This is an optimization exercise on Yosys and OpenROAD, whose aim is small area, a short achievable clock period and few clock cycles, not a production implementation. Where RTL was checked, it was by simulation tests only, not by an equivalence proof against the original. Not every run is shown, and edits may drop behaviour that the tests do not exercise. Only the layout flow was run in runs 4 and 7 to 9; the RTL was not checked for function there.

## design/flow/run.sh

```bash
#!/bin/bash
# synth_recipe.tcl (not shown) runs the flow's synth.tcl, then flattens the netlist and writes it again
# the make line also repeats each setting of config.mk as NAME=value (left out here)
make -C /OpenROAD-flow-scripts/flow DESIGN_CONFIG=/design/flow/config.mk WORK_HOME=/design/flow/orfs CLKGATE_MAP_FILE= SYNTH_SCRIPT=/design/flow/synth_recipe.tcl finish
```

## design/flow/config.mk

```make
export PLATFORM = sky130hd
export DESIGN_NAME = TriSolve4x4
export DESIGN_NICKNAME = TriSolve4x4
export VERILOG_FILES = /design/flow/design.v
export SDC_FILE = /design/flow/constraint.sdc
export NUM_CORES = 8
export LEC_CHECK = 0
export CAP_MARGIN = 20
export CORE_MARGIN = 2
export CORE_UTILIZATION = 40
export SLEW_MARGIN = 20
```

## design/flow/constraint.sdc

```tcl
create_clock -name core_clock -period 150.0 [get_ports {clk}]
set_input_delay 30.0000 -clock core_clock [delete_from_list [all_inputs] [get_ports {clk}]]
set_output_delay 30.0000 -clock core_clock [all_outputs]
set_load 0.01 [all_outputs]
```

## design/flow/design.v

```verilog
`timescale 1ns/1ps
module ForwardSub4x4(
    input              clk,
    input              rst,
    input              start,
    input      [511:0] L_in,  
    input      [127:0] b_in,
    output reg         done,
    output reg [127:0] y_out
);
  reg signed [31:0] L [0:15];
  reg signed [31:0] b [0:3];
  reg signed [31:0] y [0:3];
  reg [1:0] i;
  integer j;
  localparam IDLE  = 3'd0,
             LOAD  = 3'd1,
             CALC  = 3'd2,
             DONE  = 3'd3;
  reg [2:0] state;
  reg signed [31:0] sum;
  integer idx;
  always @(posedge clk) begin
    if(rst) begin
      state <= IDLE;
      done  <= 0;
    end else begin
      case(state)
        IDLE: begin
          done <= 0;
          if(start)
            state <= LOAD;
        end
        LOAD: begin
          for(idx=0; idx<16; idx=idx+1) begin
            if(idx/4 >= idx%4)
              L[idx] <= L_in[idx*32 +: 32];
          end
          for(idx=0; idx<4; idx=idx+1) begin
            b[idx] <= b_in[idx*32 +: 32];
          end
          i <= 0;   
          state <= CALC;
        end
        CALC: begin
          sum = b[i];
          for(j=0; j<3; j=j+1) begin
            if(j < i)
              sum = sum - (L[{i, j[1:0]}] * y[j]);
          end
          if(sum == 32'sh80000000 && L[{i, i}] == -32'sd1)
            y[i] <= 32'sh80000000;
          else if(L[{i, i}] != 0)
            y[i] <= sum / L[{i, i}];
          else
            y[i] <= 0;  
          if(i<3) begin
            i <= i+1;
          end else begin
            state <= DONE;
          end
        end
        DONE: begin
          done <= 1;
          for(idx=0; idx<4; idx=idx+1) begin
            y_out[idx*32 +: 32] <= y[idx];
          end
          if(start) begin
            done  <= 0;
            state <= LOAD;
          end
        end
      endcase
    end
  end
endmodule
`timescale 1ns/1ps
module BackwardSub4x4(
    input              clk,
    input              rst,
    input              start,
    input      [511:0] U_in,
    input      [127:0] y_in,
    output reg         done,
    output reg [127:0] x_out
);
  reg signed [31:0] U [0:15];
  reg signed [31:0] y [0:3];
  reg signed [31:0] x [0:3];
  reg [1:0] i;
  integer j;
  localparam IDLE  = 3'd0,
             LOAD  = 3'd1,
             CALC  = 3'd2,
             DONE  = 3'd3;
  reg [2:0] state;
  reg signed [31:0] sum;
  integer idx;
  always @(posedge clk) begin
    if(rst) begin
      state <= IDLE;
      done <= 0;
    end else begin
      case(state)
        IDLE: begin
          done <= 0;
          if(start)
            state <= LOAD;
        end
        LOAD: begin
          for(idx=0; idx<16; idx=idx+1) begin
            if(idx%4 >= idx/4)
              U[idx] <= U_in[idx*32 +: 32];
          end
          for(idx=0; idx<4; idx=idx+1) begin
            y[idx] <= y_in[idx*32 +: 32];
          end
          i <= 3;  
          state <= CALC;
        end
        CALC: begin
          sum = y[i];
          for(j=3; j>0; j=j-1) begin
            if(j > i)
              sum = sum - (U[{i, j[1:0]}] * x[j]);
          end
          if(sum == 32'sh80000000 && U[{i, i}] == -32'sd1)
            x[i] <= 32'sh80000000;
          else if(U[{i, i}] != 0)
            x[i] <= sum / U[{i, i}];
          else
            x[i] <= 0;  
          if(i>0) begin
            i <= i - 1;
          end else begin
            state <= DONE;
          end
        end
        DONE: begin
          done <= 1;
          for(idx=0; idx<4; idx=idx+1) begin
            x_out[idx*32 +: 32] <= x[idx];
          end
          if(start) begin
            done  <= 0;
            state <= LOAD;
          end
        end
      endcase
    end
  end
endmodule
`timescale 1ns/1ps
module TriSolve4x4(
    input              clk,
    input              rst,
    input              start,
    input      [511:0] L_in,
    input      [511:0] U_in,
    input      [127:0] b_in,
    output reg         done,
    output     [127:0] x_out
);
  wire         fdone;
  wire         bdone;
  wire [127:0] y;
  reg          fdone_q;
  reg          bdone_q;
  ForwardSub4x4 fwd (
    .clk(clk), .rst(rst), .start(start),
    .L_in(L_in), .b_in(b_in),
    .done(fdone), .y_out(y)
  );
  wire bstart = fdone & ~fdone_q;
  BackwardSub4x4 bwd (
    .clk(clk), .rst(rst), .start(bstart),
    .U_in(U_in), .y_in(y),
    .done(bdone), .x_out(x_out)
  );
  always @(posedge clk) begin
    if (rst) begin
      fdone_q <= 1'b0;
      bdone_q <= 1'b0;
      done    <= 1'b0;
    end else begin
      fdone_q <= fdone;
      bdone_q <= bdone;
      if (start)
        done <= 1'b0;
      else if (bdone & ~bdone_q)
        done <= 1'b1;
    end
  end
endmodule
```

==> results.py, run 1 <==
metrics = {
    "sta": {
        "grt_setup_unrepaired": "no",
        "fin_crit_ns": 130.11,
        "finalSetupTns_ns": 0,
        "fmax_mhz": 7.69,
        "skew_ns": 0.0624,
        "tightest_slew_ns": 1.30,
        "finalHoldViolCount": 0,
        "setup_ws_ns": 19.89,
        "setup_viol": 0,
        "hold_ws_ns": 0.409,
        "maxSlewViolCount": 0,
    },
    "placed_design": {
        "placed_cells": 29621,
        "dpl-instance-area_sq_um": 226000,
        "place_congestion": 1.01,
        "io_buffers": 899,
        "dp_hpwl_um": 662000,
    },
    "cells_and_area": {
        "n_all_buffers": 1425,
        "nNonClkInverters": 2546,
        "diodes": 71,
        "reg_top3": "bwd.U (320), fwd.L (320)",
        "drive_gt1_share_pct": 6.34,
        "seqCellArea_sq_um": 42600,
        "dominant-cell-class": "multi-input combinational cells",
        "clock_buffers": 198,
        "layout.nonclk_buf_share_pct": 5.61,
        "multi_input_area_share_pct": 65.7,
        "fin_cells": 29992,
        "seq_cells": 1421,
        "nFillCells": 49599,
        "final_area_sq_um": 232000,
        "multi_input_cells": 17318,
        "multi_input_area_sq_um": 152000,
        "layout.nets": 28723,
        "clockNetworkAreaShare_pct": 2.34,
        "fin_util_pct": 44.9,
    },
    "routing": {
        "ant_nets": 0,
        "drtPass1Iterations": 9,
        "drt_iter0_markers": 15624,
        "finalWirelength_um": 817000,
        "drc": 0,
        "vias": 171904,
        "via_per_inst": 5.73,
        "wl_met3_um": 78100,
        "wl_met1_um": 321000,
        "avgRoutedWirePerCell_um": 27.2,
    },
    "grt": {
        "grt_pass1_wl_um": 1190000,
        "grt_use_met1_pct": 39.1,
        "grt_max_degree": 157,
        "grt-busiest-layer": "met2",
        "grtUsageMet2_pct": 47.1,
        "use_met3_pct": 7.56,
        "globalRouteOverflowTotal": 0,
        "antenna_found_initial": 79,
        "grt_pass1_vias": 172109,
    },
    "cts": {
        "root_buffer": "clkbuf_16",
        "clkLatencyLatePin_ns": 0.93,
        "clock-sinks": 1421,
        "clk_pin_slew_ns": 0.06,
        "cts_max_path_buffers": 4,
        "cts_buffers": 169,
        "cts_tree": "built",
        "cts_setup_buffers": 0,
        "cts_hold_buffers": 0,
        "htree_levels": 4,
        "cts-resized-gates": 0,
    },
    "floorplanning": {
        "start_util_pct": 40.1,
        "ios": 1284,
        "dieArea_sq_um": 524000,
        "rows": 264,
        "die_x_um": 724,
        "fp.coreArea_sq_um": 516000,
        "die_h_um": 724,
    },
    "worst_setup_path": {
        "worst-setup-path-type": "register to register",
        "worstPathArrival_ns": 130.64,
        "worstSetupStartpoint": "fwd.i[1]$_SDFFCE_PN0P_",
        "cp_num_buf_inv": 42,
        "r2r_start": "fwd.i[1]$_SDFFCE_PN0P_",
        "reg2reg_setup_slack_ns": 19.89,
        "cp-end-kind": "register",
        "r2r_cells": 478,
        "critPathTopFamily": "compound AO/OA/AOI/OAI gates",
        "required_ns": 150.53,
        "crit_end": "fwd.y[3][29]$_DFFE_PP_",
        "reg2reg_to": "fwd.y[3][29]$_DFFE_PP_",
        "cpPeakStageDelay_ns": 0.92,
        "cp.depth": 478,
        "cpMaxStageDelayCell": "a2111oi_0",
    },
    "synthesis": {
        "avgSynthCellArea_sq_um": 9.30,
        "yosys.area.top_type_share_pct": 25.5,
        "netlist_instances": 22269,
        "yosysWarningCount": 391,
        "synth_ff_type": "edfxtp_1",
        "syn-num-nets": 28111,
        "synth_edf_count": 1412,
        "async_reset_ff_share_pct": 0,
        "synth-seq-cells": 1421,
        "synth_commonest_cells": "nand2_1 (3798), fa_1 (2640), inv_1 (2540)",
        "yosysMostFrequentCell": "nand2_1",
        "seq_area_frac_synth_pct": 20.6,
    },
    "worst_hold_path": {
        "min-delay-start": "fwd.y_out[35]$_DFFE_PP_",
        "hold_depth": 0,
        "hold_path_end": "bwd.y[1][3]$_DFFE_PP_",
    },
    "run": {
        "max_cap_violations": 0,
    },
    "status": {
        "outcome": "finished clean",
    },
}
Testbench counts for the RTL of run 1, summed over its fixed seeds: cycles 4,800.
-- run 1: placed cells by master, fill, tap and decap left out, types with 452 or more instances in the layout --
cell             netlist  layout
fa_1                2640    2640
and2_1               455     454
xnor2_1              781     753
nand2_1             3798    3798
a21oi_1             1062    1004
nor3_1               457     452
o21ai_0              659     648
inv_1               2540    2538
buf_4                 21     519
nor2_1              1263    1232
ha_1                2047    2038
edfxtp_1            1412    1412
clkdlybuf4s50_1        0     898
-- run 1: cell families (layout without fill, tap and decap cells) --
kind of cell / count (synthesis) / count (layout) / synth area share (%)
other: 0 / 71 / 0
muxes: 371 / 371 / 1.97
and+or+nand+nor: 7163 / 7163 / 15.3
buffers and inverters: 3530 / 4266 / 6.52
DFF: 1421 / 1421 / 20.6
xor gates and xnor gates: 1159 / 1159 / 5.12
AOI/OAI and AO/OA: 3938 / 3938 / 12.7
adders and majority gates: 4687 / 4687 / 37.9
run_1/routed.png
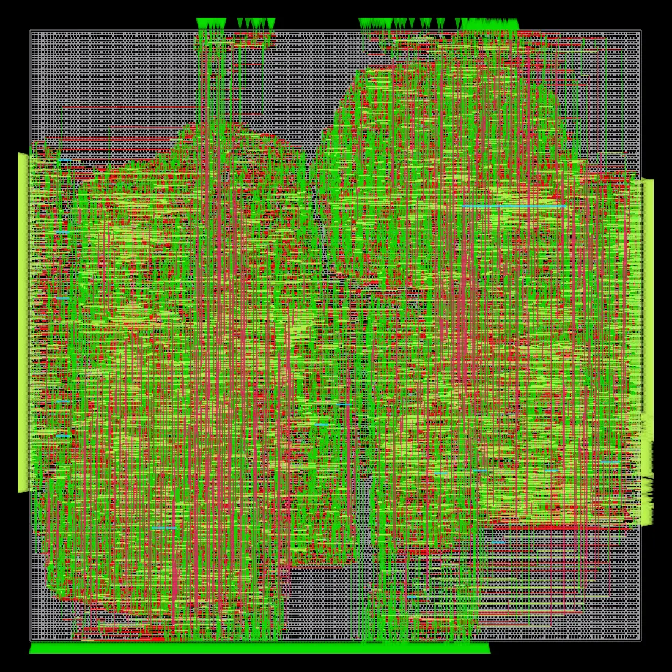
top layer in use: met5
met2 wire length: 354000 um
GRT Overall Usage: 30.9%

run_1/closeup.png
Region (530, 530) to (555, 555) um. Cells in grey, sequential cells in the stronger grey; small squares are vias.
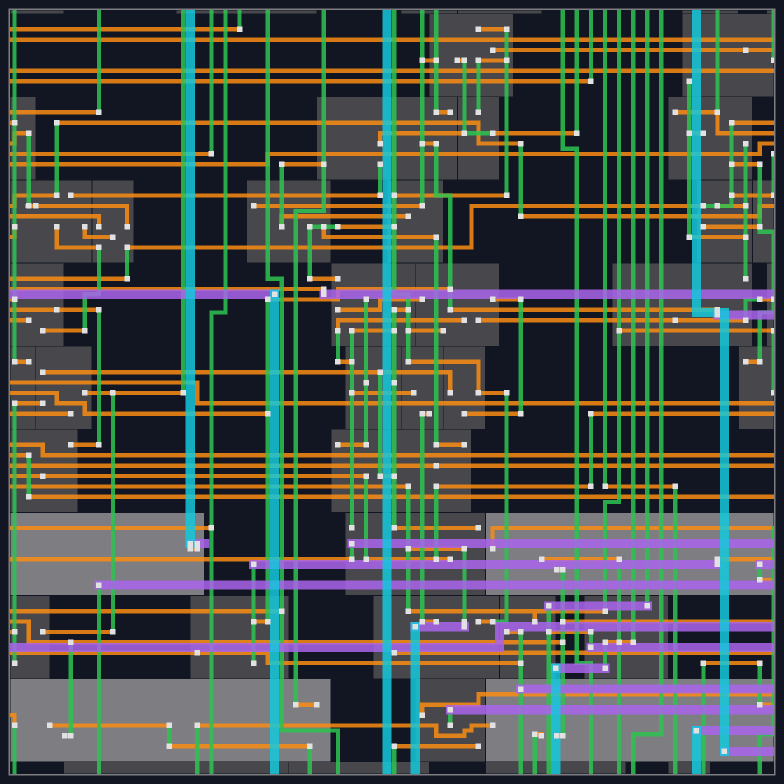
| layer | colour |
|---|---|
| M2 | green |
| M4 | cyan |
| M3 | purple |
| M1 | orange |
cells with their middle in the window: 31
most frequent: ha_1 (5)
netlist names of flops here include: bwd.x_out (4)
sequential cells in the window: 4

run_1/layers.png
Drawn at 1 px/um. Only two layers are drawn.
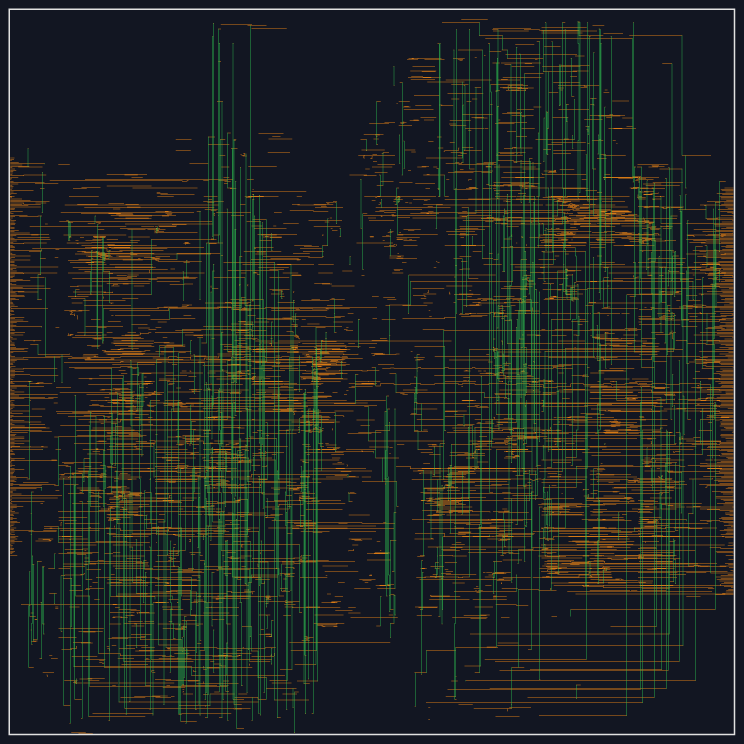
| layer | colour | wire length |
|---|---|---|
| M4 | green | 63.7 mm |
| M3 | orange | 78.1 mm |

==> run 1 -> run 2 <==
--- a/design/flow/design.v
+++ b/design/flow/design.v
@@ -161,34 +161,187 @@
     output reg         done,
     output     [127:0] x_out
 );
-  wire         fdone;
-  wire         bdone;
-  wire [127:0] y;
-  reg          fdone_q;
-  reg          bdone_q;
-  ForwardSub4x4 fwd (
-    .clk(clk), .rst(rst), .start(start),
-    .L_in(L_in), .b_in(b_in),
-    .done(fdone), .y_out(y)
-  );
-  wire bstart = fdone & ~fdone_q;
-  BackwardSub4x4 bwd (
-    .clk(clk), .rst(rst), .start(bstart),
-    .U_in(U_in), .y_in(y),
-    .done(bdone), .x_out(x_out)
-  );
+  localparam W = 8;      
+  reg  [31:0] slot [0:3];
+  assign x_out = {slot[3], slot[2], slot[1], slot[0]};
+  reg         busy;
+  reg  [4:0]  pc;        
+  reg  [1:0]  ph;        
+  reg  [31:0] op;        
+  reg  [31:0] rr;        
+  reg  [31:0] nq;        
+  reg  [5:0]  sc;        
+  reg         sgn;       
+  reg         wide;      
+  function [5:0] opdec;    
+    input [4:0] p;
+    case (p)
+      5'd0:  opdec = {1'b1, 2'd0, 2'd0, 1'b0};
+      5'd1:  opdec = {1'b0, 2'd1, 2'd0, 1'b0};
+      5'd2:  opdec = {1'b1, 2'd1, 2'd1, 1'b0};
+      5'd3:  opdec = {1'b0, 2'd2, 2'd0, 1'b0};
+      5'd4:  opdec = {1'b0, 2'd2, 2'd1, 1'b0};
+      5'd5:  opdec = {1'b1, 2'd2, 2'd2, 1'b0};
+      5'd6:  opdec = {1'b0, 2'd3, 2'd0, 1'b0};
+      5'd7:  opdec = {1'b0, 2'd3, 2'd1, 1'b0};
+      5'd8:  opdec = {1'b0, 2'd3, 2'd2, 1'b0};
+      5'd9:  opdec = {1'b1, 2'd3, 2'd3, 1'b0};
+      5'd10: opdec = {1'b1, 2'd3, 2'd3, 1'b1};
+      5'd11: opdec = {1'b0, 2'd2, 2'd3, 1'b1};
+      5'd12: opdec = {1'b1, 2'd2, 2'd2, 1'b1};
+      5'd13: opdec = {1'b0, 2'd1, 2'd3, 1'b1};
+      5'd14: opdec = {1'b0, 2'd1, 2'd2, 1'b1};
+      5'd15: opdec = {1'b1, 2'd1, 2'd1, 1'b1};
+      5'd16: opdec = {1'b0, 2'd0, 2'd3, 1'b1};
+      5'd17: opdec = {1'b0, 2'd0, 2'd2, 1'b1};
+      5'd18: opdec = {1'b0, 2'd0, 2'd1, 1'b1};
+      default: opdec = {1'b1, 2'd0, 2'd0, 1'b1};
+    endcase
+  endfunction
+  wire [5:0] cur = opdec(pc);
+  wire       isdiv = cur[5];
+  wire [1:0] ti = cur[4:3];
+  wire [1:0] sj = cur[2:1];
+  wire [4:0] pcn = busy ? pc + 5'd1 : 5'd0;
+  wire [5:0] nxt = opdec(pcn);
+  wire [3:0] widx = {nxt[4:3], nxt[2:1]};
+  wire [31:0] opn = nxt[0] ? U_in[widx*32 +: 32] : L_in[widx*32 +: 32];
+  wire [31:0] acc = slot[ti];
+  wire [31:0] mj  = slot[sj];
+  wire        fits = (&op[31:11]) | ~(|op[31:11]);
+  reg  signed [11:0] digit;
+  reg  signed [31:0] mcand;
+  always @* begin
+    if (fits) begin
+      digit = op[11:0];
+      mcand = mj;
+    end else begin
+      case (ph)
+        2'd0: begin digit = {1'b0, op[10:0]};  mcand = mj; end
+        2'd1: begin digit = {1'b0, op[21:11]}; mcand = {mj[20:0], 11'd0}; end
+        default: begin digit = {{2{op[31]}}, op[31:22]}; mcand = {mj[9:0], 22'd0}; end
+      endcase
+    end
+  end
+  wire signed [31:0] prod = digit * mcand;
+  wire [31:0] macres = acc - prod;
+  wire [31:0] dabs = op[31] ? -op : op;
+  wire        dzero = ~(|op);
+  wire        done1 = (dabs == 32'd1);
+  wire [31:0] negin = (ph == 2'd0) ? acc : nq;
+  wire        negs  = (ph == 2'd0) ? (done1 ? op[31] : acc[31]) : sgn;
+  wire [31:0] negout = negs ? -negin : negin;    
+  function [5:0] blen;
+    input [31:0] v;
+    integer k;
+    begin
+      blen = 0;
+      for (k = 0; k < 32; k = k + 1)
+        if (v[k]) blen = k + 1;
+    end
+  endfunction
+  wire [5:0] bln = blen(negout);
+  wire [5:0] bld = blen(dabs);
+  wire [7:0] rdiff = {2'b0, bln} - {2'b0, bld} + 8'd8;
+  wire [2:0] ngrp = rdiff[7] ? 3'd0 : rdiff[5:3];
+  reg [31:0] rinit, ninit;
+  always @* begin
+    case (ngrp)
+      3'd0: begin rinit = 32'd0; ninit = 32'd0; end
+      3'd1: begin rinit = negout >> 8;  ninit = {negout[7:0], 24'd0}; end
+      3'd2: begin rinit = negout >> 16; ninit = {negout[15:0], 16'd0}; end
+      3'd3: begin rinit = negout >> 24; ninit = {negout[23:0], 8'd0}; end
+      default: begin rinit = 32'd0; ninit = negout; end
+    endcase
+  end
+  reg [W-1:0] nr;
+  reg [31:0]  nn;
+  reg [W:0]   nt;
+  integer s;
+  always @* begin
+    nr = rr[W-1:0];
+    nn = nq;
+    for (s = 0; s < 8; s = s + 1) begin
+      nt = {nr, nn[31]} - {1'b0, op[W-1:0]};
+      if (!nt[W]) nr = nt[W-1:0];
+      else        nr = {nr[W-2:0], nn[31]};
+      nn = {nn[30:0], ~nt[W]};
+    end
+  end
+  wire [31:0] wx = {rr[30:0], nq[31]};
+  wire [32:0] wt = {1'b0, wx} - {1'b0, op};
+  wire        wq = ~wt[32];
+  integer t;
+  wire last_cyc = (!isdiv) ? (fits || ph == 2'd2)
+                 : (ph == 2'd0) ? (dzero || done1) : (ph == 2'd2);
   always @(posedge clk) begin
     if (rst) begin
-      fdone_q <= 1'b0;
-      bdone_q <= 1'b0;
-      done    <= 1'b0;
+      busy <= 1'b0;
+      done <= 1'b0;
+    end else if (!busy) begin
+      if (start) begin
+        busy <= 1'b1;
+        done <= 1'b0;
+      end
+    end else if (last_cyc && pc == 5'd19) begin
+      busy <= 1'b0;
+      done <= 1'b1;
+    end
+  end
+  always @(posedge clk) begin
+    if (!busy) begin
+      if (start) begin
+        pc   <= 5'd0;
+        ph   <= 2'd0;
+        op   <= opn;
+        for (t = 0; t < 4; t = t + 1)
+          slot[t] <= b_in[t*32 +: 32];
+      end
+    end else if (!isdiv) begin
+      slot[ti] <= macres;
+      if (fits || ph == 2'd2) begin
+        ph <= 2'd0;
+        pc <= pcn;
+        op <= opn;
+      end else
+        ph <= ph + 2'd1;
     end else begin
-      fdone_q <= fdone;
-      bdone_q <= bdone;
-      if (start)
-        done <= 1'b0;
-      else if (bdone & ~bdone_q)
-        done <= 1'b1;
+      case (ph)
+        2'd0: begin
+          if (dzero || done1) begin
+            slot[ti] <= dzero ? 32'd0 : negout;
+            pc <= pcn;
+            op <= opn;
+              end else begin
+            op   <= dabs;
+            sgn  <= acc[31] ^ op[31];
+            wide <= |dabs[31:W];
+            rr   <= rinit;
+            nq   <= ninit;
+            sc   <= {ngrp, 3'd0};
+            ph   <= (ngrp == 3'd0) ? 2'd2 : 2'd1;
+          end
+        end
+        2'd1: begin
+          if (!wide) begin
+            rr <= {{(32-W){1'b0}}, nr};
+            nq <= nn;
+            sc <= sc - 6'd8;
+            if (sc == 6'd8) ph <= 2'd2;
+          end else begin
+            rr <= wq ? wt[31:0] : wx;
+            nq <= {nq[30:0], wq};
+            sc <= sc - 6'd1;
+            if (sc == 6'd1) ph <= 2'd2;
+          end
+        end
+        default: begin
+          slot[ti] <= negout;
+          ph <= 2'd0;
+          pc <= pcn;
+          op <= opn;
+          end
+      endcase
     end
   end
 endmodule
==> run 2 against run 1 <==
  * The flow now stops in 3_2_place_iop
  * Area after synthesis down 79%
  * Synthesized cell count down 76%
==> results.py, run 2 <==
metrics = {
    "synthesis": {
        "synth_commonest_cells": "nand2_1 (791), nor2_1 (460), a211oi_1 (433)",
        "syn-num-nets": 7025,
        "synthTopCellsByArea": "edfxtp_1 (17%), fa_1 (13%), a211oi_1 (7.6%)",
        "synth_edf_count": 238,
        "ys_types": 101,
        "synth_ff_type": "edfxtp_1",
        "netlist_instances": 5404,
        "avgSynthCellArea_sq_um": 7.96,
        "async_reset_ff_share_pct": 0,
        "yosys.area.top_type_share_pct": 16.6,
        "synth-seq-cells": 245,
        "synthDominantAreaCellType": "edfxtp_1",
        "yosysMostFrequentCell": "nand2_1",
        "yosysWarningCount": 1,
        "synthesis.area_sq_um": 43000,
        "seq_area_frac_synth_pct": 16.9,
    },
    "status": {
        "outcome": "did not finish",
        "stop_stage": "3_2_place_iop",
        "firstError": "[ERROR PPL-0024] Number of IO pins (1284) exceeds maximum number of available positions (1198). Increase the die perimeter from 1327.60um to 1746.24um.",
    },
    "floorplanning": {
        "die_x_um": 332,
        "start_util_pct": 40.2,
        "rows": 120,
        "die_h_um": 332,
    },
}
Testbench counts for the RTL of run 2, summed over its fixed seeds: cycles 12,032.
## run 2: cell count changes after synthesis, sizes merged, moves of 783 or more
cell    change
a21oi     -783
edfxtp   -1174
ha       -1854
fa       -2367
nand2    -3007
nor2      -808
inv      -2138
## run 2: logic make-up after synthesis
family	share of synthesized area, %
AOI/OAI and AO/OA	24.3
buffers and inverters	7.14
xor gates and xnor gates	4.02
adders and majority gates	18.3
muxes	8.88
and+or+nand+nor	20.4
DFF	16.9
--- run 3 (changed files replaced; the others as in run 2) ---
==> design/flow/design.v <==
`timescale 1ns/1ps
module ForwardSub4x4(
    input              clk,
    input              rst,
    input              start,
    input      [511:0] L_in,  
    input      [127:0] b_in,
    output reg         done,
    output reg [127:0] y_out
);
  reg signed [31:0] L [0:15];
  reg signed [31:0] b [0:3];
  reg signed [31:0] y [0:3];
  reg [1:0] i;
  integer j;
  localparam IDLE  = 3'd0,
             LOAD  = 3'd1,
             CALC  = 3'd2,
             DONE  = 3'd3;
  reg [2:0] state;
  reg signed [31:0] sum;
  integer idx;
  always @(posedge clk) begin
    if(rst) begin
      state <= IDLE;
      done  <= 0;
    end else begin
      case(state)
        IDLE: begin
          done <= 0;
          if(start)
            state <= LOAD;
        end
        LOAD: begin
          for(idx=0; idx<16; idx=idx+1) begin
            if(idx/4 >= idx%4)
              L[idx] <= L_in[idx*32 +: 32];
          end
          for(idx=0; idx<4; idx=idx+1) begin
            b[idx] <= b_in[idx*32 +: 32];
          end
          i <= 0;   
          state <= CALC;
        end
        CALC: begin
          sum = b[i];
          for(j=0; j<3; j=j+1) begin
            if(j < i)
              sum = sum - (L[{i, j[1:0]}] * y[j]);
          end
          if(sum == 32'sh80000000 && L[{i, i}] == -32'sd1)
            y[i] <= 32'sh80000000;
          else if(L[{i, i}] != 0)
            y[i] <= sum / L[{i, i}];
          else
            y[i] <= 0;  
          if(i<3) begin
            i <= i+1;
          end else begin
            state <= DONE;
          end
        end
        DONE: begin
          done <= 1;
          for(idx=0; idx<4; idx=idx+1) begin
            y_out[idx*32 +: 32] <= y[idx];
          end
          if(start) begin
            done  <= 0;
            state <= LOAD;
          end
        end
      endcase
    end
  end
endmodule
`timescale 1ns/1ps
module BackwardSub4x4(
    input              clk,
    input              rst,
    input              start,
    input      [511:0] U_in,
    input      [127:0] y_in,
    output reg         done,
    output reg [127:0] x_out
);
  reg signed [31:0] U [0:15];
  reg signed [31:0] y [0:3];
  reg signed [31:0] x [0:3];
  reg [1:0] i;
  integer j;
  localparam IDLE  = 3'd0,
             LOAD  = 3'd1,
             CALC  = 3'd2,
             DONE  = 3'd3;
  reg [2:0] state;
  reg signed [31:0] sum;
  integer idx;
  always @(posedge clk) begin
    if(rst) begin
      state <= IDLE;
      done <= 0;
    end else begin
      case(state)
        IDLE: begin
          done <= 0;
          if(start)
            state <= LOAD;
        end
        LOAD: begin
          for(idx=0; idx<16; idx=idx+1) begin
            if(idx%4 >= idx/4)
              U[idx] <= U_in[idx*32 +: 32];
          end
          for(idx=0; idx<4; idx=idx+1) begin
            y[idx] <= y_in[idx*32 +: 32];
          end
          i <= 3;  
          state <= CALC;
        end
        CALC: begin
          sum = y[i];
          for(j=3; j>0; j=j-1) begin
            if(j > i)
              sum = sum - (U[{i, j[1:0]}] * x[j]);
          end
          if(sum == 32'sh80000000 && U[{i, i}] == -32'sd1)
            x[i] <= 32'sh80000000;
          else if(U[{i, i}] != 0)
            x[i] <= sum / U[{i, i}];
          else
            x[i] <= 0;  
          if(i>0) begin
            i <= i - 1;
          end else begin
            state <= DONE;
          end
        end
        DONE: begin
          done <= 1;
          for(idx=0; idx<4; idx=idx+1) begin
            x_out[idx*32 +: 32] <= x[idx];
          end
          if(start) begin
            done  <= 0;
            state <= LOAD;
          end
        end
      endcase
    end
  end
endmodule
`timescale 1ns/1ps
module TriSolve4x4(
    input              clk,
    input              rst,
    input              start,
    input      [511:0] L_in,
    input      [511:0] U_in,
    input      [127:0] b_in,
    output reg         done,
    output     [127:0] x_out
);
  localparam W = 8;
  reg  [31:0] slot0, slot1, slot2, slot3;
  assign x_out = {slot3, slot2, slot1, slot0};
  reg  [3:0]  sg;        
  reg  [3:0]  ff;        
  reg  [3:0]  ydn;       
  reg  [3:0]  xdn;       
  reg         busy;
  reg         fix;       
  wire [31:0] mw0  = L_in[(4*1+0)*32 +: 32];
  wire [31:0] mw1  = L_in[(4*2+0)*32 +: 32];
  wire [31:0] mw2  = L_in[(4*3+0)*32 +: 32];
  wire [31:0] mw3  = L_in[(4*2+1)*32 +: 32];
  wire [31:0] mw4  = L_in[(4*3+1)*32 +: 32];
  wire [31:0] mw5  = L_in[(4*3+2)*32 +: 32];
  wire [31:0] mw6  = U_in[(4*2+3)*32 +: 32];
  wire [31:0] mw7  = U_in[(4*1+3)*32 +: 32];
  wire [31:0] mw8  = U_in[(4*1+2)*32 +: 32];
  wire [31:0] mw9  = U_in[(4*0+3)*32 +: 32];
  wire [31:0] mw10 = U_in[(4*0+2)*32 +: 32];
  wire [31:0] mw11 = U_in[(4*0+1)*32 +: 32];
  wire [31:0] dw0 = L_in[(4*0+0)*32 +: 32];
  wire [31:0] dw1 = L_in[(4*1+1)*32 +: 32];
  wire [31:0] dw2 = L_in[(4*2+2)*32 +: 32];
  wire [31:0] dw3 = L_in[(4*3+3)*32 +: 32];
  wire [31:0] dw4 = U_in[(4*3+3)*32 +: 32];
  wire [31:0] dw5 = U_in[(4*2+2)*32 +: 32];
  wire [31:0] dw6 = U_in[(4*1+1)*32 +: 32];
  wire [31:0] dw7 = U_in[(4*0+0)*32 +: 32];
  reg  [11:0] mnx;       
  reg  [7:0]  dnx;       
  wire [31:0] opbn = ({32{mnx[0]}} & mw0) | ({32{mnx[1]}} & mw1) | ({32{mnx[2]}} & mw2)
                   | ({32{mnx[3]}} & mw3) | ({32{mnx[4]}} & mw4) | ({32{mnx[5]}} & mw5)
                   | ({32{mnx[6]}} & mw6) | ({32{mnx[7]}} & mw7) | ({32{mnx[8]}} & mw8)
                   | ({32{mnx[9]}} & mw9) | ({32{mnx[10]}} & mw10) | ({32{mnx[11]}} & mw11);
  wire [31:0] drn  = ({32{dnx[0]}} & dw0) | ({32{dnx[1]}} & dw1) | ({32{dnx[2]}} & dw2)
                   | ({32{dnx[3]}} & dw3) | ({32{dnx[4]}} & dw4) | ({32{dnx[5]}} & dw5)
                   | ({32{dnx[6]}} & dw6) | ({32{dnx[7]}} & dw7);
  reg  [3:0]  mp;        
  reg  [1:0]  ch;        
  reg  [31:0] opb;       
  wire [1:0] mi = (mp == 4'd0) ? 2'd1 : (mp == 4'd1 || mp == 4'd3 || mp == 4'd6) ? 2'd2 :
                  (mp == 4'd2 || mp == 4'd4 || mp == 4'd5) ? 2'd3 :
                  (mp == 4'd7 || mp == 4'd8) ? 2'd1 : 2'd0;
  wire [1:0] mj = (mp <= 4'd2) ? 2'd0 : (mp == 4'd3 || mp == 4'd4 || mp == 4'd11) ? 2'd1 :
                  (mp == 4'd5 || mp == 4'd8 || mp == 4'd10) ? 2'd2 : 2'd3;
  wire       mbwd = (mp >= 4'd6);
  wire       mdone = (mp == 4'd12);
  wire [3:0] rowdone_f = {mp > 4'd5, mp > 4'd3, mp > 4'd0, 1'b1};
  wire [3:0] yrdy = ydn | (ff & rowdone_f);
  wire       srcrdy = mbwd ? xdn[mj] : yrdy[mj];
  function [31:0] sel4;
    input [1:0] k;
    input [31:0] a0, a1, a2, a3;
    sel4 = k[1] ? (k[0] ? a3 : a2) : (k[0] ? a1 : a0);
  endfunction
  reg  [3:0]  dp;        
  reg  [31:0] dr;        
  reg         dbusy;
  reg  [W-1:0] rr;       
  reg  [31:0] nq;        
  reg  [5:0]  sc;        
  reg         qsg;       
  reg         dwide;     
  wire [1:0]  drow = dp[2] ? ~dp[1:0] : dp[1:0];
  wire        dfwd = ~dp[2];
  wire        wstep = dbusy & dwide;
  wire [31:0] sa = sel4(mi, slot0, slot1, slot2, slot3);
  wire [31:0] sb = sel4(mj, slot0, slot1, slot2, slot3);
  wire [31:0] sd = sel4(drow, slot0, slot1, slot2, slot3);
  wire        fits = (&opb[31:11]) | ~(|opb[31:11]);
  reg  [11:0] dg;
  reg  [31:0] mc;
  always @* begin
    if (wstep) begin
      dg = 12'd1;
      mc = dr;
    end else if (fits) begin
      dg = opb[11:0];
      mc = sb;
    end else if (ch == 2'd0) begin
      dg = {1'b0, opb[10:0]};
      mc = sb;
    end else if (ch == 2'd1) begin
      dg = {1'b0, opb[21:11]};
      mc = {sb[20:0], 11'd0};
    end else begin
      dg = {{2{opb[31]}}, opb[31:22]};
      mc = {sb[9:0], 22'd0};
    end
  end
  wire        flip = wstep ? dr[31] : (sg[mj] ^ (mbwd & sg[mi]));
  wire [31:0] wx   = {sd[30:0], nq[31]};
  wire [31:0] acc  = wstep ? wx : sa;
  wire [12:0] dge = {dg, 1'b0};
  reg  [31:0] row0, row1, row2, row3, row4, row5;
  reg  [31:0] negs;
  reg  [31:0] sel;
  reg         one, two, neg;
  reg  [2:0]  bt;
  integer k, b;
  always @* begin
    negs = 32'd0;
    row0 = 0; row1 = 0; row2 = 0; row3 = 0; row4 = 0; row5 = 0;
    for (k = 0; k < 6; k = k + 1) begin
      bt  = dge[2*k +: 3];
      one = bt[1] ^ bt[0];
      two = (bt == 3'b011) | (bt == 3'b100);
      neg = (one | two) & (bt[2] ^ ~flip);
      for (b = 0; b < 32; b = b + 1)
        sel[b] = (one & mc[b]) | (two & (b > 0 ? mc[b-1] : 1'b0));
      sel = (sel ^ {32{neg}}) << (2*k);
      negs[2*k] = neg;
      case (k)
        0: row0 = sel;
        1: row1 = sel;
        2: row2 = sel;
        3: row3 = sel;
        4: row4 = sel;
        default: row5 = sel;
      endcase
    end
  end
  wire [31:0] macres = acc + row0 + row1 + row2 + row3 + row4 + row5 + negs;
  wire        mlast = fits | (ch == 2'd2);
  wire        mfire = busy & ~fix & ~mdone & srcrdy & ~wstep;
  wire        mfin = mfire & mlast;
  wire        d_one  = (dr == 32'd1);
  wire        d_mone = (dr == 32'hffffffff);
  wire        d_zero = (dr == 32'd0);
  wire        dleft  = busy & ~fix & ~dp[3] & ~dbusy;
  wire        prefold = dleft & dfwd & (d_one | d_mone);
  wire [3:0]  lastmac = (dp[2:0] == 3'd1) ? 4'd0 : (dp[2:0] == 3'd2) ? 4'd3 :
                        (dp[2:0] == 3'd3 || dp[2:0] == 3'd4) ? 4'd5 :
                        (dp[2:0] == 3'd5) ? 4'd6 : (dp[2:0] == 3'd6) ? 4'd8 : 4'd11;
  wire        row_ok  = (dp[2:0] == 3'd0) | (mp > lastmac);      
  wire        merge   = mfin & (mp == lastmac) & (dp[2:0] != 3'd0);
  wire        setup   = dleft & ~prefold & (row_ok | merge);
  wire [31:0] nv  = merge ? macres : sd;
  wire        nsg = sg[drow];
  wire [31:0] nneg = -nv;
  wire [31:0] nabs = nv[31] ? nneg : nv;
  wire        nsign = nsg ? nneg[31] : nv[31];
  wire        dnar = dr[31] ? ((&dr[31:W]) & (|dr[W-1:0])) : ~(|dr[31:W]);
  wire [W-1:0] d8 = dr[31] ? -dr[W-1:0] : dr[W-1:0];
  wire [W+1:0] d8x3 = {2'b0, d8} + {1'b0, d8, 1'b0};
  wire [W-1:0] dsm = {1'b0, d8[W-1:1] | {1'b0, d8[W-1:2]} | {2'b0, d8[W-1:3]} | {3'b0, d8[W-1:4]}
                     | {4'b0, d8[W-1:5]} | {5'b0, d8[W-1:6]} | {6'b0, d8[W-1:7]}};
  wire       qzero = dnar & ~(|nabs[31:W]) & ~(|(nabs[W-1:0] & ~dsm));
  wire       grp2 = ~dnar | (|nabs[31:16+W]) | (|(nabs[16 +: W] & ~dsm));
  wire       s_res = d_one | d_mone;                   
  wire       s_zero = d_zero | qzero;                  
  wire       s_div = setup & ~s_res & ~s_zero;
  reg  [W-1:0] sr;
  reg  [31:0]  sn;
  reg  [W+1:0] sx;
  reg  [W+2:0] t1, t2, t3;
  integer s;
  always @* begin
    sr = rr;
    sn = nq;
    for (s = 0; s < 8; s = s + 1) begin
      sx = {sr, sn[31:30]};
      t1 = {1'b0, sx} - {3'b0, dr[W-1:0]};
      t2 = {1'b0, sx} - {2'b0, dr[W-1:0], 1'b0};
      t3 = {1'b0, sx} - {1'b0, dr[W+W+1:W]};
      if (!t3[W+2])      begin sr = t3[W-1:0]; sn = {sn[29:0], 2'd3}; end
      else if (!t2[W+2]) begin sr = t2[W-1:0]; sn = {sn[29:0], 2'd2}; end
      else if (!t1[W+2]) begin sr = t1[W-1:0]; sn = {sn[29:0], 2'd1}; end
      else               begin sr = sx[W-1:0]; sn = {sn[29:0], 2'd0}; end
    end
  end
  wire        wq = ~macres[31];                        
  wire [31:0] qn = dwide ? {nq[30:0], wq} : sn;
  wire        dfin = dbusy & (sc == 6'd1);
  wire [1:0]  fixrow = sg[0] ? 2'd0 : sg[1] ? 2'd1 : sg[2] ? 2'd2 : 2'd3;
  wire [31:0] sf = sel4(fixrow, slot0, slot1, slot2, slot3);
  wire [31:0] dwin = fix ? sf : qn;
  wire        dwneg = fix | qsg;
  wire [31:0] dwv = dwneg ? -dwin : dwin;
  wire        szw = setup & ((s_zero & ~s_res) | (s_div & ~dnar));
  wire        dwr = dfin | fix | szw;
  wire [1:0]  dwrow = fix ? fixrow : drow;
  wire [31:0] dwdata = szw ? 32'd0 : dwv;
  wire [31:0] wrem = wq ? macres : wx;
  wire        dadv = prefold | dfin | (setup & (s_res | s_zero));
  reg [3:0] sg_n;
  always @* begin
    sg_n = sg;
    if (prefold) sg_n[drow] = d_mone;
    if (setup & s_res) sg_n[drow] = nsg ^ d_mone;
    if ((setup & s_zero & ~s_res) | dfin) sg_n[drow] = 1'b0;
    if (fix) sg_n[fixrow] = 1'b0;
  end
  wire all_end = (dadv & (dp == 4'd7)) | fix;
  always @(posedge clk) begin
    if (rst) begin
      busy <= 1'b0;
      done <= 1'b0;
    end else if (!busy) begin
      if (start) begin
        busy <= 1'b1;
        done <= 1'b0;
      end
    end else if (all_end && sg_n == 4'd0) begin
      busy <= 1'b0;
      done <= 1'b1;
    end
  end
  wire        mwr = mfire | wstep;
  wire [1:0]  mwrow = wstep ? drow : mi;
  wire [31:0] mwdata = wstep ? wrem : macres;
  wire [3:0]  dsel = {4{dwr}} & (4'b0001 << dwrow);
  wire [3:0]  msel = {4{mwr}} & (4'b0001 << mwrow) & ~dsel;
  always @(posedge clk) begin
    if (!busy) begin
      if (start) begin
        slot0 <= b_in[31:0];
        slot1 <= b_in[63:32];
        slot2 <= b_in[95:64];
        slot3 <= b_in[127:96];
      end
    end else begin
      if (dsel[0]) slot0 <= dwdata; else if (msel[0]) slot0 <= mwdata;
      if (dsel[1]) slot1 <= dwdata; else if (msel[1]) slot1 <= mwdata;
      if (dsel[2]) slot2 <= dwdata; else if (msel[2]) slot2 <= mwdata;
      if (dsel[3]) slot3 <= dwdata; else if (msel[3]) slot3 <= mwdata;
    end
  end
  always @(posedge clk) begin
    if (!busy) begin
      if (start) begin
        mp    <= 4'd0;
        ch    <= 2'd0;
        opb   <= mw0;
        mnx   <= 12'd2;
        dp    <= 4'd0;
        dr    <= dw0;
        dnx   <= 8'd2;
        sg    <= {3'b0, dw0 == 32'hffffffff};
        ff    <= {3'b0, (dw0[31:1] == 31'd0 && dw0[0]) || (dw0 == 32'hffffffff)};
        ydn   <= 4'd0;
        xdn   <= 4'd0;
        dbusy <= 1'b0;
        fix   <= 1'b0;
      end
    end else begin
      sg <= sg_n;
      if (all_end && sg_n != 4'd0) fix <= 1'b1;
      if (mfire) begin
        if (mlast) begin
          mp  <= mp + 4'd1;
          ch  <= 2'd0;
          opb <= opbn;
          mnx <= {mnx[10:0], 1'b0};
        end else
          ch <= ch + 2'd1;
      end
      if (prefold)
        ff[drow] <= 1'b1;
      if (setup && (s_res || s_zero)) begin
        if (!dfwd) xdn[drow] <= 1'b1;
        else       ydn[drow] <= 1'b1;
      end
      if (s_div) begin
        dbusy <= 1'b1;
        qsg   <= nsign ^ dr[31];
        dwide <= ~dnar;
        if (dnar) begin
          dr[W-1:0]     <= d8;
          dr[2*W+1:W]   <= d8x3;
        end
        rr    <= grp2 ? {W{1'b0}} : nabs[16 +: W];
        nq    <= grp2 ? nabs : {nabs[15:0], 16'd0};
        sc    <= ~dnar ? 6'd32 : (grp2 ? 6'd2 : 6'd1);
      end
      if (dbusy) begin
        nq <= qn;
        rr <= sr;
        sc <= sc - 6'd1;
        if (dfin) begin
          dbusy <= 1'b0;
          if (!dfwd) xdn[drow] <= 1'b1;
          else       ydn[drow] <= 1'b1;
        end
      end
      if (dadv) begin
        dp  <= dp + 4'd1;
        dr  <= drn;
        dnx <= {dnx[6:0], 1'b0};
      end
    end
  end
endmodule
==> design/flow/config.mk <==
export PLATFORM = sky130hd
export DESIGN_NAME = TriSolve4x4
export DESIGN_NICKNAME = TriSolve4x4
export VERILOG_FILES = /design/flow/design.v
export SDC_FILE = /design/flow/constraint.sdc
export NUM_CORES = 8
export LEC_CHECK = 0
export CAP_MARGIN = 20
export CORE_AREA = 3 3 447 447
export DIE_AREA = 0 0 450 450
export SLEW_MARGIN = 20
run_3/routed.png
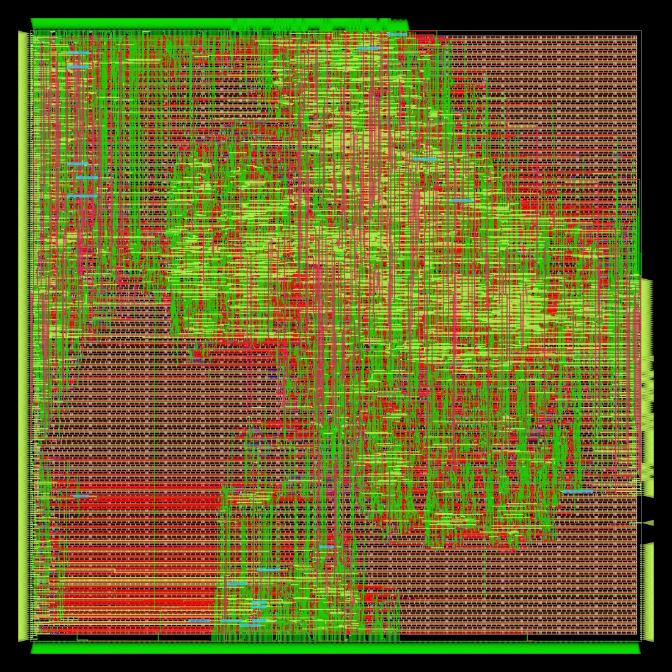
Vias: 53236
met2 wire length: 130000 um
GRT Overall Usage: 28.8%
WL per Instance: 34.4 um

run_3/layers.png
Drawn at 1 px/um. Only two layers are drawn.
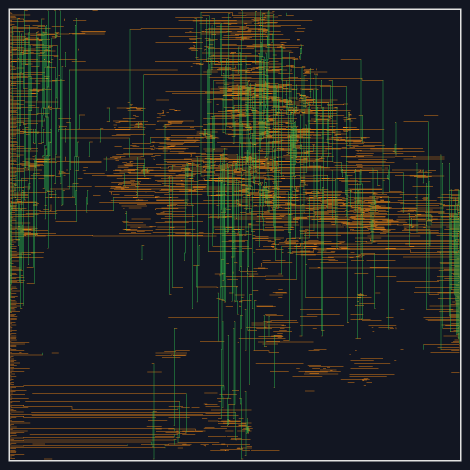
| layer | colour | wire length |
|---|---|---|
| M4 | green | 21.7 mm |
| M3 | orange | 35.6 mm |

==> run 3 against run 2 <==
  * Area after synthesis rose by 4.8%
  * Synthesized cell count rose by 2.4%
  * Now clean on timing, DRC and antenna
==> results.py, run 3 <==
metrics = {
    "cells_and_area": {
        "layout.nets": 7879,
        "drive_gt1_share_pct": 7.36,
        "nFillCells": 20903,
        "multi_input_cells": 4556,
        "layout_commonest_cell": "clkdlybuf4s50_1",
        "seqCellArea_sq_um": 8630,
        "fin_util_pct": 30.0,
        "layout.nonclk_buf_share_pct": 17.3,
        "multi_input_area_sq_um": 34000,
        "clockNetworkAreaShare_pct": 2.17,
        "final_area_sq_um": 58600,
        "layout_common_cells": "clkdlybuf4s50_1 (899), nand2_1 (549), o21ai_0 (425)",
        "nNonClkInverters": 314,
        "clock_buffers": 47,
        "multi_input_area_share_pct": 58.0,
        "seq_cells": 288,
    },
    "synthesis": {
        "synth_top_family_by_area": "compound AO/OA/AOI/OAI gates",
        "netlist_instances": 5534,
        "synth-simple-area-share_pct": 16.0,
        "synthTopCellsByArea": "edfxtp_1 (19%), ha_1 (9.0%), fa_1 (6.8%)",
        "synth_commonest_cells": "nand2_1 (550), o21ai_0 (432), nor2_1 (350)",
        "yosys.area.top_type_share_pct": 19.1,
        "syn-num-nets": 7166,
        "yosysMostFrequentCell": "nand2_1",
        "synthDominantAreaCellType": "edfxtp_1",
        "seq_area_frac_synth_pct": 19.1,
        "synthAdderAreaFrac_pct": 15.8,
        "synthMuxAreaShare_pct": 6.55,
        "yosysWarningCount": 1,
        "synth_edf_count": 286,
        "synth-seq-cells": 288,
        "ys_types": 118,
        "synthesis.area_sq_um": 45100,
    },
    "status": {
        "outcome": "finished clean",
    },
    "floorplanning": {
        "fp.coreArea_sq_um": 195000,
        "dieArea_sq_um": 203000,
        "die_x_um": 450,
        "start_util_pct": 23.1,
        "ios": 1284,
    },
    "sta": {
        "fmax_mhz": 31.0,
        "fin_crit_ns": 32.29,
        "maxSlewViolCount": 0,
        "skew_ns": 0.0782,
        "setup_viol": 0,
        "finalHoldViolCount": 0,
        "finalSetupTns_ns": 0,
    },
    "grt": {
        "grt_pass1_wl_um": 413000,
        "grt_pass1_vias": 49731,
        "grt-busiest-layer": "met2",
        "use_met3_pct": 8.31,
        "grt_max_degree": 110,
        "antenna_found_initial": 106,
        "grtUsageMet2_pct": 43.4,
    },
    "cts": {
        "clkLatencyLatePin_ns": 0.65,
        "root_buffer": "clkbuf_16",
        "cts_tree": "built",
        "cts_hold_buffers": 0,
        "cts_setup_buffers": 0,
        "htree_levels": 2,
        "clock-sinks": 288,
        "clk_pin_slew_ns": 0.06,
        "cts_buffers": 39,
    },
    "placed_design": {
        "place_congestion": 1.01,
        "dpl-instance-area_sq_um": 57200,
    },
    "run": {
        "max_cap_violations": 0,
    },
    "worst_setup_path": {
        "critPathTopFamily": "buffers and inverters",
        "cpPeakStageDelay_ns": 0.91,
        "cp_num_buf_inv": 1,
    },
    "routing": {
        "drt_iter0_markers": 7712,
        "ant_nets": 0,
        "via_per_inst": 5.95,
        "finalWirelength_um": 308000,
        "drtPass1Iterations": 9,
    },
}
Testbench counts for the RTL of run 3, summed over its fixed seeds: cycles 5,520.
run_3/port_trees.png
Drawn at 1 px/um.
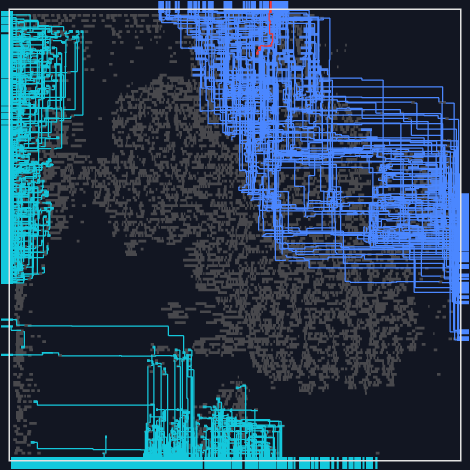
| port | colour | bits | direction | end cells | buffers | wire |
|---|---|---|---|---|---|---|
| L_in | cyan | 512 | input | 319 | 320 | 15600 um |
| rst | red | 1 | input | 2 | 1 | 69.8 um |
| x_out | blue | 128 | output | 128 | 131 | 32.7 mm |

run_3/closeup.png
Region (325, 325) to (350, 350) um. Cells in grey, sequential cells in the stronger grey; small squares are vias.
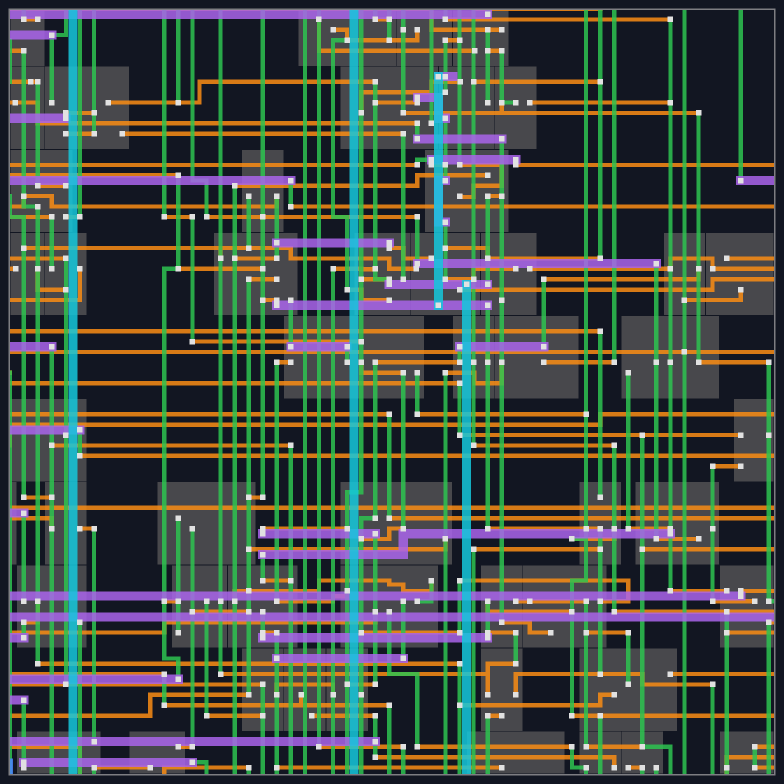
| layer | colour |
|---|---|
| M2 | green |
| M4 | cyan |
| M1 | orange |
| M3 | purple |
| M5 | blue |
most frequent: nor2_1 (8), nand2_1 (6), xor2_1 (4)
sequential cells in the window: 0
cells with their middle in the window: 47

==> run 3: worst paths after layout <==
path / startpoint / to / slack [ns] / cells after the start
setup / recovery: slot2[9]$_DFFE_PP_ / x_out[73] / 117.71 / 1
hold / removal: done$_SDFFE_PP0P_ / done$_SDFFE_PP0P_ / 0.48 / 2
hold reg to reg: done$_SDFFE_PP0P_ / done$_SDFFE_PP0P_ / 0.48 / 2
setup reg to reg: dr[13]$_DFFE_PP_ / slot1[26]$_DFFE_PP_ / 123.68 / 100
==> run 3: through the flow <==
stage,std cells,setup slack (ns)
3_5_place_dp,8829,117.36
5_1_grt,8935,117.69
3_3_place_gp,8828,117.39
4_1_cts,8900,117.82
6_report,8948,117.71
2_1_floorplan,5534,115.76
==> run 3: logic make-up (layout without fill, tap and decap cells) <==
group / after synthesis / count (layout)
xor+xnor: 260 / 260
other cells: 0 / 47
buf+inv: 690 / 1433
fa+ha+maj: 477 / 477
mux: 245 / 245
compound gates: 2051 / 2051
flops: 288 / 288
simple gates: 1523 / 1523
==> run 3: tightest hold or removal path: stages (launching register included) <==
cell and delay, ns:
dfxtp_1 0.32, nand2_1 0.05, a21oi_1 0.06
==> run 3 -> run 4 <==
--- a/design/flow/design.v
+++ b/design/flow/design.v
@@ -190,8 +190,12 @@
   wire [31:0] dw5 = U_in[(4*2+2)*32 +: 32];
   wire [31:0] dw6 = U_in[(4*1+1)*32 +: 32];
   wire [31:0] dw7 = U_in[(4*0+0)*32 +: 32];
-  reg  [11:0] mnx;       
-  reg  [7:0]  dnx;       
+  reg  [3:0]  mp;        
+  reg  [3:0]  dp;        
+  wire [3:0]  mpn = mp + 4'd1;
+  wire [3:0]  dpn = dp + 4'd1;
+  wire [11:0] mnx = 12'd1 << mpn;    
+  wire [7:0]  dnx = 8'd1 << dpn[2:0];   
   wire [31:0] opbn = ({32{mnx[0]}} & mw0) | ({32{mnx[1]}} & mw1) | ({32{mnx[2]}} & mw2)
                    | ({32{mnx[3]}} & mw3) | ({32{mnx[4]}} & mw4) | ({32{mnx[5]}} & mw5)
                    | ({32{mnx[6]}} & mw6) | ({32{mnx[7]}} & mw7) | ({32{mnx[8]}} & mw8)
@@ -199,7 +203,6 @@
   wire [31:0] drn  = ({32{dnx[0]}} & dw0) | ({32{dnx[1]}} & dw1) | ({32{dnx[2]}} & dw2)
                    | ({32{dnx[3]}} & dw3) | ({32{dnx[4]}} & dw4) | ({32{dnx[5]}} & dw5)
                    | ({32{dnx[6]}} & dw6) | ({32{dnx[7]}} & dw7);
-  reg  [3:0]  mp;        
   reg  [1:0]  ch;        
   reg  [31:0] opb;       
   wire [1:0] mi = (mp == 4'd0) ? 2'd1 : (mp == 4'd1 || mp == 4'd3 || mp == 4'd6) ? 2'd2 :
@@ -217,7 +220,6 @@
     input [31:0] a0, a1, a2, a3;
     sel4 = k[1] ? (k[0] ? a3 : a2) : (k[0] ? a1 : a0);
   endfunction
-  reg  [3:0]  dp;        
   reg  [31:0] dr;        
   reg         dbusy;
   reg  [W-1:0] rr;       
@@ -228,9 +230,21 @@
   wire [1:0]  drow = dp[2] ? ~dp[1:0] : dp[1:0];
   wire        dfwd = ~dp[2];
   wire        wstep = dbusy & dwide;
-  wire [31:0] sa = sel4(mi, slot0, slot1, slot2, slot3);
+  wire        dleft  = busy & ~fix & ~dp[3] & ~dbusy;
+  wire        d_one  = (dr == 32'd1);
+  wire        d_mone = (dr == 32'hffffffff);
+  wire        d_zero = (dr == 32'd0);
+  wire        prefold = dleft & dfwd & (d_one | d_mone);
+  wire [3:0]  lastmac = (dp[2:0] == 3'd1) ? 4'd0 : (dp[2:0] == 3'd2) ? 4'd3 :
+                        (dp[2:0] == 3'd3 || dp[2:0] == 3'd4) ? 4'd5 :
+                        (dp[2:0] == 3'd5) ? 4'd6 : (dp[2:0] == 3'd6) ? 4'd8 : 4'd11;
+  wire        row_ok  = (dp[2:0] == 3'd0) | (mp > lastmac);
+  wire        alone   = dleft & ~prefold & row_ok;    
+  wire [1:0]  fixrow = sg[0] ? 2'd0 : sg[1] ? 2'd1 : sg[2] ? 2'd2 : 2'd3;
+  wire [1:0]  ridx = fix ? fixrow : (alone | wstep) ? drow : mi;
+  wire [31:0] sa = sel4(ridx, slot0, slot1, slot2, slot3);
   wire [31:0] sb = sel4(mj, slot0, slot1, slot2, slot3);
-  wire [31:0] sd = sel4(drow, slot0, slot1, slot2, slot3);
+  wire [31:0] sd = sa;
   wire        fits = (&opb[31:11]) | ~(|opb[31:11]);
   reg  [11:0] dg;
   reg  [31:0] mc;
@@ -284,24 +298,36 @@
       endcase
     end
   end
-  wire [31:0] macres = acc + row0 + row1 + row2 + row3 + row4 + row5 + negs;
+  wire [31:0] s1 = acc ^ row0 ^ row1;
+  wire [31:0] c1 = ((acc & row0) | (acc & row1) | (row0 & row1)) << 1;
+  wire [31:0] s2 = row2 ^ row3 ^ row4;
+  wire [31:0] c2 = ((row2 & row3) | (row2 & row4) | (row3 & row4)) << 1;
+  wire [31:0] s3 = s1 ^ c1 ^ s2;
+  wire [31:0] c3 = ((s1 & c1) | (s1 & s2) | (c1 & s2)) << 1;
+  wire [31:0] s4 = c2 ^ row5 ^ negs;
+  wire [31:0] c4 = ((c2 & row5) | (c2 & negs) | (row5 & negs)) << 1;
+  wire [31:0] s5 = s3 ^ c3 ^ s4;
+  wire [31:0] c5 = ((s3 & c3) | (s3 & s4) | (c3 & s4)) << 1;
+  wire [31:0] s6 = s5 ^ c5 ^ c4;
+  wire [31:0] c6 = ((s5 & c5) | (s5 & c4) | (c5 & c4)) << 1;
+  reg  [31:0] macres;
+  reg         rc;
+  integer m;
+  always @* begin
+    rc = 1'b0;
+    for (m = 0; m < 32; m = m + 1) begin
+      macres[m] = s6[m] ^ c6[m] ^ rc;
+      rc = (s6[m] & c6[m]) | (rc & (s6[m] ^ c6[m]));
+    end
+  end
   wire        mlast = fits | (ch == 2'd2);
-  wire        mfire = busy & ~fix & ~mdone & srcrdy & ~wstep;
+  wire        mfire = busy & ~fix & ~mdone & srcrdy & ~wstep & ~alone;
   wire        mfin = mfire & mlast;
-  wire        d_one  = (dr == 32'd1);
-  wire        d_mone = (dr == 32'hffffffff);
-  wire        d_zero = (dr == 32'd0);
-  wire        dleft  = busy & ~fix & ~dp[3] & ~dbusy;
-  wire        prefold = dleft & dfwd & (d_one | d_mone);
-  wire [3:0]  lastmac = (dp[2:0] == 3'd1) ? 4'd0 : (dp[2:0] == 3'd2) ? 4'd3 :
-                        (dp[2:0] == 3'd3 || dp[2:0] == 3'd4) ? 4'd5 :
-                        (dp[2:0] == 3'd5) ? 4'd6 : (dp[2:0] == 3'd6) ? 4'd8 : 4'd11;
-  wire        row_ok  = (dp[2:0] == 3'd0) | (mp > lastmac);      
-  wire        merge   = mfin & (mp == lastmac) & (dp[2:0] != 3'd0);
-  wire        setup   = dleft & ~prefold & (row_ok | merge);
+  wire        merge   = dleft & ~prefold & mfin & (mp == lastmac) & (dp[2:0] != 3'd0);
+  wire        setup   = alone | merge;
   wire [31:0] nv  = merge ? macres : sd;
   wire        nsg = sg[drow];
-  wire [31:0] nneg = -nv;
+  wire [31:0] nneg = ngo;
   wire [31:0] nabs = nv[31] ? nneg : nv;
   wire        nsign = nsg ? nneg[31] : nv[31];
   wire        dnar = dr[31] ? ((&dr[31:W]) & (|dr[W-1:0])) : ~(|dr[31:W]);
@@ -314,6 +340,8 @@
   wire       s_res = d_one | d_mone;                   
   wire       s_zero = d_zero | qzero;                  
   wire       s_div = setup & ~s_res & ~s_zero;
+  wire [31:0] ngi = (dbusy | fix) ? dwin : nv;
+  wire [31:0] ngo = -ngi;
   reg  [W-1:0] sr;
   reg  [31:0]  sn;
   reg  [W+1:0] sx;
@@ -336,11 +364,9 @@
   wire        wq = ~macres[31];                        
   wire [31:0] qn = dwide ? {nq[30:0], wq} : sn;
   wire        dfin = dbusy & (sc == 6'd1);
-  wire [1:0]  fixrow = sg[0] ? 2'd0 : sg[1] ? 2'd1 : sg[2] ? 2'd2 : 2'd3;
-  wire [31:0] sf = sel4(fixrow, slot0, slot1, slot2, slot3);
-  wire [31:0] dwin = fix ? sf : qn;
+  wire [31:0] dwin = fix ? sa : qn;
   wire        dwneg = fix | qsg;
-  wire [31:0] dwv = dwneg ? -dwin : dwin;
+  wire [31:0] dwv = dwneg ? ngo : dwin;
   wire        szw = setup & ((s_zero & ~s_res) | (s_div & ~dnar));
   wire        dwr = dfin | fix | szw;
   wire [1:0]  dwrow = fix ? fixrow : drow;
@@ -396,10 +422,8 @@
         mp    <= 4'd0;
         ch    <= 2'd0;
         opb   <= mw0;
-        mnx   <= 12'd2;
         dp    <= 4'd0;
         dr    <= dw0;
-        dnx   <= 8'd2;
         sg    <= {3'b0, dw0 == 32'hffffffff};
         ff    <= {3'b0, (dw0[31:1] == 31'd0 && dw0[0]) || (dw0 == 32'hffffffff)};
         ydn   <= 4'd0;
@@ -412,10 +436,9 @@
       if (all_end && sg_n != 4'd0) fix <= 1'b1;
       if (mfire) begin
         if (mlast) begin
-          mp  <= mp + 4'd1;
+          mp  <= mpn;
           ch  <= 2'd0;
           opb <= opbn;
-          mnx <= {mnx[10:0], 1'b0};
         end else
           ch <= ch + 2'd1;
       end
@@ -448,9 +471,8 @@
         end
       end
       if (dadv) begin
-        dp  <= dp + 4'd1;
+        dp  <= dpn;
         dr  <= drn;
-        dnx <= {dnx[6:0], 1'b0};
       end
     end
   end
==> design/flow/flow/run.sh (new file) <==
#!/bin/bash
# The standard layout (standard.sh: the standard flow's synthesis and ORFS flow), except
# that the port buffers are plain buf_1 cells instead of the default choice.
# Every input and output port still gets its own buffer.
set -euo pipefail
bash standard.sh "BUFFER_PORTS_ARGS=-buffer_cell sky130_fd_sc_hd__buf_1" finish > standard_flow.log 2>&1
==> design/flow/standard.sh (new file) <==
#!/bin/bash
# synth_recipe.tcl (not shown) runs the flow's synth.tcl, then flattens the netlist and writes it again
# the make line also repeats each setting of config.mk as NAME=value (left out here)
make -C /OpenROAD-flow-scripts/flow DESIGN_CONFIG=/design/flow/config.mk WORK_HOME=/design/flow/orfs CLKGATE_MAP_FILE= SYNTH_SCRIPT=/design/flow/synth_recipe.tcl "${@:-finish}"
removed: design/flow/run.sh
run_4/port_trees.png
Drawn at 1 px/um.
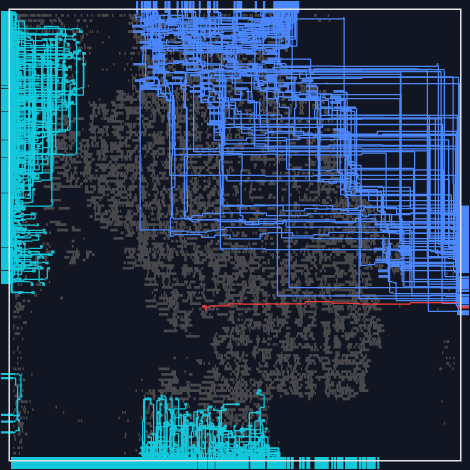
| port | colour | bits | direction | end cells | buffers | wire |
|---|---|---|---|---|---|---|
| x_out | blue | 128 | output | 128 | 128 | 29.9 mm |
| L_in | cyan | 512 | input | 300 | 320 | 16900 um |
| rst | red | 1 | input | 2 | 1 | 275 um |
Port Buffer Count: 899
num ports: 1284

run_4/routed.png
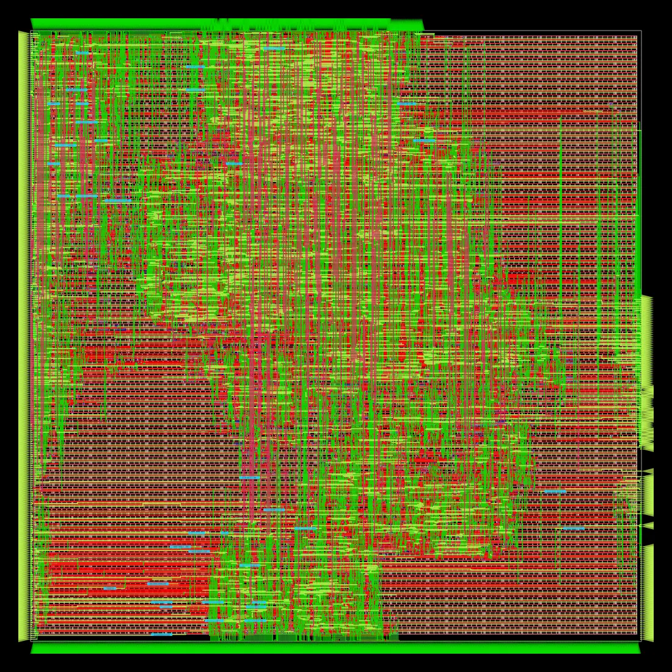
Vias: 51791
Detailed Route WL: 309000 um
met2 wire length: 131000 um
GRT Overall Usage: 29.0%

run_4/layers.png
Drawn at 1 px/um. Only two layers are drawn.
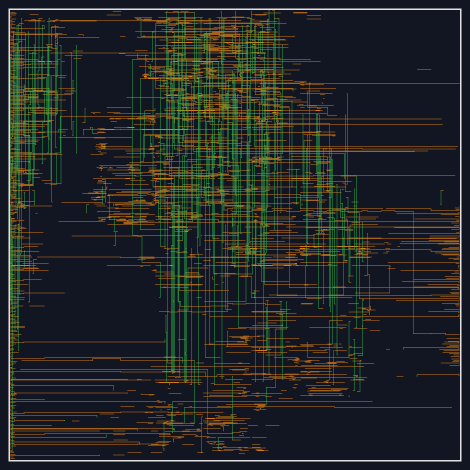
| layer | colour | wire length |
|---|---|---|
| M4 | green | 23.6 mm |
| M3 | orange | 36.3 mm |
WL per Instance: 34.7 um

run_4/closeup.png
Region (325, 325) to (350, 350) um. Cells in grey, sequential cells in the stronger grey; small squares are vias.
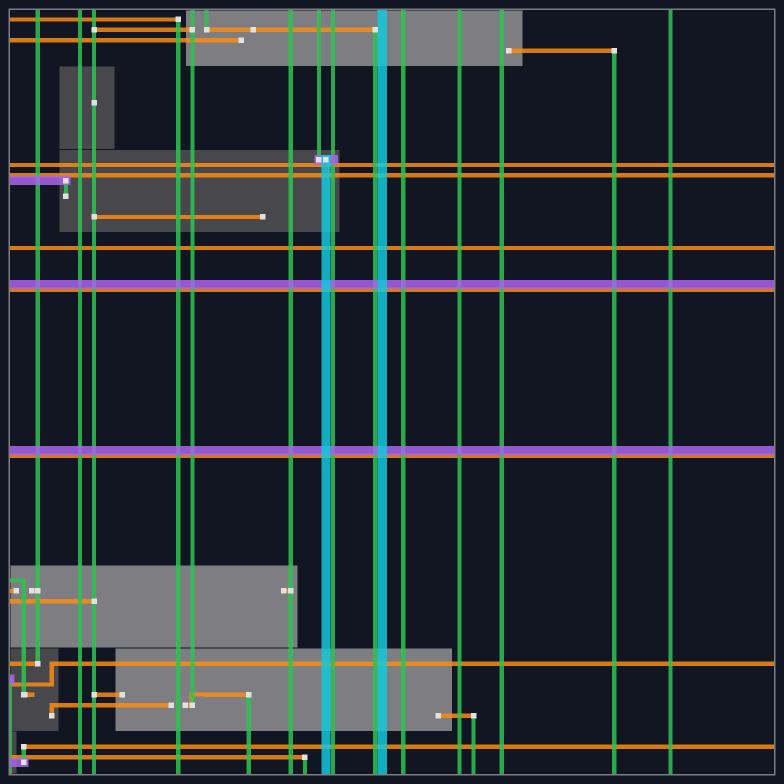
| layer | colour |
|---|---|
| M1 | orange |
| M4 | cyan |
| M3 | purple |
| M2 | green |
cells with their middle in the window: 5
most frequent: edfxtp_1 (3), clkbuf_16 (1), clkinv_2 (1)
sequential cells in the window: 3

==> run 4 against run 3 <==
  * Setup slack worse by 0.11 ns
  * Still clean on timing, DRC and antenna
  * Area after synthesis down 2.4%
  * Non-clock buffer count up 38
  * Highest routed layer unchanged
==> results.py, run 4 <==
metrics = {
    "status": {
        "outcome": "finished clean",
    },
    "cts": {
        "htree_levels": 2,
        "clk_pin_slew_ns": 0.06,
        "cts_hold_buffers": 0,
        "cts_tree": "built",
        "cts_setup_buffers": 0,
        "clock-sinks": 270,
        "clkLatencyLatePin_ns": 0.65,
        "cts-resized-gates": 0,
        "root_buffer": "clkbuf_16",
    },
    "sta": {
        "finalSetupTns_ns": 0,
        "hold_ws_ns": 0.573,
        "setup_viol": 0,
        "tightest_slew_ns": 1.24,
        "finalHoldViolCount": 0,
        "maxSlewViolCount": 0,
        "setup_ws_ns": 117.60,
        "fmax_mhz": 30.9,
        "grt_setup_unrepaired": "no",
        "fin_crit_ns": 32.40,
    },
    "synthesis": {
        "synthMuxAreaShare_pct": 5.22,
        "synth_ff_type": "edfxtp_1",
        "synthAdderAreaFrac_pct": 16.8,
        "netlist_instances": 5464,
        "synth-seq-cells": 270,
        "yosysMostFrequentCell": "nand2_1",
        "yosys.area_share.xor_xnor_pct": 5.37,
        "synthesis.area_sq_um": 44000,
        "synth_edf_count": 268,
        "yosysWarningCount": 1,
        "yosys.area.top_type_share_pct": 18.3,
        "syn-num-nets": 7102,
        "avgSynthCellArea_sq_um": 8.05,
        "synth_top_family_by_area": "compound AO/OA/AOI/OAI gates",
        "synthDominantAreaCellType": "edfxtp_1",
        "synth_commonest_cells": "nand2_1 (607), a21oi_1 (431), nor2_1 (408)",
        "async_reset_ff_share_pct": 0,
        "synth_compound_area_share_pct": 31.7,
    },
    "floorplanning": {
        "dieArea_sq_um": 203000,
        "rows": 162,
        "die_h_um": 450,
        "fp.coreArea_sq_um": 195000,
    },
    "worst_setup_path": {
        "worstPathArrival_ns": 32.65,
        "required_ns": 150.25,
        "r2r_cells": 117,
        "cpPeakStageDelay_ns": 0.90,
        "critPathTopFamily": "compound AO/OA/AOI/OAI gates",
        "reg2reg_to": "slot3[25]$_DFFE_PP_",
        "cp.depth": 117,
        "worst-setup-path-type": "register to register",
        "worstSetupStartpoint": "dr[9]$_DFFE_PP_",
        "cp_max_fo": 32,
        "r2r_start": "dr[9]$_DFFE_PP_",
        "crit_end": "slot3[25]$_DFFE_PP_",
        "cp_num_buf_inv": 10,
        "cpMaxStageDelayCell": "a211oi_1",
        "cp-end-kind": "register",
    },
    "placed_design": {
        "dpl_worst_slack_ns": 117.83,
        "placed_cells": 8794,
        "dp_hpwl_um": 250000,
        "place_congestion": 1.05,
        "dpl-instance-area_sq_um": 50900,
    },
    "grt": {
        "globalRouteOverflowTotal": 0,
        "grt_pass1_wl_um": 412000,
        "grt_max_degree": 86,
    },
    "cells_and_area": {
        "layout_commonest_cell": "buf_1",
        "layout.nets": 7850,
        "drive_gt1_share_pct": 7.43,
        "fin_util_pct": 26.8,
        "layout_common_cells": "buf_1 (899), nand2_1 (606), a21oi_1 (420)",
    },
    "routing": {
        "wl_met1_um": 117000,
        "drc": 0,
        "drtPass1Iterations": 8,
        "via_per_inst": 5.81,
        "ant_nets": 0,
        "top_layer": "met5",
        "wl_met3_um": 36300,
    },
    "worst_hold_path": {
        "hold_path_end": "xdn[2]$_SDFFCE_PN0P_",
        "min-delay-start": "xdn[2]$_SDFFCE_PN0P_",
        "hold_depth": 2,
    },
    "run": {
        "max_cap_violations": 0,
    },
}
## run 4: changes by cell type in the layout (fill, tap and decap cells not counted), moves of 61 or more
cell / delta
a21oi_1: +87
a221o_1: +79
a22oi_1: +61
buf_1: +899
clkdlybuf4s50_1: -899
nor2_1: +62
o21ai_0: -143
o22ai_1: -80
## run 4: worst reg2reg max path, delay by kind of cell (launching register included)
kind	cells	cell delay, ns
AO/OA/AOI/OAI	62	17.52
AND/OR/NAND/NOR	33	7.46
adder cells (fa/ha/maj)	9	3.47
buffers and inverters	10	2.41
multiplexers	2	0.54
flip-flops	1	0.32
XOR/XNOR	1	0.17
## run 4: layout make-up
cell class / instances / area [sq um]
Fill cell: 21606 / 143000
Multi-Input combinational cell: 4496 / 33500
Sequential cell: 270 / 8090
Timing Repair Buffer: 1086 / 4780
Tap cell: 2624 / 3280
Inverter: 320 / 1210
Clock buffer: 40 / 980
Clock inverter: 29 / 308
Antenna cell: 43 / 108
## run 4: layer usage
| metal | vias to the layer above | GRT usage, % |
|---|---|---|
| met3 | 838 | 10.5 |
| met5 | - | 0 |
| met1 | 25361 | 34.7 |
| li1 | 21935 | - |
| met4 | 74 | 18.2 |
| met2 | 3583 | 44.0 |
==> run 4 -> run 5 <==
--- a/design/flow/design.v
+++ b/design/flow/design.v
@@ -335,10 +335,9 @@
   wire [W+1:0] d8x3 = {2'b0, d8} + {1'b0, d8, 1'b0};
   wire [W-1:0] dsm = {1'b0, d8[W-1:1] | {1'b0, d8[W-1:2]} | {2'b0, d8[W-1:3]} | {3'b0, d8[W-1:4]}
                      | {4'b0, d8[W-1:5]} | {5'b0, d8[W-1:6]} | {6'b0, d8[W-1:7]}};
-  wire       qzero = dnar & ~(|nabs[31:W]) & ~(|(nabs[W-1:0] & ~dsm));
   wire       grp2 = ~dnar | (|nabs[31:16+W]) | (|(nabs[16 +: W] & ~dsm));
   wire       s_res = d_one | d_mone;                   
-  wire       s_zero = d_zero | qzero;                  
+  wire       s_zero = d_zero;                          
   wire       s_div = setup & ~s_res & ~s_zero;
   wire [31:0] ngi = (dbusy | fix) ? dwin : nv;
   wire [31:0] ngo = -ngi;
--- a/design/flow/config.mk
+++ b/design/flow/config.mk
@@ -5,6 +5,7 @@
 export SDC_FILE = /design/flow/constraint.sdc
 export NUM_CORES = 8
 export LEC_CHECK = 0
+export ABC_AREA = 1
 export CAP_MARGIN = 20
 export CORE_AREA = 3 3 447 447
 export DIE_AREA = 0 0 450 450
run_5/port_trees.png
Drawn at 1 px/um.
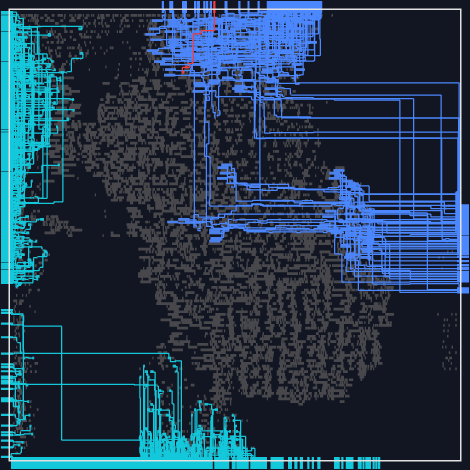
| port | colour | bits | direction | end cells | buffers | wire |
|---|---|---|---|---|---|---|
| L_in | cyan | 512 | input | 298 | 320 | 13100 um |
| rst | red | 1 | input | 2 | 1 | 95.8 um |
| x_out | blue | 128 | output | 128 | 128 | 21.9 mm |

run_5/layers.png
Drawn at 1 px/um. Only two layers are drawn.
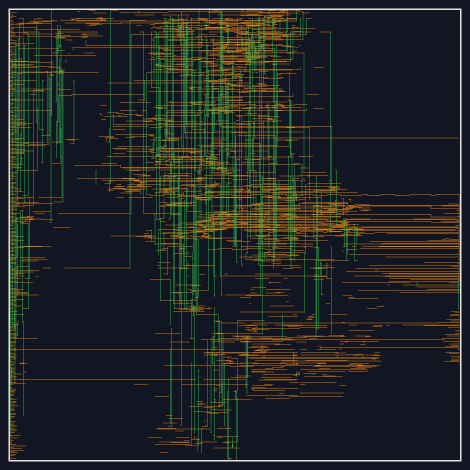
| layer | colour | wire length |
|---|---|---|
| M3 | orange | 33.2 mm |
| M4 | green | 21.2 mm |

==> run 5 against run 4 <==
  * Synthesized cell count increased by 9.3%
  * Die area unchanged
  * Routed wire length decreased by 7.1%
  * First-iteration DRC count increased by 2.2%
  * Setup slack improved by 0.41 ns
  * Critical path type is now input port to register
==> results.py, run 5 <==
metrics = {
    "worst_setup_path": {
        "cpMaxStageDelayCell": "a21oi_1",
        "worst-setup-path-type": "input port to register",
        "r2r_cells": 83,
        "critPathTopFamily": "compound AO/OA/AOI/OAI gates",
        "required_ns": 150.34,
        "cp_max_fo": 1,
        "worstSetupStartpoint": "U_in[4]",
        "cp.depth": 8,
        "crit_end": "dr[4]$_DFFE_PP_",
        "cpPeakStageDelay_ns": 0.62,
    },
    "synthesis": {
        "synthDominantAreaCellType": "edfxtp_1",
        "syn-num-nets": 7610,
        "yosysMostFrequentCell": "nand2_1",
        "seq_area_frac_synth_pct": 19.1,
        "synth_edf_count": 268,
        "ys_types": 77,
        "synth-seq-cells": 270,
        "synthTopCellsByArea": "edfxtp_1 (19%), nand2_1 (11%), ha_1 (9.1%)",
    },
    "grt": {
        "globalRouteOverflowTotal": 0,
        "antenna_found_initial": 77,
        "grt_use_met1_pct": 33.6,
    },
    "placed_design": {
        "io_buffers": 899,
        "dp_hpwl_um": 235000,
        "dpl-instance-area_sq_um": 49000,
    },
    "cells_and_area": {
        "layout_commonest_cell": "nand2_1",
        "layout_common_cells": "nand2_1 (1253), buf_1 (899), inv_1 (667)",
        "nFillCells": 21968,
        "fin_cells": 9409,
        "fin_util_pct": 25.7,
    },
    "routing": {
        "drt_iter0_markers": 6679,
        "drtPass1Iterations": 6,
        "via_per_inst": 5.41,
    },
    "run": {
        "max_cap_violations": 0,
    },
    "status": {
        "outcome": "finished clean",
    },
    "cts": {
        "cts_tree": "built",
        "htree_levels": 2,
        "cts-resized-gates": 0,
        "clkLatencyLatePin_ns": 0.64,
        "cts_hold_buffers": 0,
        "clk_pin_slew_ns": 0.06,
        "cts_max_path_buffers": 3,
        "clock-sinks": 270,
    },
    "sta": {
        "finalHoldViolCount": 0,
        "setup_ws_ns": 118.01,
        "fmax_mhz": 31.3,
        "fin_crit_ns": 32.00,
        "setup_viol": 0,
        "hold_ws_ns": 0.496,
        "skew_ns": 0.0411,
    },
    "floorplanning": {
        "fp.coreArea_sq_um": 195000,
        "start_util_pct": 21.6,
        "die_h_um": 450,
        "dieArea_sq_um": 203000,
        "ios": 1284,
        "rows": 162,
    },
    "worst_hold_path": {
        "hold_path_end": "done$_SDFFE_PP0P_",
    },
}
Testbench counts for the RTL of run 5, summed over its fixed seeds: cycles 5,520.
run_5/routed.png
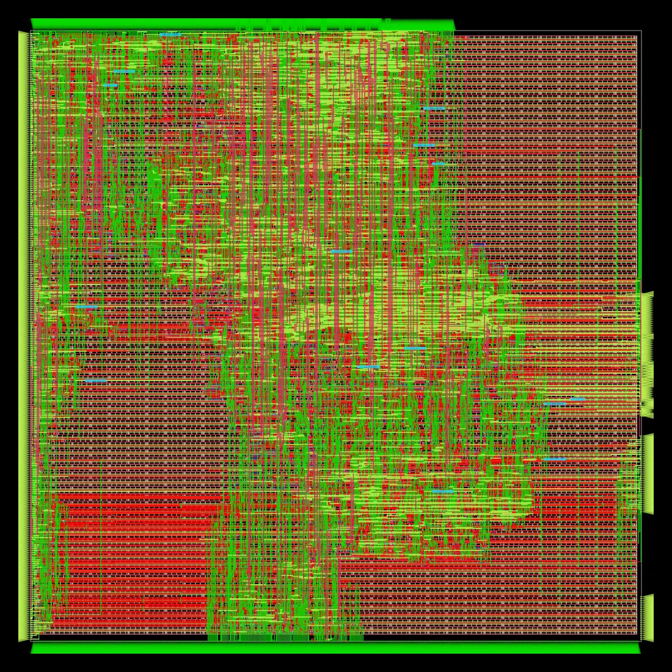
GRT Overall Usage: 27.0%
Vias: 50939
wire length on met3: 33200 um
Detailed Route WL: 287000 um

[run 5: changes by cell type in the layout (fill, tap and decap cells not counted), moves of 69 or more]
cell	previous run	this run
mux2i_1	154	3
a22oi_1	155	51
nand2_1	606	1253
nand3_1	81	284
a221o_1	114	13
nor2b_1	69	0
o21ai_0	282	389
o22ai_1	71	189
a21o_1	149	18
inv_1	313	667
[run 5: logic make-up (layout without fill, tap and decap cells)]
logic type,after synthesis,in the layout,share of synthesized area (%)
fa+ha+maj,485,485,17.5
buf+inv,1039,1819,9.41
mux,7,7,0.166
other cells,0,35,0
simple gates,2180,2180,22.2
xor+xnor,308,308,6.38
flops,270,270,19.1
compound gates,1681,1681,25.2
[run 5: layout make-up]
cell class	instances	area, sq um	share of cell area [%]
inverter	705	2660	5.29
sequential	270	8090	16.1
tap	2624	3280	6.53
clock inverter	22	228	0.453
antenna	35	87.6	0.174
multi-input combinational	4661	30500	60.6
clock buffer	45	956	1.90
timing repair buffer	1047	4490	8.92
[run 5: metal layers]
metal / up-vias / share of wire (%)
li1: 22281 / -
met1: 24542 / 39
met2: 3374 / 42
met3: 712 / 12
met4: 30 / 7.4
met5: - / 0.066
==> run 5 -> run 6 <==
--- a/design/flow/config.mk
+++ b/design/flow/config.mk
@@ -7,6 +7,6 @@
 export LEC_CHECK = 0
 export ABC_AREA = 1
 export CAP_MARGIN = 20
-export CORE_AREA = 3 3 447 447
-export DIE_AREA = 0 0 450 450
+export CORE_AREA = 3 3 997 77
+export DIE_AREA = 0 0 1000 80
 export SLEW_MARGIN = 20
==> run 6 against run 5 <==
  * The run now fails in 5_1_grt
  * Synthesized cell count unchanged
  * Area after synthesis unchanged
==> results.py, run 6 <==
metrics = {
    "cts": {
        "cts_hold_buffers": 0,
        "htree_levels": 1,
        "cts-resized-gates": 0,
        "clock-sinks": 270,
        "cts_buffers": 21,
        "root_buffer": "clkbuf_16",
        "cts_max_path_buffers": 3,
        "cts_setup_buffers": 0,
    },
    "synthesis": {
        "avgSynthCellArea_sq_um": 7.08,
        "synthTopCellsByArea": "edfxtp_1 (19%), nand2_1 (11%), ha_1 (9.1%)",
        "seq_area_frac_synth_pct": 19.1,
        "async_reset_ff_share_pct": 0,
        "synth_edf_count": 268,
        "yosysMostFrequentCell": "nand2_1",
        "syn-num-nets": 7610,
        "synthDominantAreaCellType": "edfxtp_1",
        "ys_types": 77,
        "netlist_instances": 5970,
        "synth_commonest_cells": "nand2_1 (1255), inv_1 (674), a21oi_1 (450)",
        "synth-seq-cells": 270,
        "synth_ff_type": "edfxtp_1",
        "yosys.area.top_type_share_pct": 19.0,
        "synthesis.area_sq_um": 42300,
        "yosysWarningCount": 1,
    },
    "grt": {
        "grt_pass1_vias": 54395,
        "grt_max_degree": 121,
        "grtUsageTotal_pct": 72.3,
        "globalRouteOverflowTotal": 486,
        "grt-busiest-layer": "met1",
        "grt_pass1_wl_um": 410000,
        "grtUsageMet2_pct": 78.6,
        "use_met3_pct": 68.4,
        "grt_use_met1_pct": 83.5,
    },
    "placed_design": {
        "place_congestion": 1.47,
        "io_buffers": 899,
        "dp_hpwl_um": 229000,
    },
    "status": {
        "outcome": "did not finish",
        "firstError": "[ERROR GRT-0116] Global routing finished with congestion. Check the congestion regions in the DRC Viewer.",
        "stop_stage": "5_1_grt",
    },
    "floorplanning": {
        "die_x_um": 1000,
        "start_util_pct": 60.1,
        "ios": 1284,
        "rows": 26,
        "die_h_um": 80,
    },
}
[run 6: cell counts after synthesis]
No cell type changed its count.
[run 6: logic make-up after synthesis]
kind of cell | synth area share, %
and+or+nand+nor | 22.2
xor gates and xnor gates | 6.38
DFF | 19.1
adders and majority gates | 17.5
buffers and inverters | 9.41
AOI/OAI and AO/OA | 25.2
muxes | 0.166
[run 6: worst max-delay path by stage]
stage / from / to / slack [ns] / cells past startpoint
after floorplan: start / slot0[0]$_DFFE_PP_ / 117.89 / 2
after detailed placement: L_in[149] / opb[21]$_DFFE_PP_ / 117.67 / 9
after CTS: L_in[149] / opb[21]$_DFFE_PP_ / 118.33 / 9
after global placement: L_in[149] / opb[21]$_DFFE_PP_ / 117.67 / 9
[run 6: per-stage QoR]
stage,worst slack (ns),hold WS (ns),area (sq um),std cells
after floorplan,117.89,0.484,42300,5970
after global placement,117.67,0.457,47200,7713
after detailed placement,117.67,0.468,47200,7713
after CTS,118.33,0.480,47900,7750
==> run 6 -> run 7 <==
--- a/design/flow/design.v
+++ b/design/flow/design.v
@@ -194,8 +194,8 @@
   reg  [3:0]  dp;        
   wire [3:0]  mpn = mp + 4'd1;
   wire [3:0]  dpn = dp + 4'd1;
-  wire [11:0] mnx = 12'd1 << mpn;    
-  wire [7:0]  dnx = 8'd1 << dpn[2:0];   
+  wire [11:0] mnx = busy ? (12'd1 << mpn) : 12'd1;
+  wire [7:0]  dnx = busy ? (8'd1 << dpn[2:0]) : 8'd1;
   wire [31:0] opbn = ({32{mnx[0]}} & mw0) | ({32{mnx[1]}} & mw1) | ({32{mnx[2]}} & mw2)
                    | ({32{mnx[3]}} & mw3) | ({32{mnx[4]}} & mw4) | ({32{mnx[5]}} & mw5)
                    | ({32{mnx[6]}} & mw6) | ({32{mnx[7]}} & mw7) | ({32{mnx[8]}} & mw8)
@@ -351,9 +351,9 @@
     sn = nq;
     for (s = 0; s < 8; s = s + 1) begin
       sx = {sr, sn[31:30]};
-      t1 = {1'b0, sx} - {3'b0, dr[W-1:0]};
-      t2 = {1'b0, sx} - {2'b0, dr[W-1:0], 1'b0};
-      t3 = {1'b0, sx} - {1'b0, dr[W+W+1:W]};
+      t1 = {1'b0, sx} - {3'b0, d8};
+      t2 = {1'b0, sx} - {2'b0, d8, 1'b0};
+      t3 = {1'b0, sx} - {1'b0, d8x3};
       if (!t3[W+2])      begin sr = t3[W-1:0]; sn = {sn[29:0], 2'd3}; end
       else if (!t2[W+2]) begin sr = t2[W-1:0]; sn = {sn[29:0], 2'd2}; end
       else if (!t1[W+2]) begin sr = t1[W-1:0]; sn = {sn[29:0], 2'd1}; end
@@ -417,12 +417,12 @@
   end
   always @(posedge clk) begin
     if (!busy) begin
+      opb <= opbn;
+      dr  <= drn;
       if (start) begin
         mp    <= 4'd0;
         ch    <= 2'd0;
-        opb   <= mw0;
         dp    <= 4'd0;
-        dr    <= dw0;
         sg    <= {3'b0, dw0 == 32'hffffffff};
         ff    <= {3'b0, (dw0[31:1] == 31'd0 && dw0[0]) || (dw0 == 32'hffffffff)};
         ydn   <= 4'd0;
@@ -451,10 +451,6 @@
         dbusy <= 1'b1;
         qsg   <= nsign ^ dr[31];
         dwide <= ~dnar;
-        if (dnar) begin
-          dr[W-1:0]     <= d8;
-          dr[2*W+1:W]   <= d8x3;
-        end
         rr    <= grp2 ? {W{1'b0}} : nabs[16 +: W];
         nq    <= grp2 ? nabs : {nabs[15:0], 16'd0};
         sc    <= ~dnar ? 6'd32 : (grp2 ? 6'd2 : 6'd1);
--- a/design/flow/config.mk
+++ b/design/flow/config.mk
@@ -7,6 +7,6 @@
 export LEC_CHECK = 0
 export ABC_AREA = 1
 export CAP_MARGIN = 20
-export CORE_AREA = 3 3 997 77
-export DIE_AREA = 0 0 1000 80
+export CORE_AREA = 3 3 447 447
+export DIE_AREA = 0 0 450 450
 export SLEW_MARGIN = 20
==> run 7 against run 6 <==
  * Now clean on timing, DRC and antenna
  * Area after synthesis rose by 1.5%
  * Synthesized cell count rose by 1.7%
==> results.py, run 7 <==
metrics = {
    "sta": {
        "setup_viol": 0,
        "grt_setup_unrepaired": "no",
        "finalSetupTns_ns": 0,
        "fin_crit_ns": 31.79,
        "finalHoldViolCount": 0,
        "setup_ws_ns": 118.21,
        "maxSlewViolCount": 0,
    },
    "worst_hold_path": {
        "hold_depth": 2,
    },
    "synthesis": {
        "yosys.area.top_type_share_pct": 18.8,
        "synth_edf_count": 268,
        "async_reset_ff_share_pct": 0,
        "synth_commonest_cells": "nand2_1 (1090), inv_1 (790), o21ai_0 (530)",
        "yosysMostFrequentCell": "nand2_1",
        "synthDominantAreaCellType": "edfxtp_1",
        "syn-num-nets": 7673,
        "synth_ff_type": "edfxtp_1",
        "ys_types": 89,
        "yosysWarningCount": 1,
    },
    "cells_and_area": {
        "layout.nonclk_buf_share_pct": 8.91,
        "fin_util_pct": 25.9,
        "multi_input_area_share_pct": 60.1,
        "clock_buffers": 45,
        "nFillCells": 22010,
        "dominant-cell-class": "multi-input combinational cells",
        "layout_commonest_cell": "nand2_1",
        "seqCellArea_sq_um": 8090,
        "n_all_buffers": 1049,
        "multi_input_area_sq_um": 30400,
        "seqAreaFraction_pct": 16.0,
        "layout_common_cells": "nand2_1 (1088), buf_1 (899), inv_1 (788)",
        "drive_gt1_share_pct": 7.79,
        "diodes": 24,
        "multi_input_cells": 4632,
    },
    "worst_setup_path": {
        "cp.depth": 7,
        "required_ns": 150.40,
        "cp_max_fo": 3,
        "worstSetupStartpoint": "L_in[29]",
        "worst-setup-path-type": "input port to register",
        "cp_num_buf_inv": 1,
        "reg2reg_setup_slack_ns": 123.42,
        "critPathTopFamily": "simple AND/OR/NAND/NOR gates",
        "reg2reg_to": "nq[14]$_DFFE_PP_",
        "r2r_start": "dr[0]$_DFFE_PP_",
        "r2r_cells": 141,
        "cpMaxStageDelayCell": "nor4_1",
        "crit_end": "ff[0]$_DFFE_PP_",
        "worstPathArrival_ns": 32.19,
        "cp-end-kind": "register",
    },
    "routing": {
        "drc": 0,
        "drt_iter0_markers": 5786,
        "via_per_inst": 5.25,
    },
    "floorplanning": {
        "die_h_um": 450,
        "fp.coreArea_sq_um": 195000,
        "die_x_um": 450,
        "num_tap_cells": 2624,
    },
    "cts": {
        "cts_setup_buffers": 0,
        "clkLatencyLatePin_ns": 0.61,
        "cts_buffers": 35,
        "cts_max_path_buffers": 3,
        "cts-resized-gates": 0,
        "cts_tree": "built",
        "cts_hold_buffers": 0,
        "htree_levels": 2,
    },
    "grt": {
        "antenna_found_initial": 53,
        "grt_pass1_wl_um": 373000,
        "globalRouteOverflowTotal": 0,
        "grt_max_degree": 97,
    },
    "status": {
        "outcome": "finished clean",
    },
    "placed_design": {
        "dp_hpwl_um": 230000,
        "dpl_worst_slack_ns": 117.70,
    },
    "run": {
        "max_cap_violations": 0,
    },
}
==> run 7: worst reg2reg max path: cells and delay by family (launching register included) <==
family,cells,cell delay (ns)
AOI/OAI and AO/OA,51,10.01
and+or+nand+nor,56,7.96
adders and majority gates,11,3.92
buffers and inverters,21,2.91
xor gates and xnor gates,2,1.18
DFF,1,0.32
==> run 7: per-stage QoR <==
step                      area, sq um  hold WS [ns]  instances
after floorplan                 42900         0.406       6069
after global placement          49400         0.507       9401
after detailed placement        49400         0.518       9402
after CTS                       50500         0.528       9463
after global routing            50500         0.542       9475
final                           50500         0.540       9488
==> run 7: routing by layer <==
metal / track usage, % / up-vias / share of wire (%)
li1: - / 22300 / -
met1: 32.2 / 23965 / 39
met2: 42.8 / 2998 / 46
met3: 4.57 / 508 / 8.6
met4: 13.4 / 10 / 6.2
met5: 0 / - / 0.026
==> run 7: logic make-up after synthesis <==
kind of cell    synth area share, %
compound gates                 23.7
xor+xnor                       6.33
fa+ha+maj                      16.2
buf+inv                        11.0
flops                          18.9
mux                           0.163
simple gates                   23.7
run_7/port_trees.png
Drawn at 1 px/um.
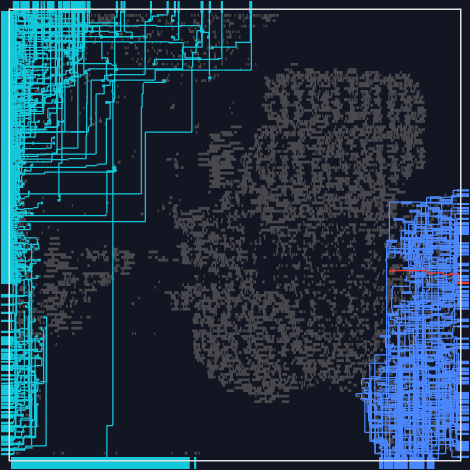
| port | colour | bits | direction | end cells | buffers | wire |
|---|---|---|---|---|---|---|
| L_in | cyan | 512 | input | 315 | 320 | 16500 um |
| rst | red | 1 | input | 2 | 1 | 84.1 um |
| x_out | blue | 128 | output | 128 | 128 | 14900 um |

run_7/layers.png
Drawn at 1 px/um. Only two layers are drawn.
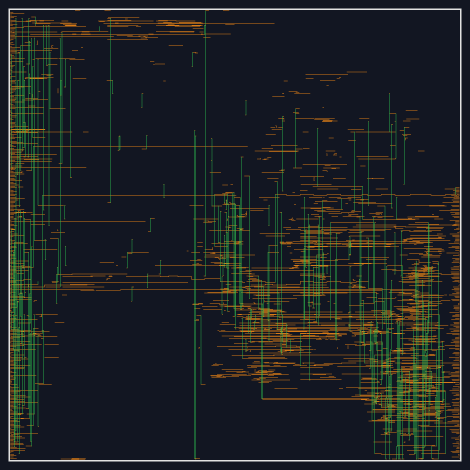
| layer | colour | wire length |
|---|---|---|
| M4 | green | 17100 um |
| M3 | orange | 23.7 mm |
Vias: 49781
WL per Instance: 29.0 um
Detailed Route WL: 275000 um

run_7/routed.png
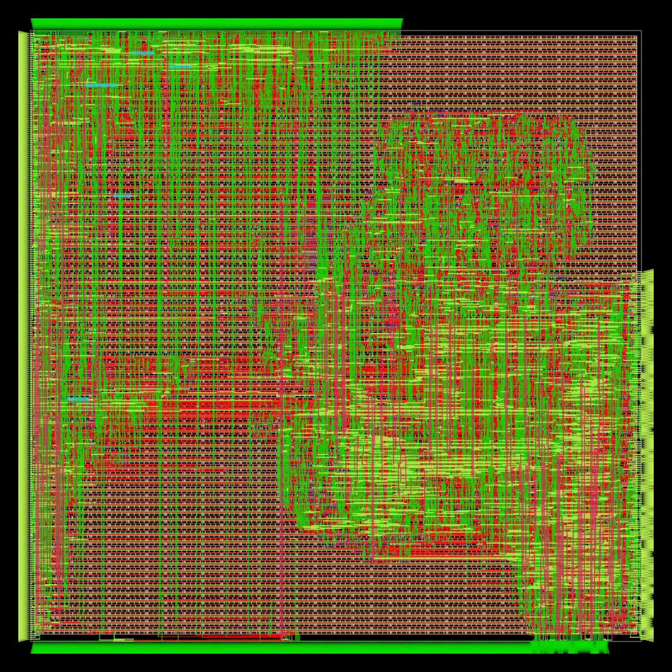
M1 WL: 107000 um
wire length on met3: 23700 um
GRT Overall Usage: 25.9%

run_7/closeup.png
Region (325, 325) to (350, 350) um. Cells in grey, sequential cells in the stronger grey; small squares are vias.
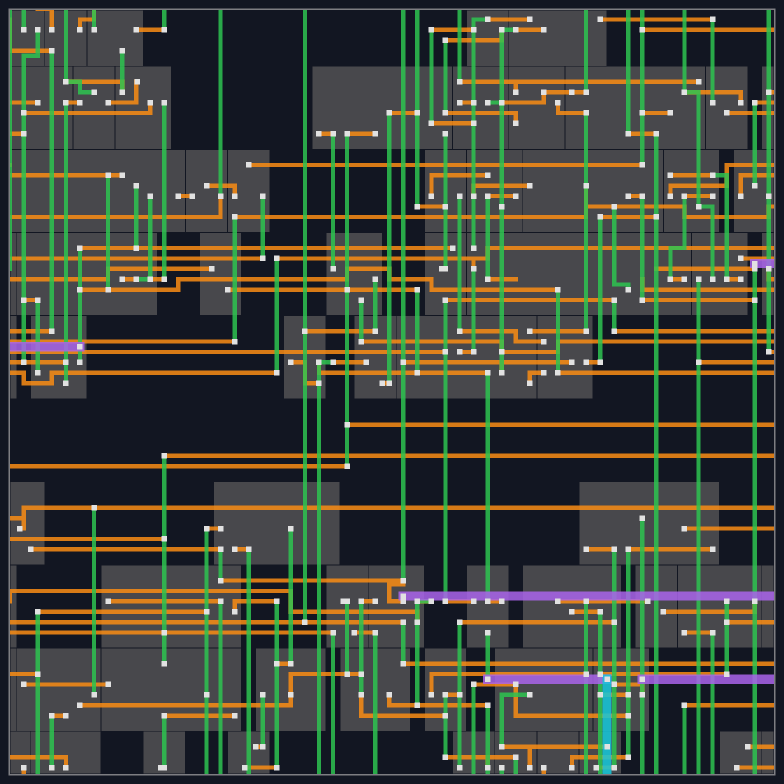
| layer | colour |
|---|---|
| M1 | orange |
| M4 | cyan |
| M3 | purple |
| M2 | green |
cells with their middle in the window: 56
sequential cells in the window: 0
most frequent: nand2_1 (12), inv_1 (10), ha_1 (8)

==> run 7 -> run 8 <==
--- a/design/flow/config.mk
+++ b/design/flow/config.mk
@@ -9,4 +9,5 @@
 export CAP_MARGIN = 20
 export CORE_AREA = 3 3 447 447
 export DIE_AREA = 0 0 450 450
+export GPL_TIMING_DRIVEN = 0
 export SLEW_MARGIN = 20
run_8/routed.png
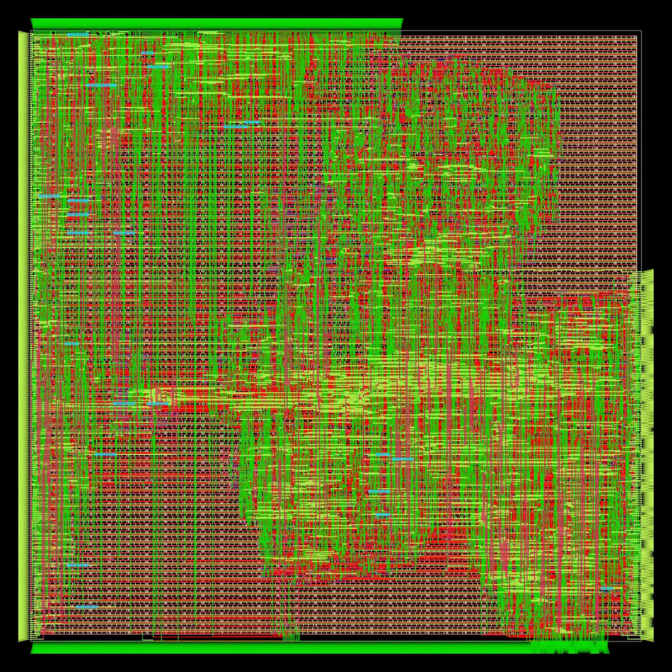
Vias: 52082
met2 wire length: 146000 um
Detailed Route WL: 314000 um
wire length on met3: 26900 um

run_8/closeup.png
Region (325, 325) to (350, 350) um. Cells in grey, sequential cells in the stronger grey; small squares are vias.
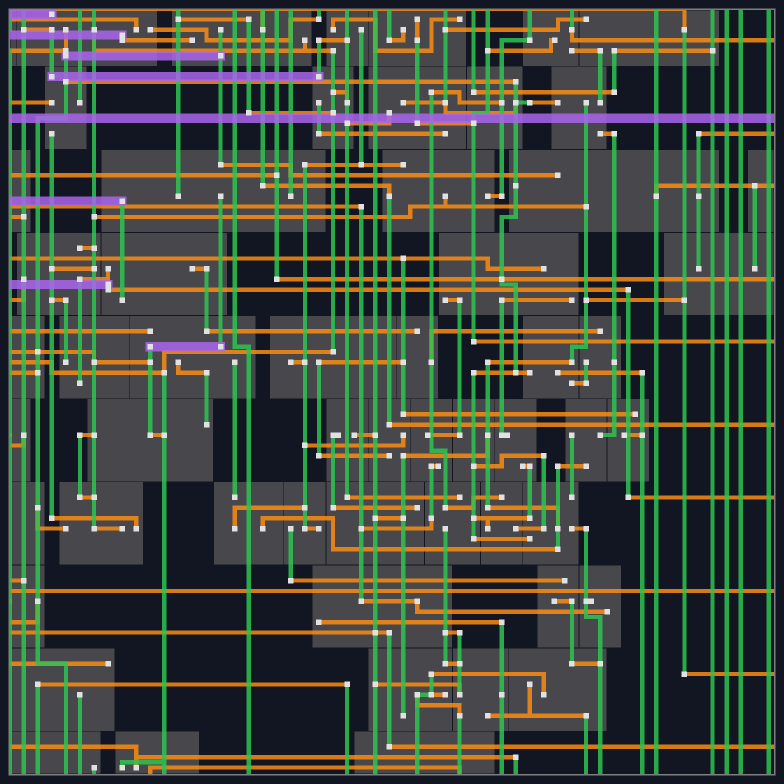
| layer | colour |
|---|---|
| M1 | orange |
| M3 | purple |
| M2 | green |
cells with their middle in the window: 49
sequential cells in the window: 0
most frequent: nand2_1 (10), inv_1 (6), ha_1 (5)

run_8/port_trees.png
Drawn at 1 px/um.
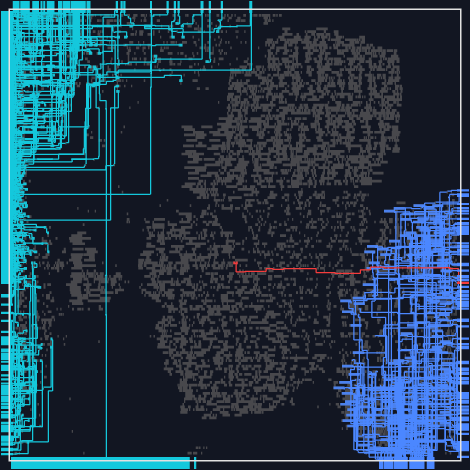
| port | colour | bits | direction | end cells | buffers | wire |
|---|---|---|---|---|---|---|
| x_out | blue | 128 | output | 128 | 128 | 16500 um |
| rst | red | 1 | input | 2 | 1 | 266 um |
| L_in | cyan | 512 | input | 315 | 320 | 18000 um |

run_8/layers.png
Drawn at 1 px/um. Only two layers are drawn.
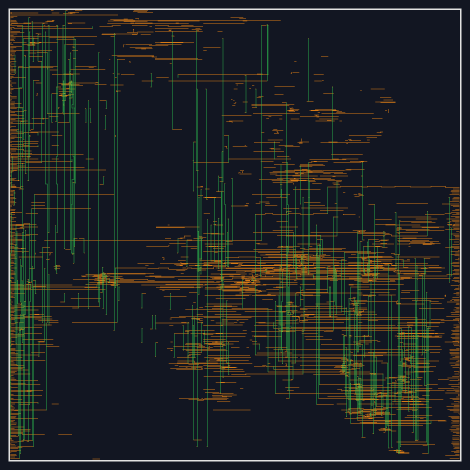
| layer | colour | wire length |
|---|---|---|
| M3 | orange | 26.9 mm |
| M4 | green | 19000 um |
WL per Instance: 32.4 um
GRT Overall Usage: 29.4%

==> run 8 against run 7 <==
  * Clock skew grew 0.0043 ns
  * Register-to-register slack lost 0.11 ns
  * Global-route usage grew 3.5 points
  * Cell count grew 2.3%
  * Via count grew 4.6%
  * Sequential share of layout area shrank 0.31 points
  * Design area grew 2.0%
  * Critical path type unchanged
  * First-iteration DRC count grew 15%
==> results.py, run 8 <==
metrics = {
    "status": {
        "outcome": "finished clean",
    },
    "grt": {
        "grt_pass1_wl_um": 415000,
        "grt_max_degree": 33,
        "use_met3_pct": 5.81,
        "grt_use_met1_pct": 36.0,
        "antenna_found_initial": 83,
        "grt-busiest-layer": "met2",
        "grt_pass1_vias": 49307,
        "globalRouteOverflowTotal": 0,
    },
    "cells_and_area": {
        "final_area_sq_um": 51600,
        "nNonClkInverters": 828,
        "fin_cells": 9708,
        "clockNetworkAreaShare_pct": 2.61,
        "seq_cells": 270,
        "multi_input_area_share_pct": 58.7,
        "layout.nonclk_buf_share_pct": 10.4,
        "multi_input_area_sq_um": 30300,
        "layout_common_cells": "nand2_1 (1089), buf_1 (941), inv_1 (788)",
        "dominant-cell-class": "multi-input combinational cells",
        "n_all_buffers": 1265,
        "layout_commonest_cell": "nand2_1",
        "seqCellArea_sq_um": 8090,
        "clock_buffers": 44,
        "seqAreaFraction_pct": 15.7,
        "multi_input_cells": 4632,
        "diodes": 21,
        "layout.nets": 8639,
        "drive_gt1_share_pct": 6.34,
        "area_growth_pct": 20.2,
    },
    "cts": {
        "htree_levels": 2,
        "cts_setup_buffers": 0,
        "clock-sinks": 270,
        "clkLatencyLatePin_ns": 0.62,
        "cts_hold_buffers": 0,
        "cts-resized-gates": 0,
        "cts_max_path_buffers": 3,
        "cts_buffers": 38,
        "clk_pin_slew_ns": 0.06,
        "cts_tree": "built",
    },
    "routing": {
        "wl_met1_um": 122000,
        "via_per_inst": 5.36,
        "drt_iter0_markers": 6626,
        "ant_nets": 0,
        "top_layer": "met5",
        "drc": 0,
    },
    "worst_setup_path": {
        "cpMaxStageDelayCell": "a2111oi_0",
        "critPathTopFamily": "compound AO/OA/AOI/OAI gates",
        "worstPathArrival_ns": 31.79,
        "required_ns": 150.24,
        "cp_max_fo": 1,
        "worst-setup-path-type": "input port to register",
        "cpPeakStageDelay_ns": 0.97,
        "cp-end-kind": "register",
    },
    "placed_design": {
        "placed_cells": 9619,
        "io_buffers": 899,
        "place_congestion": 1.09,
        "dpl-instance-area_sq_um": 50100,
        "dpl_worst_slack_ns": 117.83,
    },
    "floorplanning": {
        "die_h_um": 450,
        "start_util_pct": 22.0,
        "ios": 1284,
        "die_x_um": 450,
        "dieArea_sq_um": 203000,
        "num_tap_cells": 2624,
        "rows": 162,
    },
    "synthesis": {
        "yosys.area_share.xor_xnor_pct": 6.33,
        "async_reset_ff_share_pct": 0,
        "yosysMostFrequentCell": "nand2_1",
        "synth_top_family_by_area": "simple AND/OR/NAND/NOR gates",
        "synthAdderAreaFrac_pct": 16.2,
        "yosysWarningCount": 1,
        "avgSynthCellArea_sq_um": 7.07,
        "synth-simple-area-share_pct": 23.7,
        "synthesis.area_sq_um": 42900,
        "ys_types": 89,
        "synth-seq-cells": 270,
        "synth_compound_area_share_pct": 23.7,
        "synthTopCellsByArea": "edfxtp_1 (19%), nand2_1 (9.5%), fa_1 (8.4%)",
        "yosys.area.top_type_share_pct": 18.8,
        "syn-num-nets": 7673,
        "synth_ff_type": "edfxtp_1",
        "synth_commonest_cells": "nand2_1 (1090), inv_1 (790), o21ai_0 (530)",
        "synth_edf_count": 268,
        "synthDominantAreaCellType": "edfxtp_1",
        "seq_area_frac_synth_pct": 18.9,
    },
    "sta": {
        "fin_crit_ns": 31.56,
        "fmax_mhz": 31.7,
        "finalHoldViolCount": 0,
        "setup_ws_ns": 118.44,
        "tightest_slew_ns": 1.27,
        "finalSetupTns_ns": 0,
        "grt_setup_unrepaired": "no",
        "maxSlewViolCount": 0,
    },
}
-- run 8: worst register-to-register path, delay by kind of cell, from the launching register on --
kind,cells,cell delay [ns]
DFF,1,1.10
xor gates and xnor gates,2,0.79
AOI/OAI and AO/OA,51,9.95
buffers and inverters,24,3.99
adders and majority gates,11,3.99
and+or+nand+nor,60,6.59
-- run 8: path summary, 6_finish.rpt --
path / startpoint / endpoint / slack, ns / depth (start not counted)
worst max-delay path: U_in[45] / opb[13]$_DFFE_PP_ / 118.44 / 4
worst min-delay path: busy$_SDFF_PP0_ / fix$_DFFE_PP_ / 0.45 / 0
worst max register to register: dr[0]$_DFFE_PP_ / nq[28]$_DFFE_PP_ / 123.31 / 148
worst min register to register: busy$_SDFF_PP0_ / fix$_DFFE_PP_ / 0.45 / 0
-- run 8: through the flow --
step	util, %	hold slack [ns]
floorplan	-	0.406
global placement	25.4	0.421
detailed placement	25.7	0.425
CTS	26.3	0.449
global route	26.4	0.472
finish	26.4	0.453
==> run 8 -> run 9 <==
--- a/design/flow/config.mk
+++ b/design/flow/config.mk
@@ -8,6 +8,6 @@
 export ABC_AREA = 1
 export CAP_MARGIN = 20
 export CORE_AREA = 3 3 447 447
+export CTS_BUF_LIST = sky130_fd_sc_hd__clkbuf_8 sky130_fd_sc_hd__clkbuf_4
 export DIE_AREA = 0 0 450 450
-export GPL_TIMING_DRIVEN = 0
 export SLEW_MARGIN = 20
run_9/closeup.png
Region (325, 325) to (350, 350) um. Cells in grey, sequential cells in the stronger grey; small squares are vias.
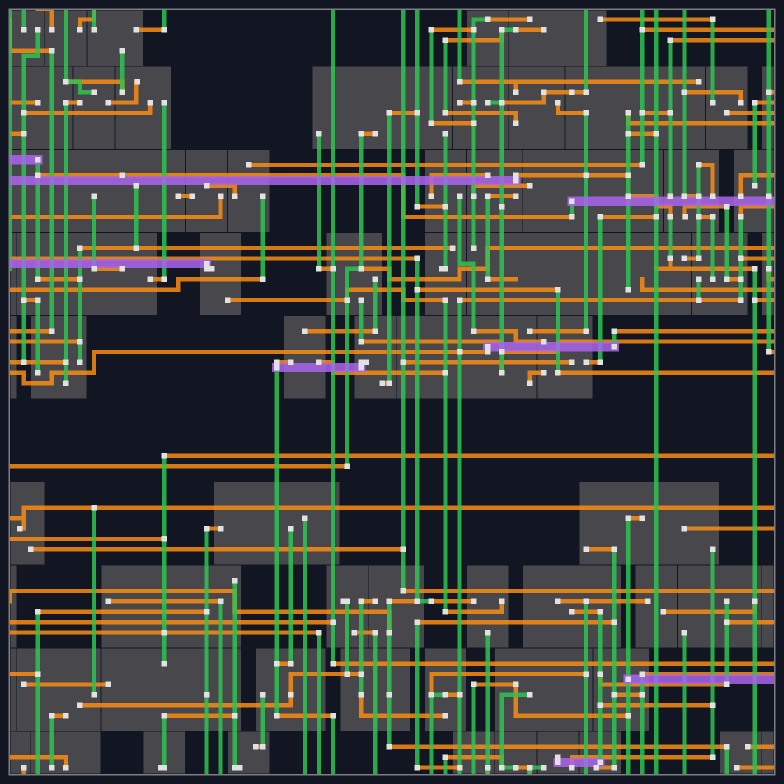
| layer | colour |
|---|---|
| M3 | purple |
| M1 | orange |
| M2 | green |
most frequent: nand2_1 (12), inv_1 (10), ha_1 (8)
cells with their middle in the window: 56
sequential cells in the window: 0

run_9/layers.png
Drawn at 1 px/um. Only two layers are drawn.
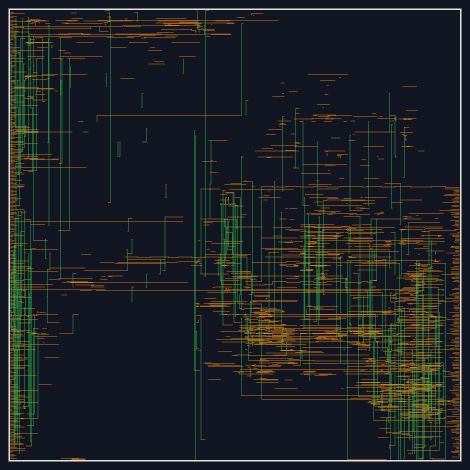
| layer | colour | wire length |
|---|---|---|
| M4 | green | 16200 um |
| M3 | orange | 24.3 mm |
Vias: 49817
GRT Overall Usage: 26.0%

run_9/routed.png
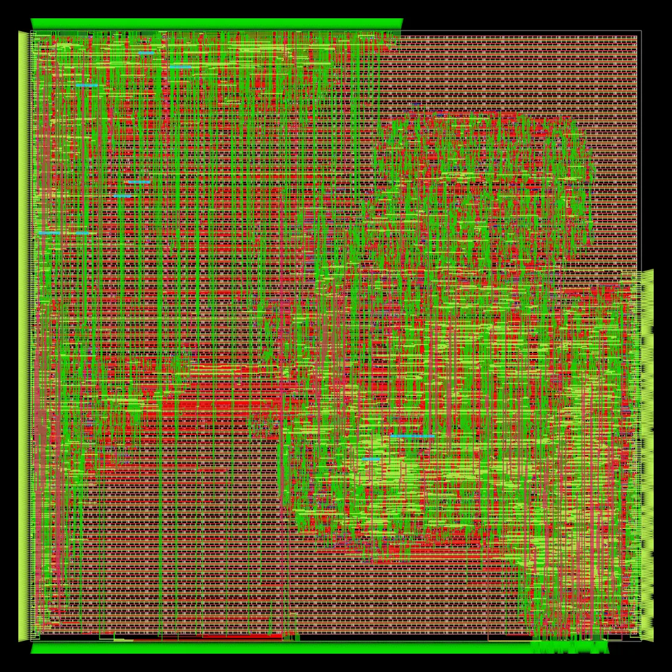
wire length on met3: 24300 um
Detailed Route WL: 276000 um
met2 wire length: 128000 um

run_9/port_trees.png
Drawn at 1 px/um.
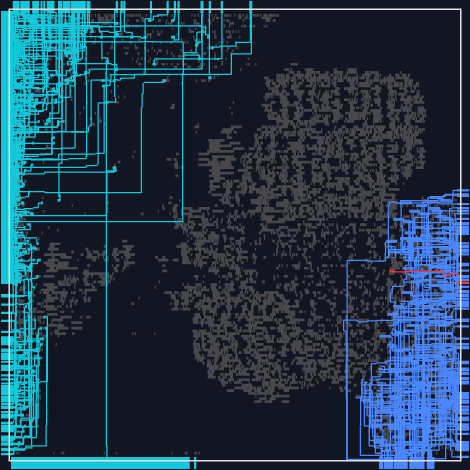
| port | colour | bits | direction | end cells | buffers | wire |
|---|---|---|---|---|---|---|
| x_out | blue | 128 | output | 128 | 128 | 15100 um |
| L_in | cyan | 512 | input | 315 | 320 | 16400 um |
| rst | red | 1 | input | 2 | 1 | 84.1 um |

==> run 9 against run 8 <==
  * Design area shrank 2.1%
  * Die area unchanged
  * Via count decreased by 4.3%
  * Routed wire length is 12% lower
  * Sequential share of layout area grew 0.33 points
  * Setup slack worse by 0.076 ns
  * Register-to-register slack gained 0.25 ns
  * Worst hold slack improved by 0.086 ns
  * Area after synthesis is the same
  * First-iteration DRC count fell by 14%
  * Flip-flop and latch count is the same
  * Critical endpoint is now x_out[80]
  * Largest cell class unchanged
==> results.py, run 9 <==
metrics = {
    "cts": {
        "clkLatencyLatePin_ns": 0.73,
        "htree_levels": 2,
        "cts_buffers": 49,
        "cts_hold_buffers": 0,
        "cts_setup_buffers": 0,
        "root_buffer": "clkbuf_8",
        "clock-sinks": 270,
        "cts-resized-gates": 0,
        "cts_max_path_buffers": 3,
        "cts_tree": "built",
        "clk_pin_slew_ns": 0.06,
    },
    "cells_and_area": {
        "layout.nets": 8434,
        "layout_common_cells": "nand2_1 (1088), buf_1 (899), inv_1 (788)",
        "seqAreaFraction_pct": 16.0,
        "clock_buffers": 57,
        "fin_util_pct": 25.8,
        "n_all_buffers": 1049,
        "fin_cells": 9515,
        "layout_commonest_cell": "nand2_1",
        "nNonClkInverters": 828,
        "nFillCells": 22023,
        "multi_input_area_sq_um": 30400,
        "seq_cells": 270,
        "clockNetworkAreaShare_pct": 1.98,
        "multi_input_area_share_pct": 60.2,
        "area_growth_pct": 17.7,
        "dominant-cell-class": "multi-input combinational cells",
        "layout.nonclk_buf_share_pct": 8.91,
        "seqCellArea_sq_um": 8090,
        "diodes": 24,
        "final_area_sq_um": 50500,
        "drive_gt1_share_pct": 8.27,
        "multi_input_cells": 4632,
    },
    "floorplanning": {
        "ios": 1284,
        "start_util_pct": 22.0,
        "num_tap_cells": 2624,
        "die_x_um": 450,
        "die_h_um": 450,
        "fp.coreArea_sq_um": 195000,
        "rows": 162,
        "dieArea_sq_um": 203000,
    },
    "placed_design": {
        "io_buffers": 899,
        "dpl-instance-area_sq_um": 49400,
        "placed_cells": 9402,
        "dp_hpwl_um": 230000,
        "dpl_worst_slack_ns": 117.70,
        "place_congestion": 1.08,
    },
    "grt": {
        "antenna_found_initial": 58,
        "grtUsageMet2_pct": 43.0,
        "globalRouteOverflowTotal": 0,
        "grt_max_degree": 97,
        "use_met3_pct": 4.87,
        "grt-busiest-layer": "met2",
        "grt_pass1_vias": 47266,
        "grt_pass1_wl_um": 374000,
        "grt_use_met1_pct": 32.2,
    },
    "worst_setup_path": {
        "cpMaxStageDelayCell": "buf_1",
        "worstPathArrival_ns": 1.63,
        "reg2reg_setup_slack_ns": 123.56,
        "startpoint_type": "register",
        "cp_num_buf_inv": 1,
        "r2r_cells": 141,
        "critPathTopFamily": "buffers and inverters",
        "cp_max_fo": 3,
        "cp.depth": 1,
        "cpPeakStageDelay_ns": 0.49,
        "required_ns": 120.00,
        "cp_cell_sequence": "buf_1",
        "cp-end-kind": "output pin",
        "worst-setup-path-type": "register to output pin",
    },
    "routing": {
        "drtPass1Iterations": 6,
        "via_per_inst": 5.24,
        "avgRoutedWirePerCell_um": 29.0,
        "drt_iter0_markers": 5697,
        "wl_met1_um": 107000,
        "ant_nets": 0,
        "drc": 0,
        "top_layer": "met5",
    },
    "synthesis": {
        "synth_commonest_cells": "nand2_1 (1090), inv_1 (790), o21ai_0 (530)",
        "async_reset_ff_share_pct": 0,
        "avgSynthCellArea_sq_um": 7.07,
        "netlist_instances": 6069,
        "seq_area_frac_synth_pct": 18.9,
        "synthTopCellsByArea": "edfxtp_1 (19%), nand2_1 (9.5%), fa_1 (8.4%)",
        "synth_edf_count": 268,
        "syn-num-nets": 7673,
        "ys_types": 89,
        "yosysMostFrequentCell": "nand2_1",
        "yosys.area.top_type_share_pct": 18.8,
        "yosysWarningCount": 1,
        "synth_ff_type": "edfxtp_1",
        "synthesis.area_sq_um": 42900,
        "synth-seq-cells": 270,
        "synthDominantAreaCellType": "edfxtp_1",
    },
    "sta": {
        "finalHoldViolCount": 0,
        "setup_ws_ns": 118.37,
        "grt_setup_unrepaired": "no",
        "finalCritPeriodShare_pct": 21.1,
        "maxSlewViolCount": 0,
        "finalSetupTns_ns": 0,
        "hold_ws_ns": 0.539,
        "fin_crit_ns": 31.63,
        "fmax_mhz": 31.6,
        "slew_headroom_pct": 14.5,
        "tightest_slew_ns": 1.28,
        "setup_viol": 0,
        "skew_ns": 0.0581,
    },
    "status": {
        "outcome": "finished clean",
    },
    "worst_hold_path": {
        "hold_depth": 2,
        "hold_class": "register to register",
    },
    "run": {
        "max_cap_violations": 0,
    },
}
-- run 9: cell counts after synthesis --
Identical to the previous run, type by type.
-- run 9: worst paths after layout --
kind                       startpoint                 to
setup / recovery  slot2[16]$_DFFE_PP_          x_out[80]
hold / removal      done$_SDFFE_PP0P_  done$_SDFFE_PP0P_
setup reg to reg      dr[0]$_DFFE_PP_   nq[14]$_DFFE_PP_
hold reg to reg     done$_SDFFE_PP0P_  done$_SDFFE_PP0P_
-- run 9: kinds of logic after synthesis --
| group | synth area share, % |
|---|---|
| multiplexers | 0.163 |
| adder cells (fa/ha/maj) | 16.2 |
| XOR/XNOR | 6.33 |
| AO/OA/AOI/OAI | 23.7 |
| flip-flops | 18.9 |
| AND/OR/NAND/NOR | 23.7 |
| buffers and inverters | 11.0 |

separate check: timing with driven ports:
The flow's constraints put no driver on any port. The routed layouts listed below were extracted and timed again, unchanged, in two steps.
Step 1, drivers: a clkbuf_16 drives clk and a buf_2 each remaining input, both assumed.
Step 2 moves the port delays by t, midway between the first and last clock arrival at a register: inputs arrive t later, outputs are due t later. That takes back most of the time a late clock gives input paths.
Slacks: ideal ports / drivers / drivers and shift; pairs: ideal ports / drivers.
run | shift t [ns] | slack for setup (ns) | hold slack, ns | worst register clock-pin slew, ns
run 1 | 1.031 | 19.888 / 19.888 / 19.888 | 0.409 / 0.409 / 0.409 | 0.09 / 0.09
run 3 | 0.685 | 117.708 / 117.636 / 117.221 | 0.476 / 0.476 / 0.476 | 0.07 / 0.07
run 4 | 0.712 | 117.596 / 117.596 / 117.596 | 0.573 / 0.573 / 0.573 | 0.09 / 0.09
run 5 | 0.712 | 118.005 / 118.068 / 117.356 | 0.496 / 0.496 / 0.496 | 0.08 / 0.08
run 7 | 0.663 | 118.211 / 118.256 / 117.593 | 0.540 / 0.540 / 0.540 | 0.06 / 0.06
run 8 | 0.665 | 118.442 / 118.471 / 117.823 | 0.453 / 0.453 / 0.453 | 0.07 / 0.07
run 9 | 0.776 | 118.366 / 118.294 / 117.667 | 0.539 / 0.539 / 0.539 | 0.08 / 0.08
After both steps setup and hold are still met in every run listed. The setup slack of run 9, which loses most, moves by -0.072 ns with the drivers and by -0.699 ns with both steps.
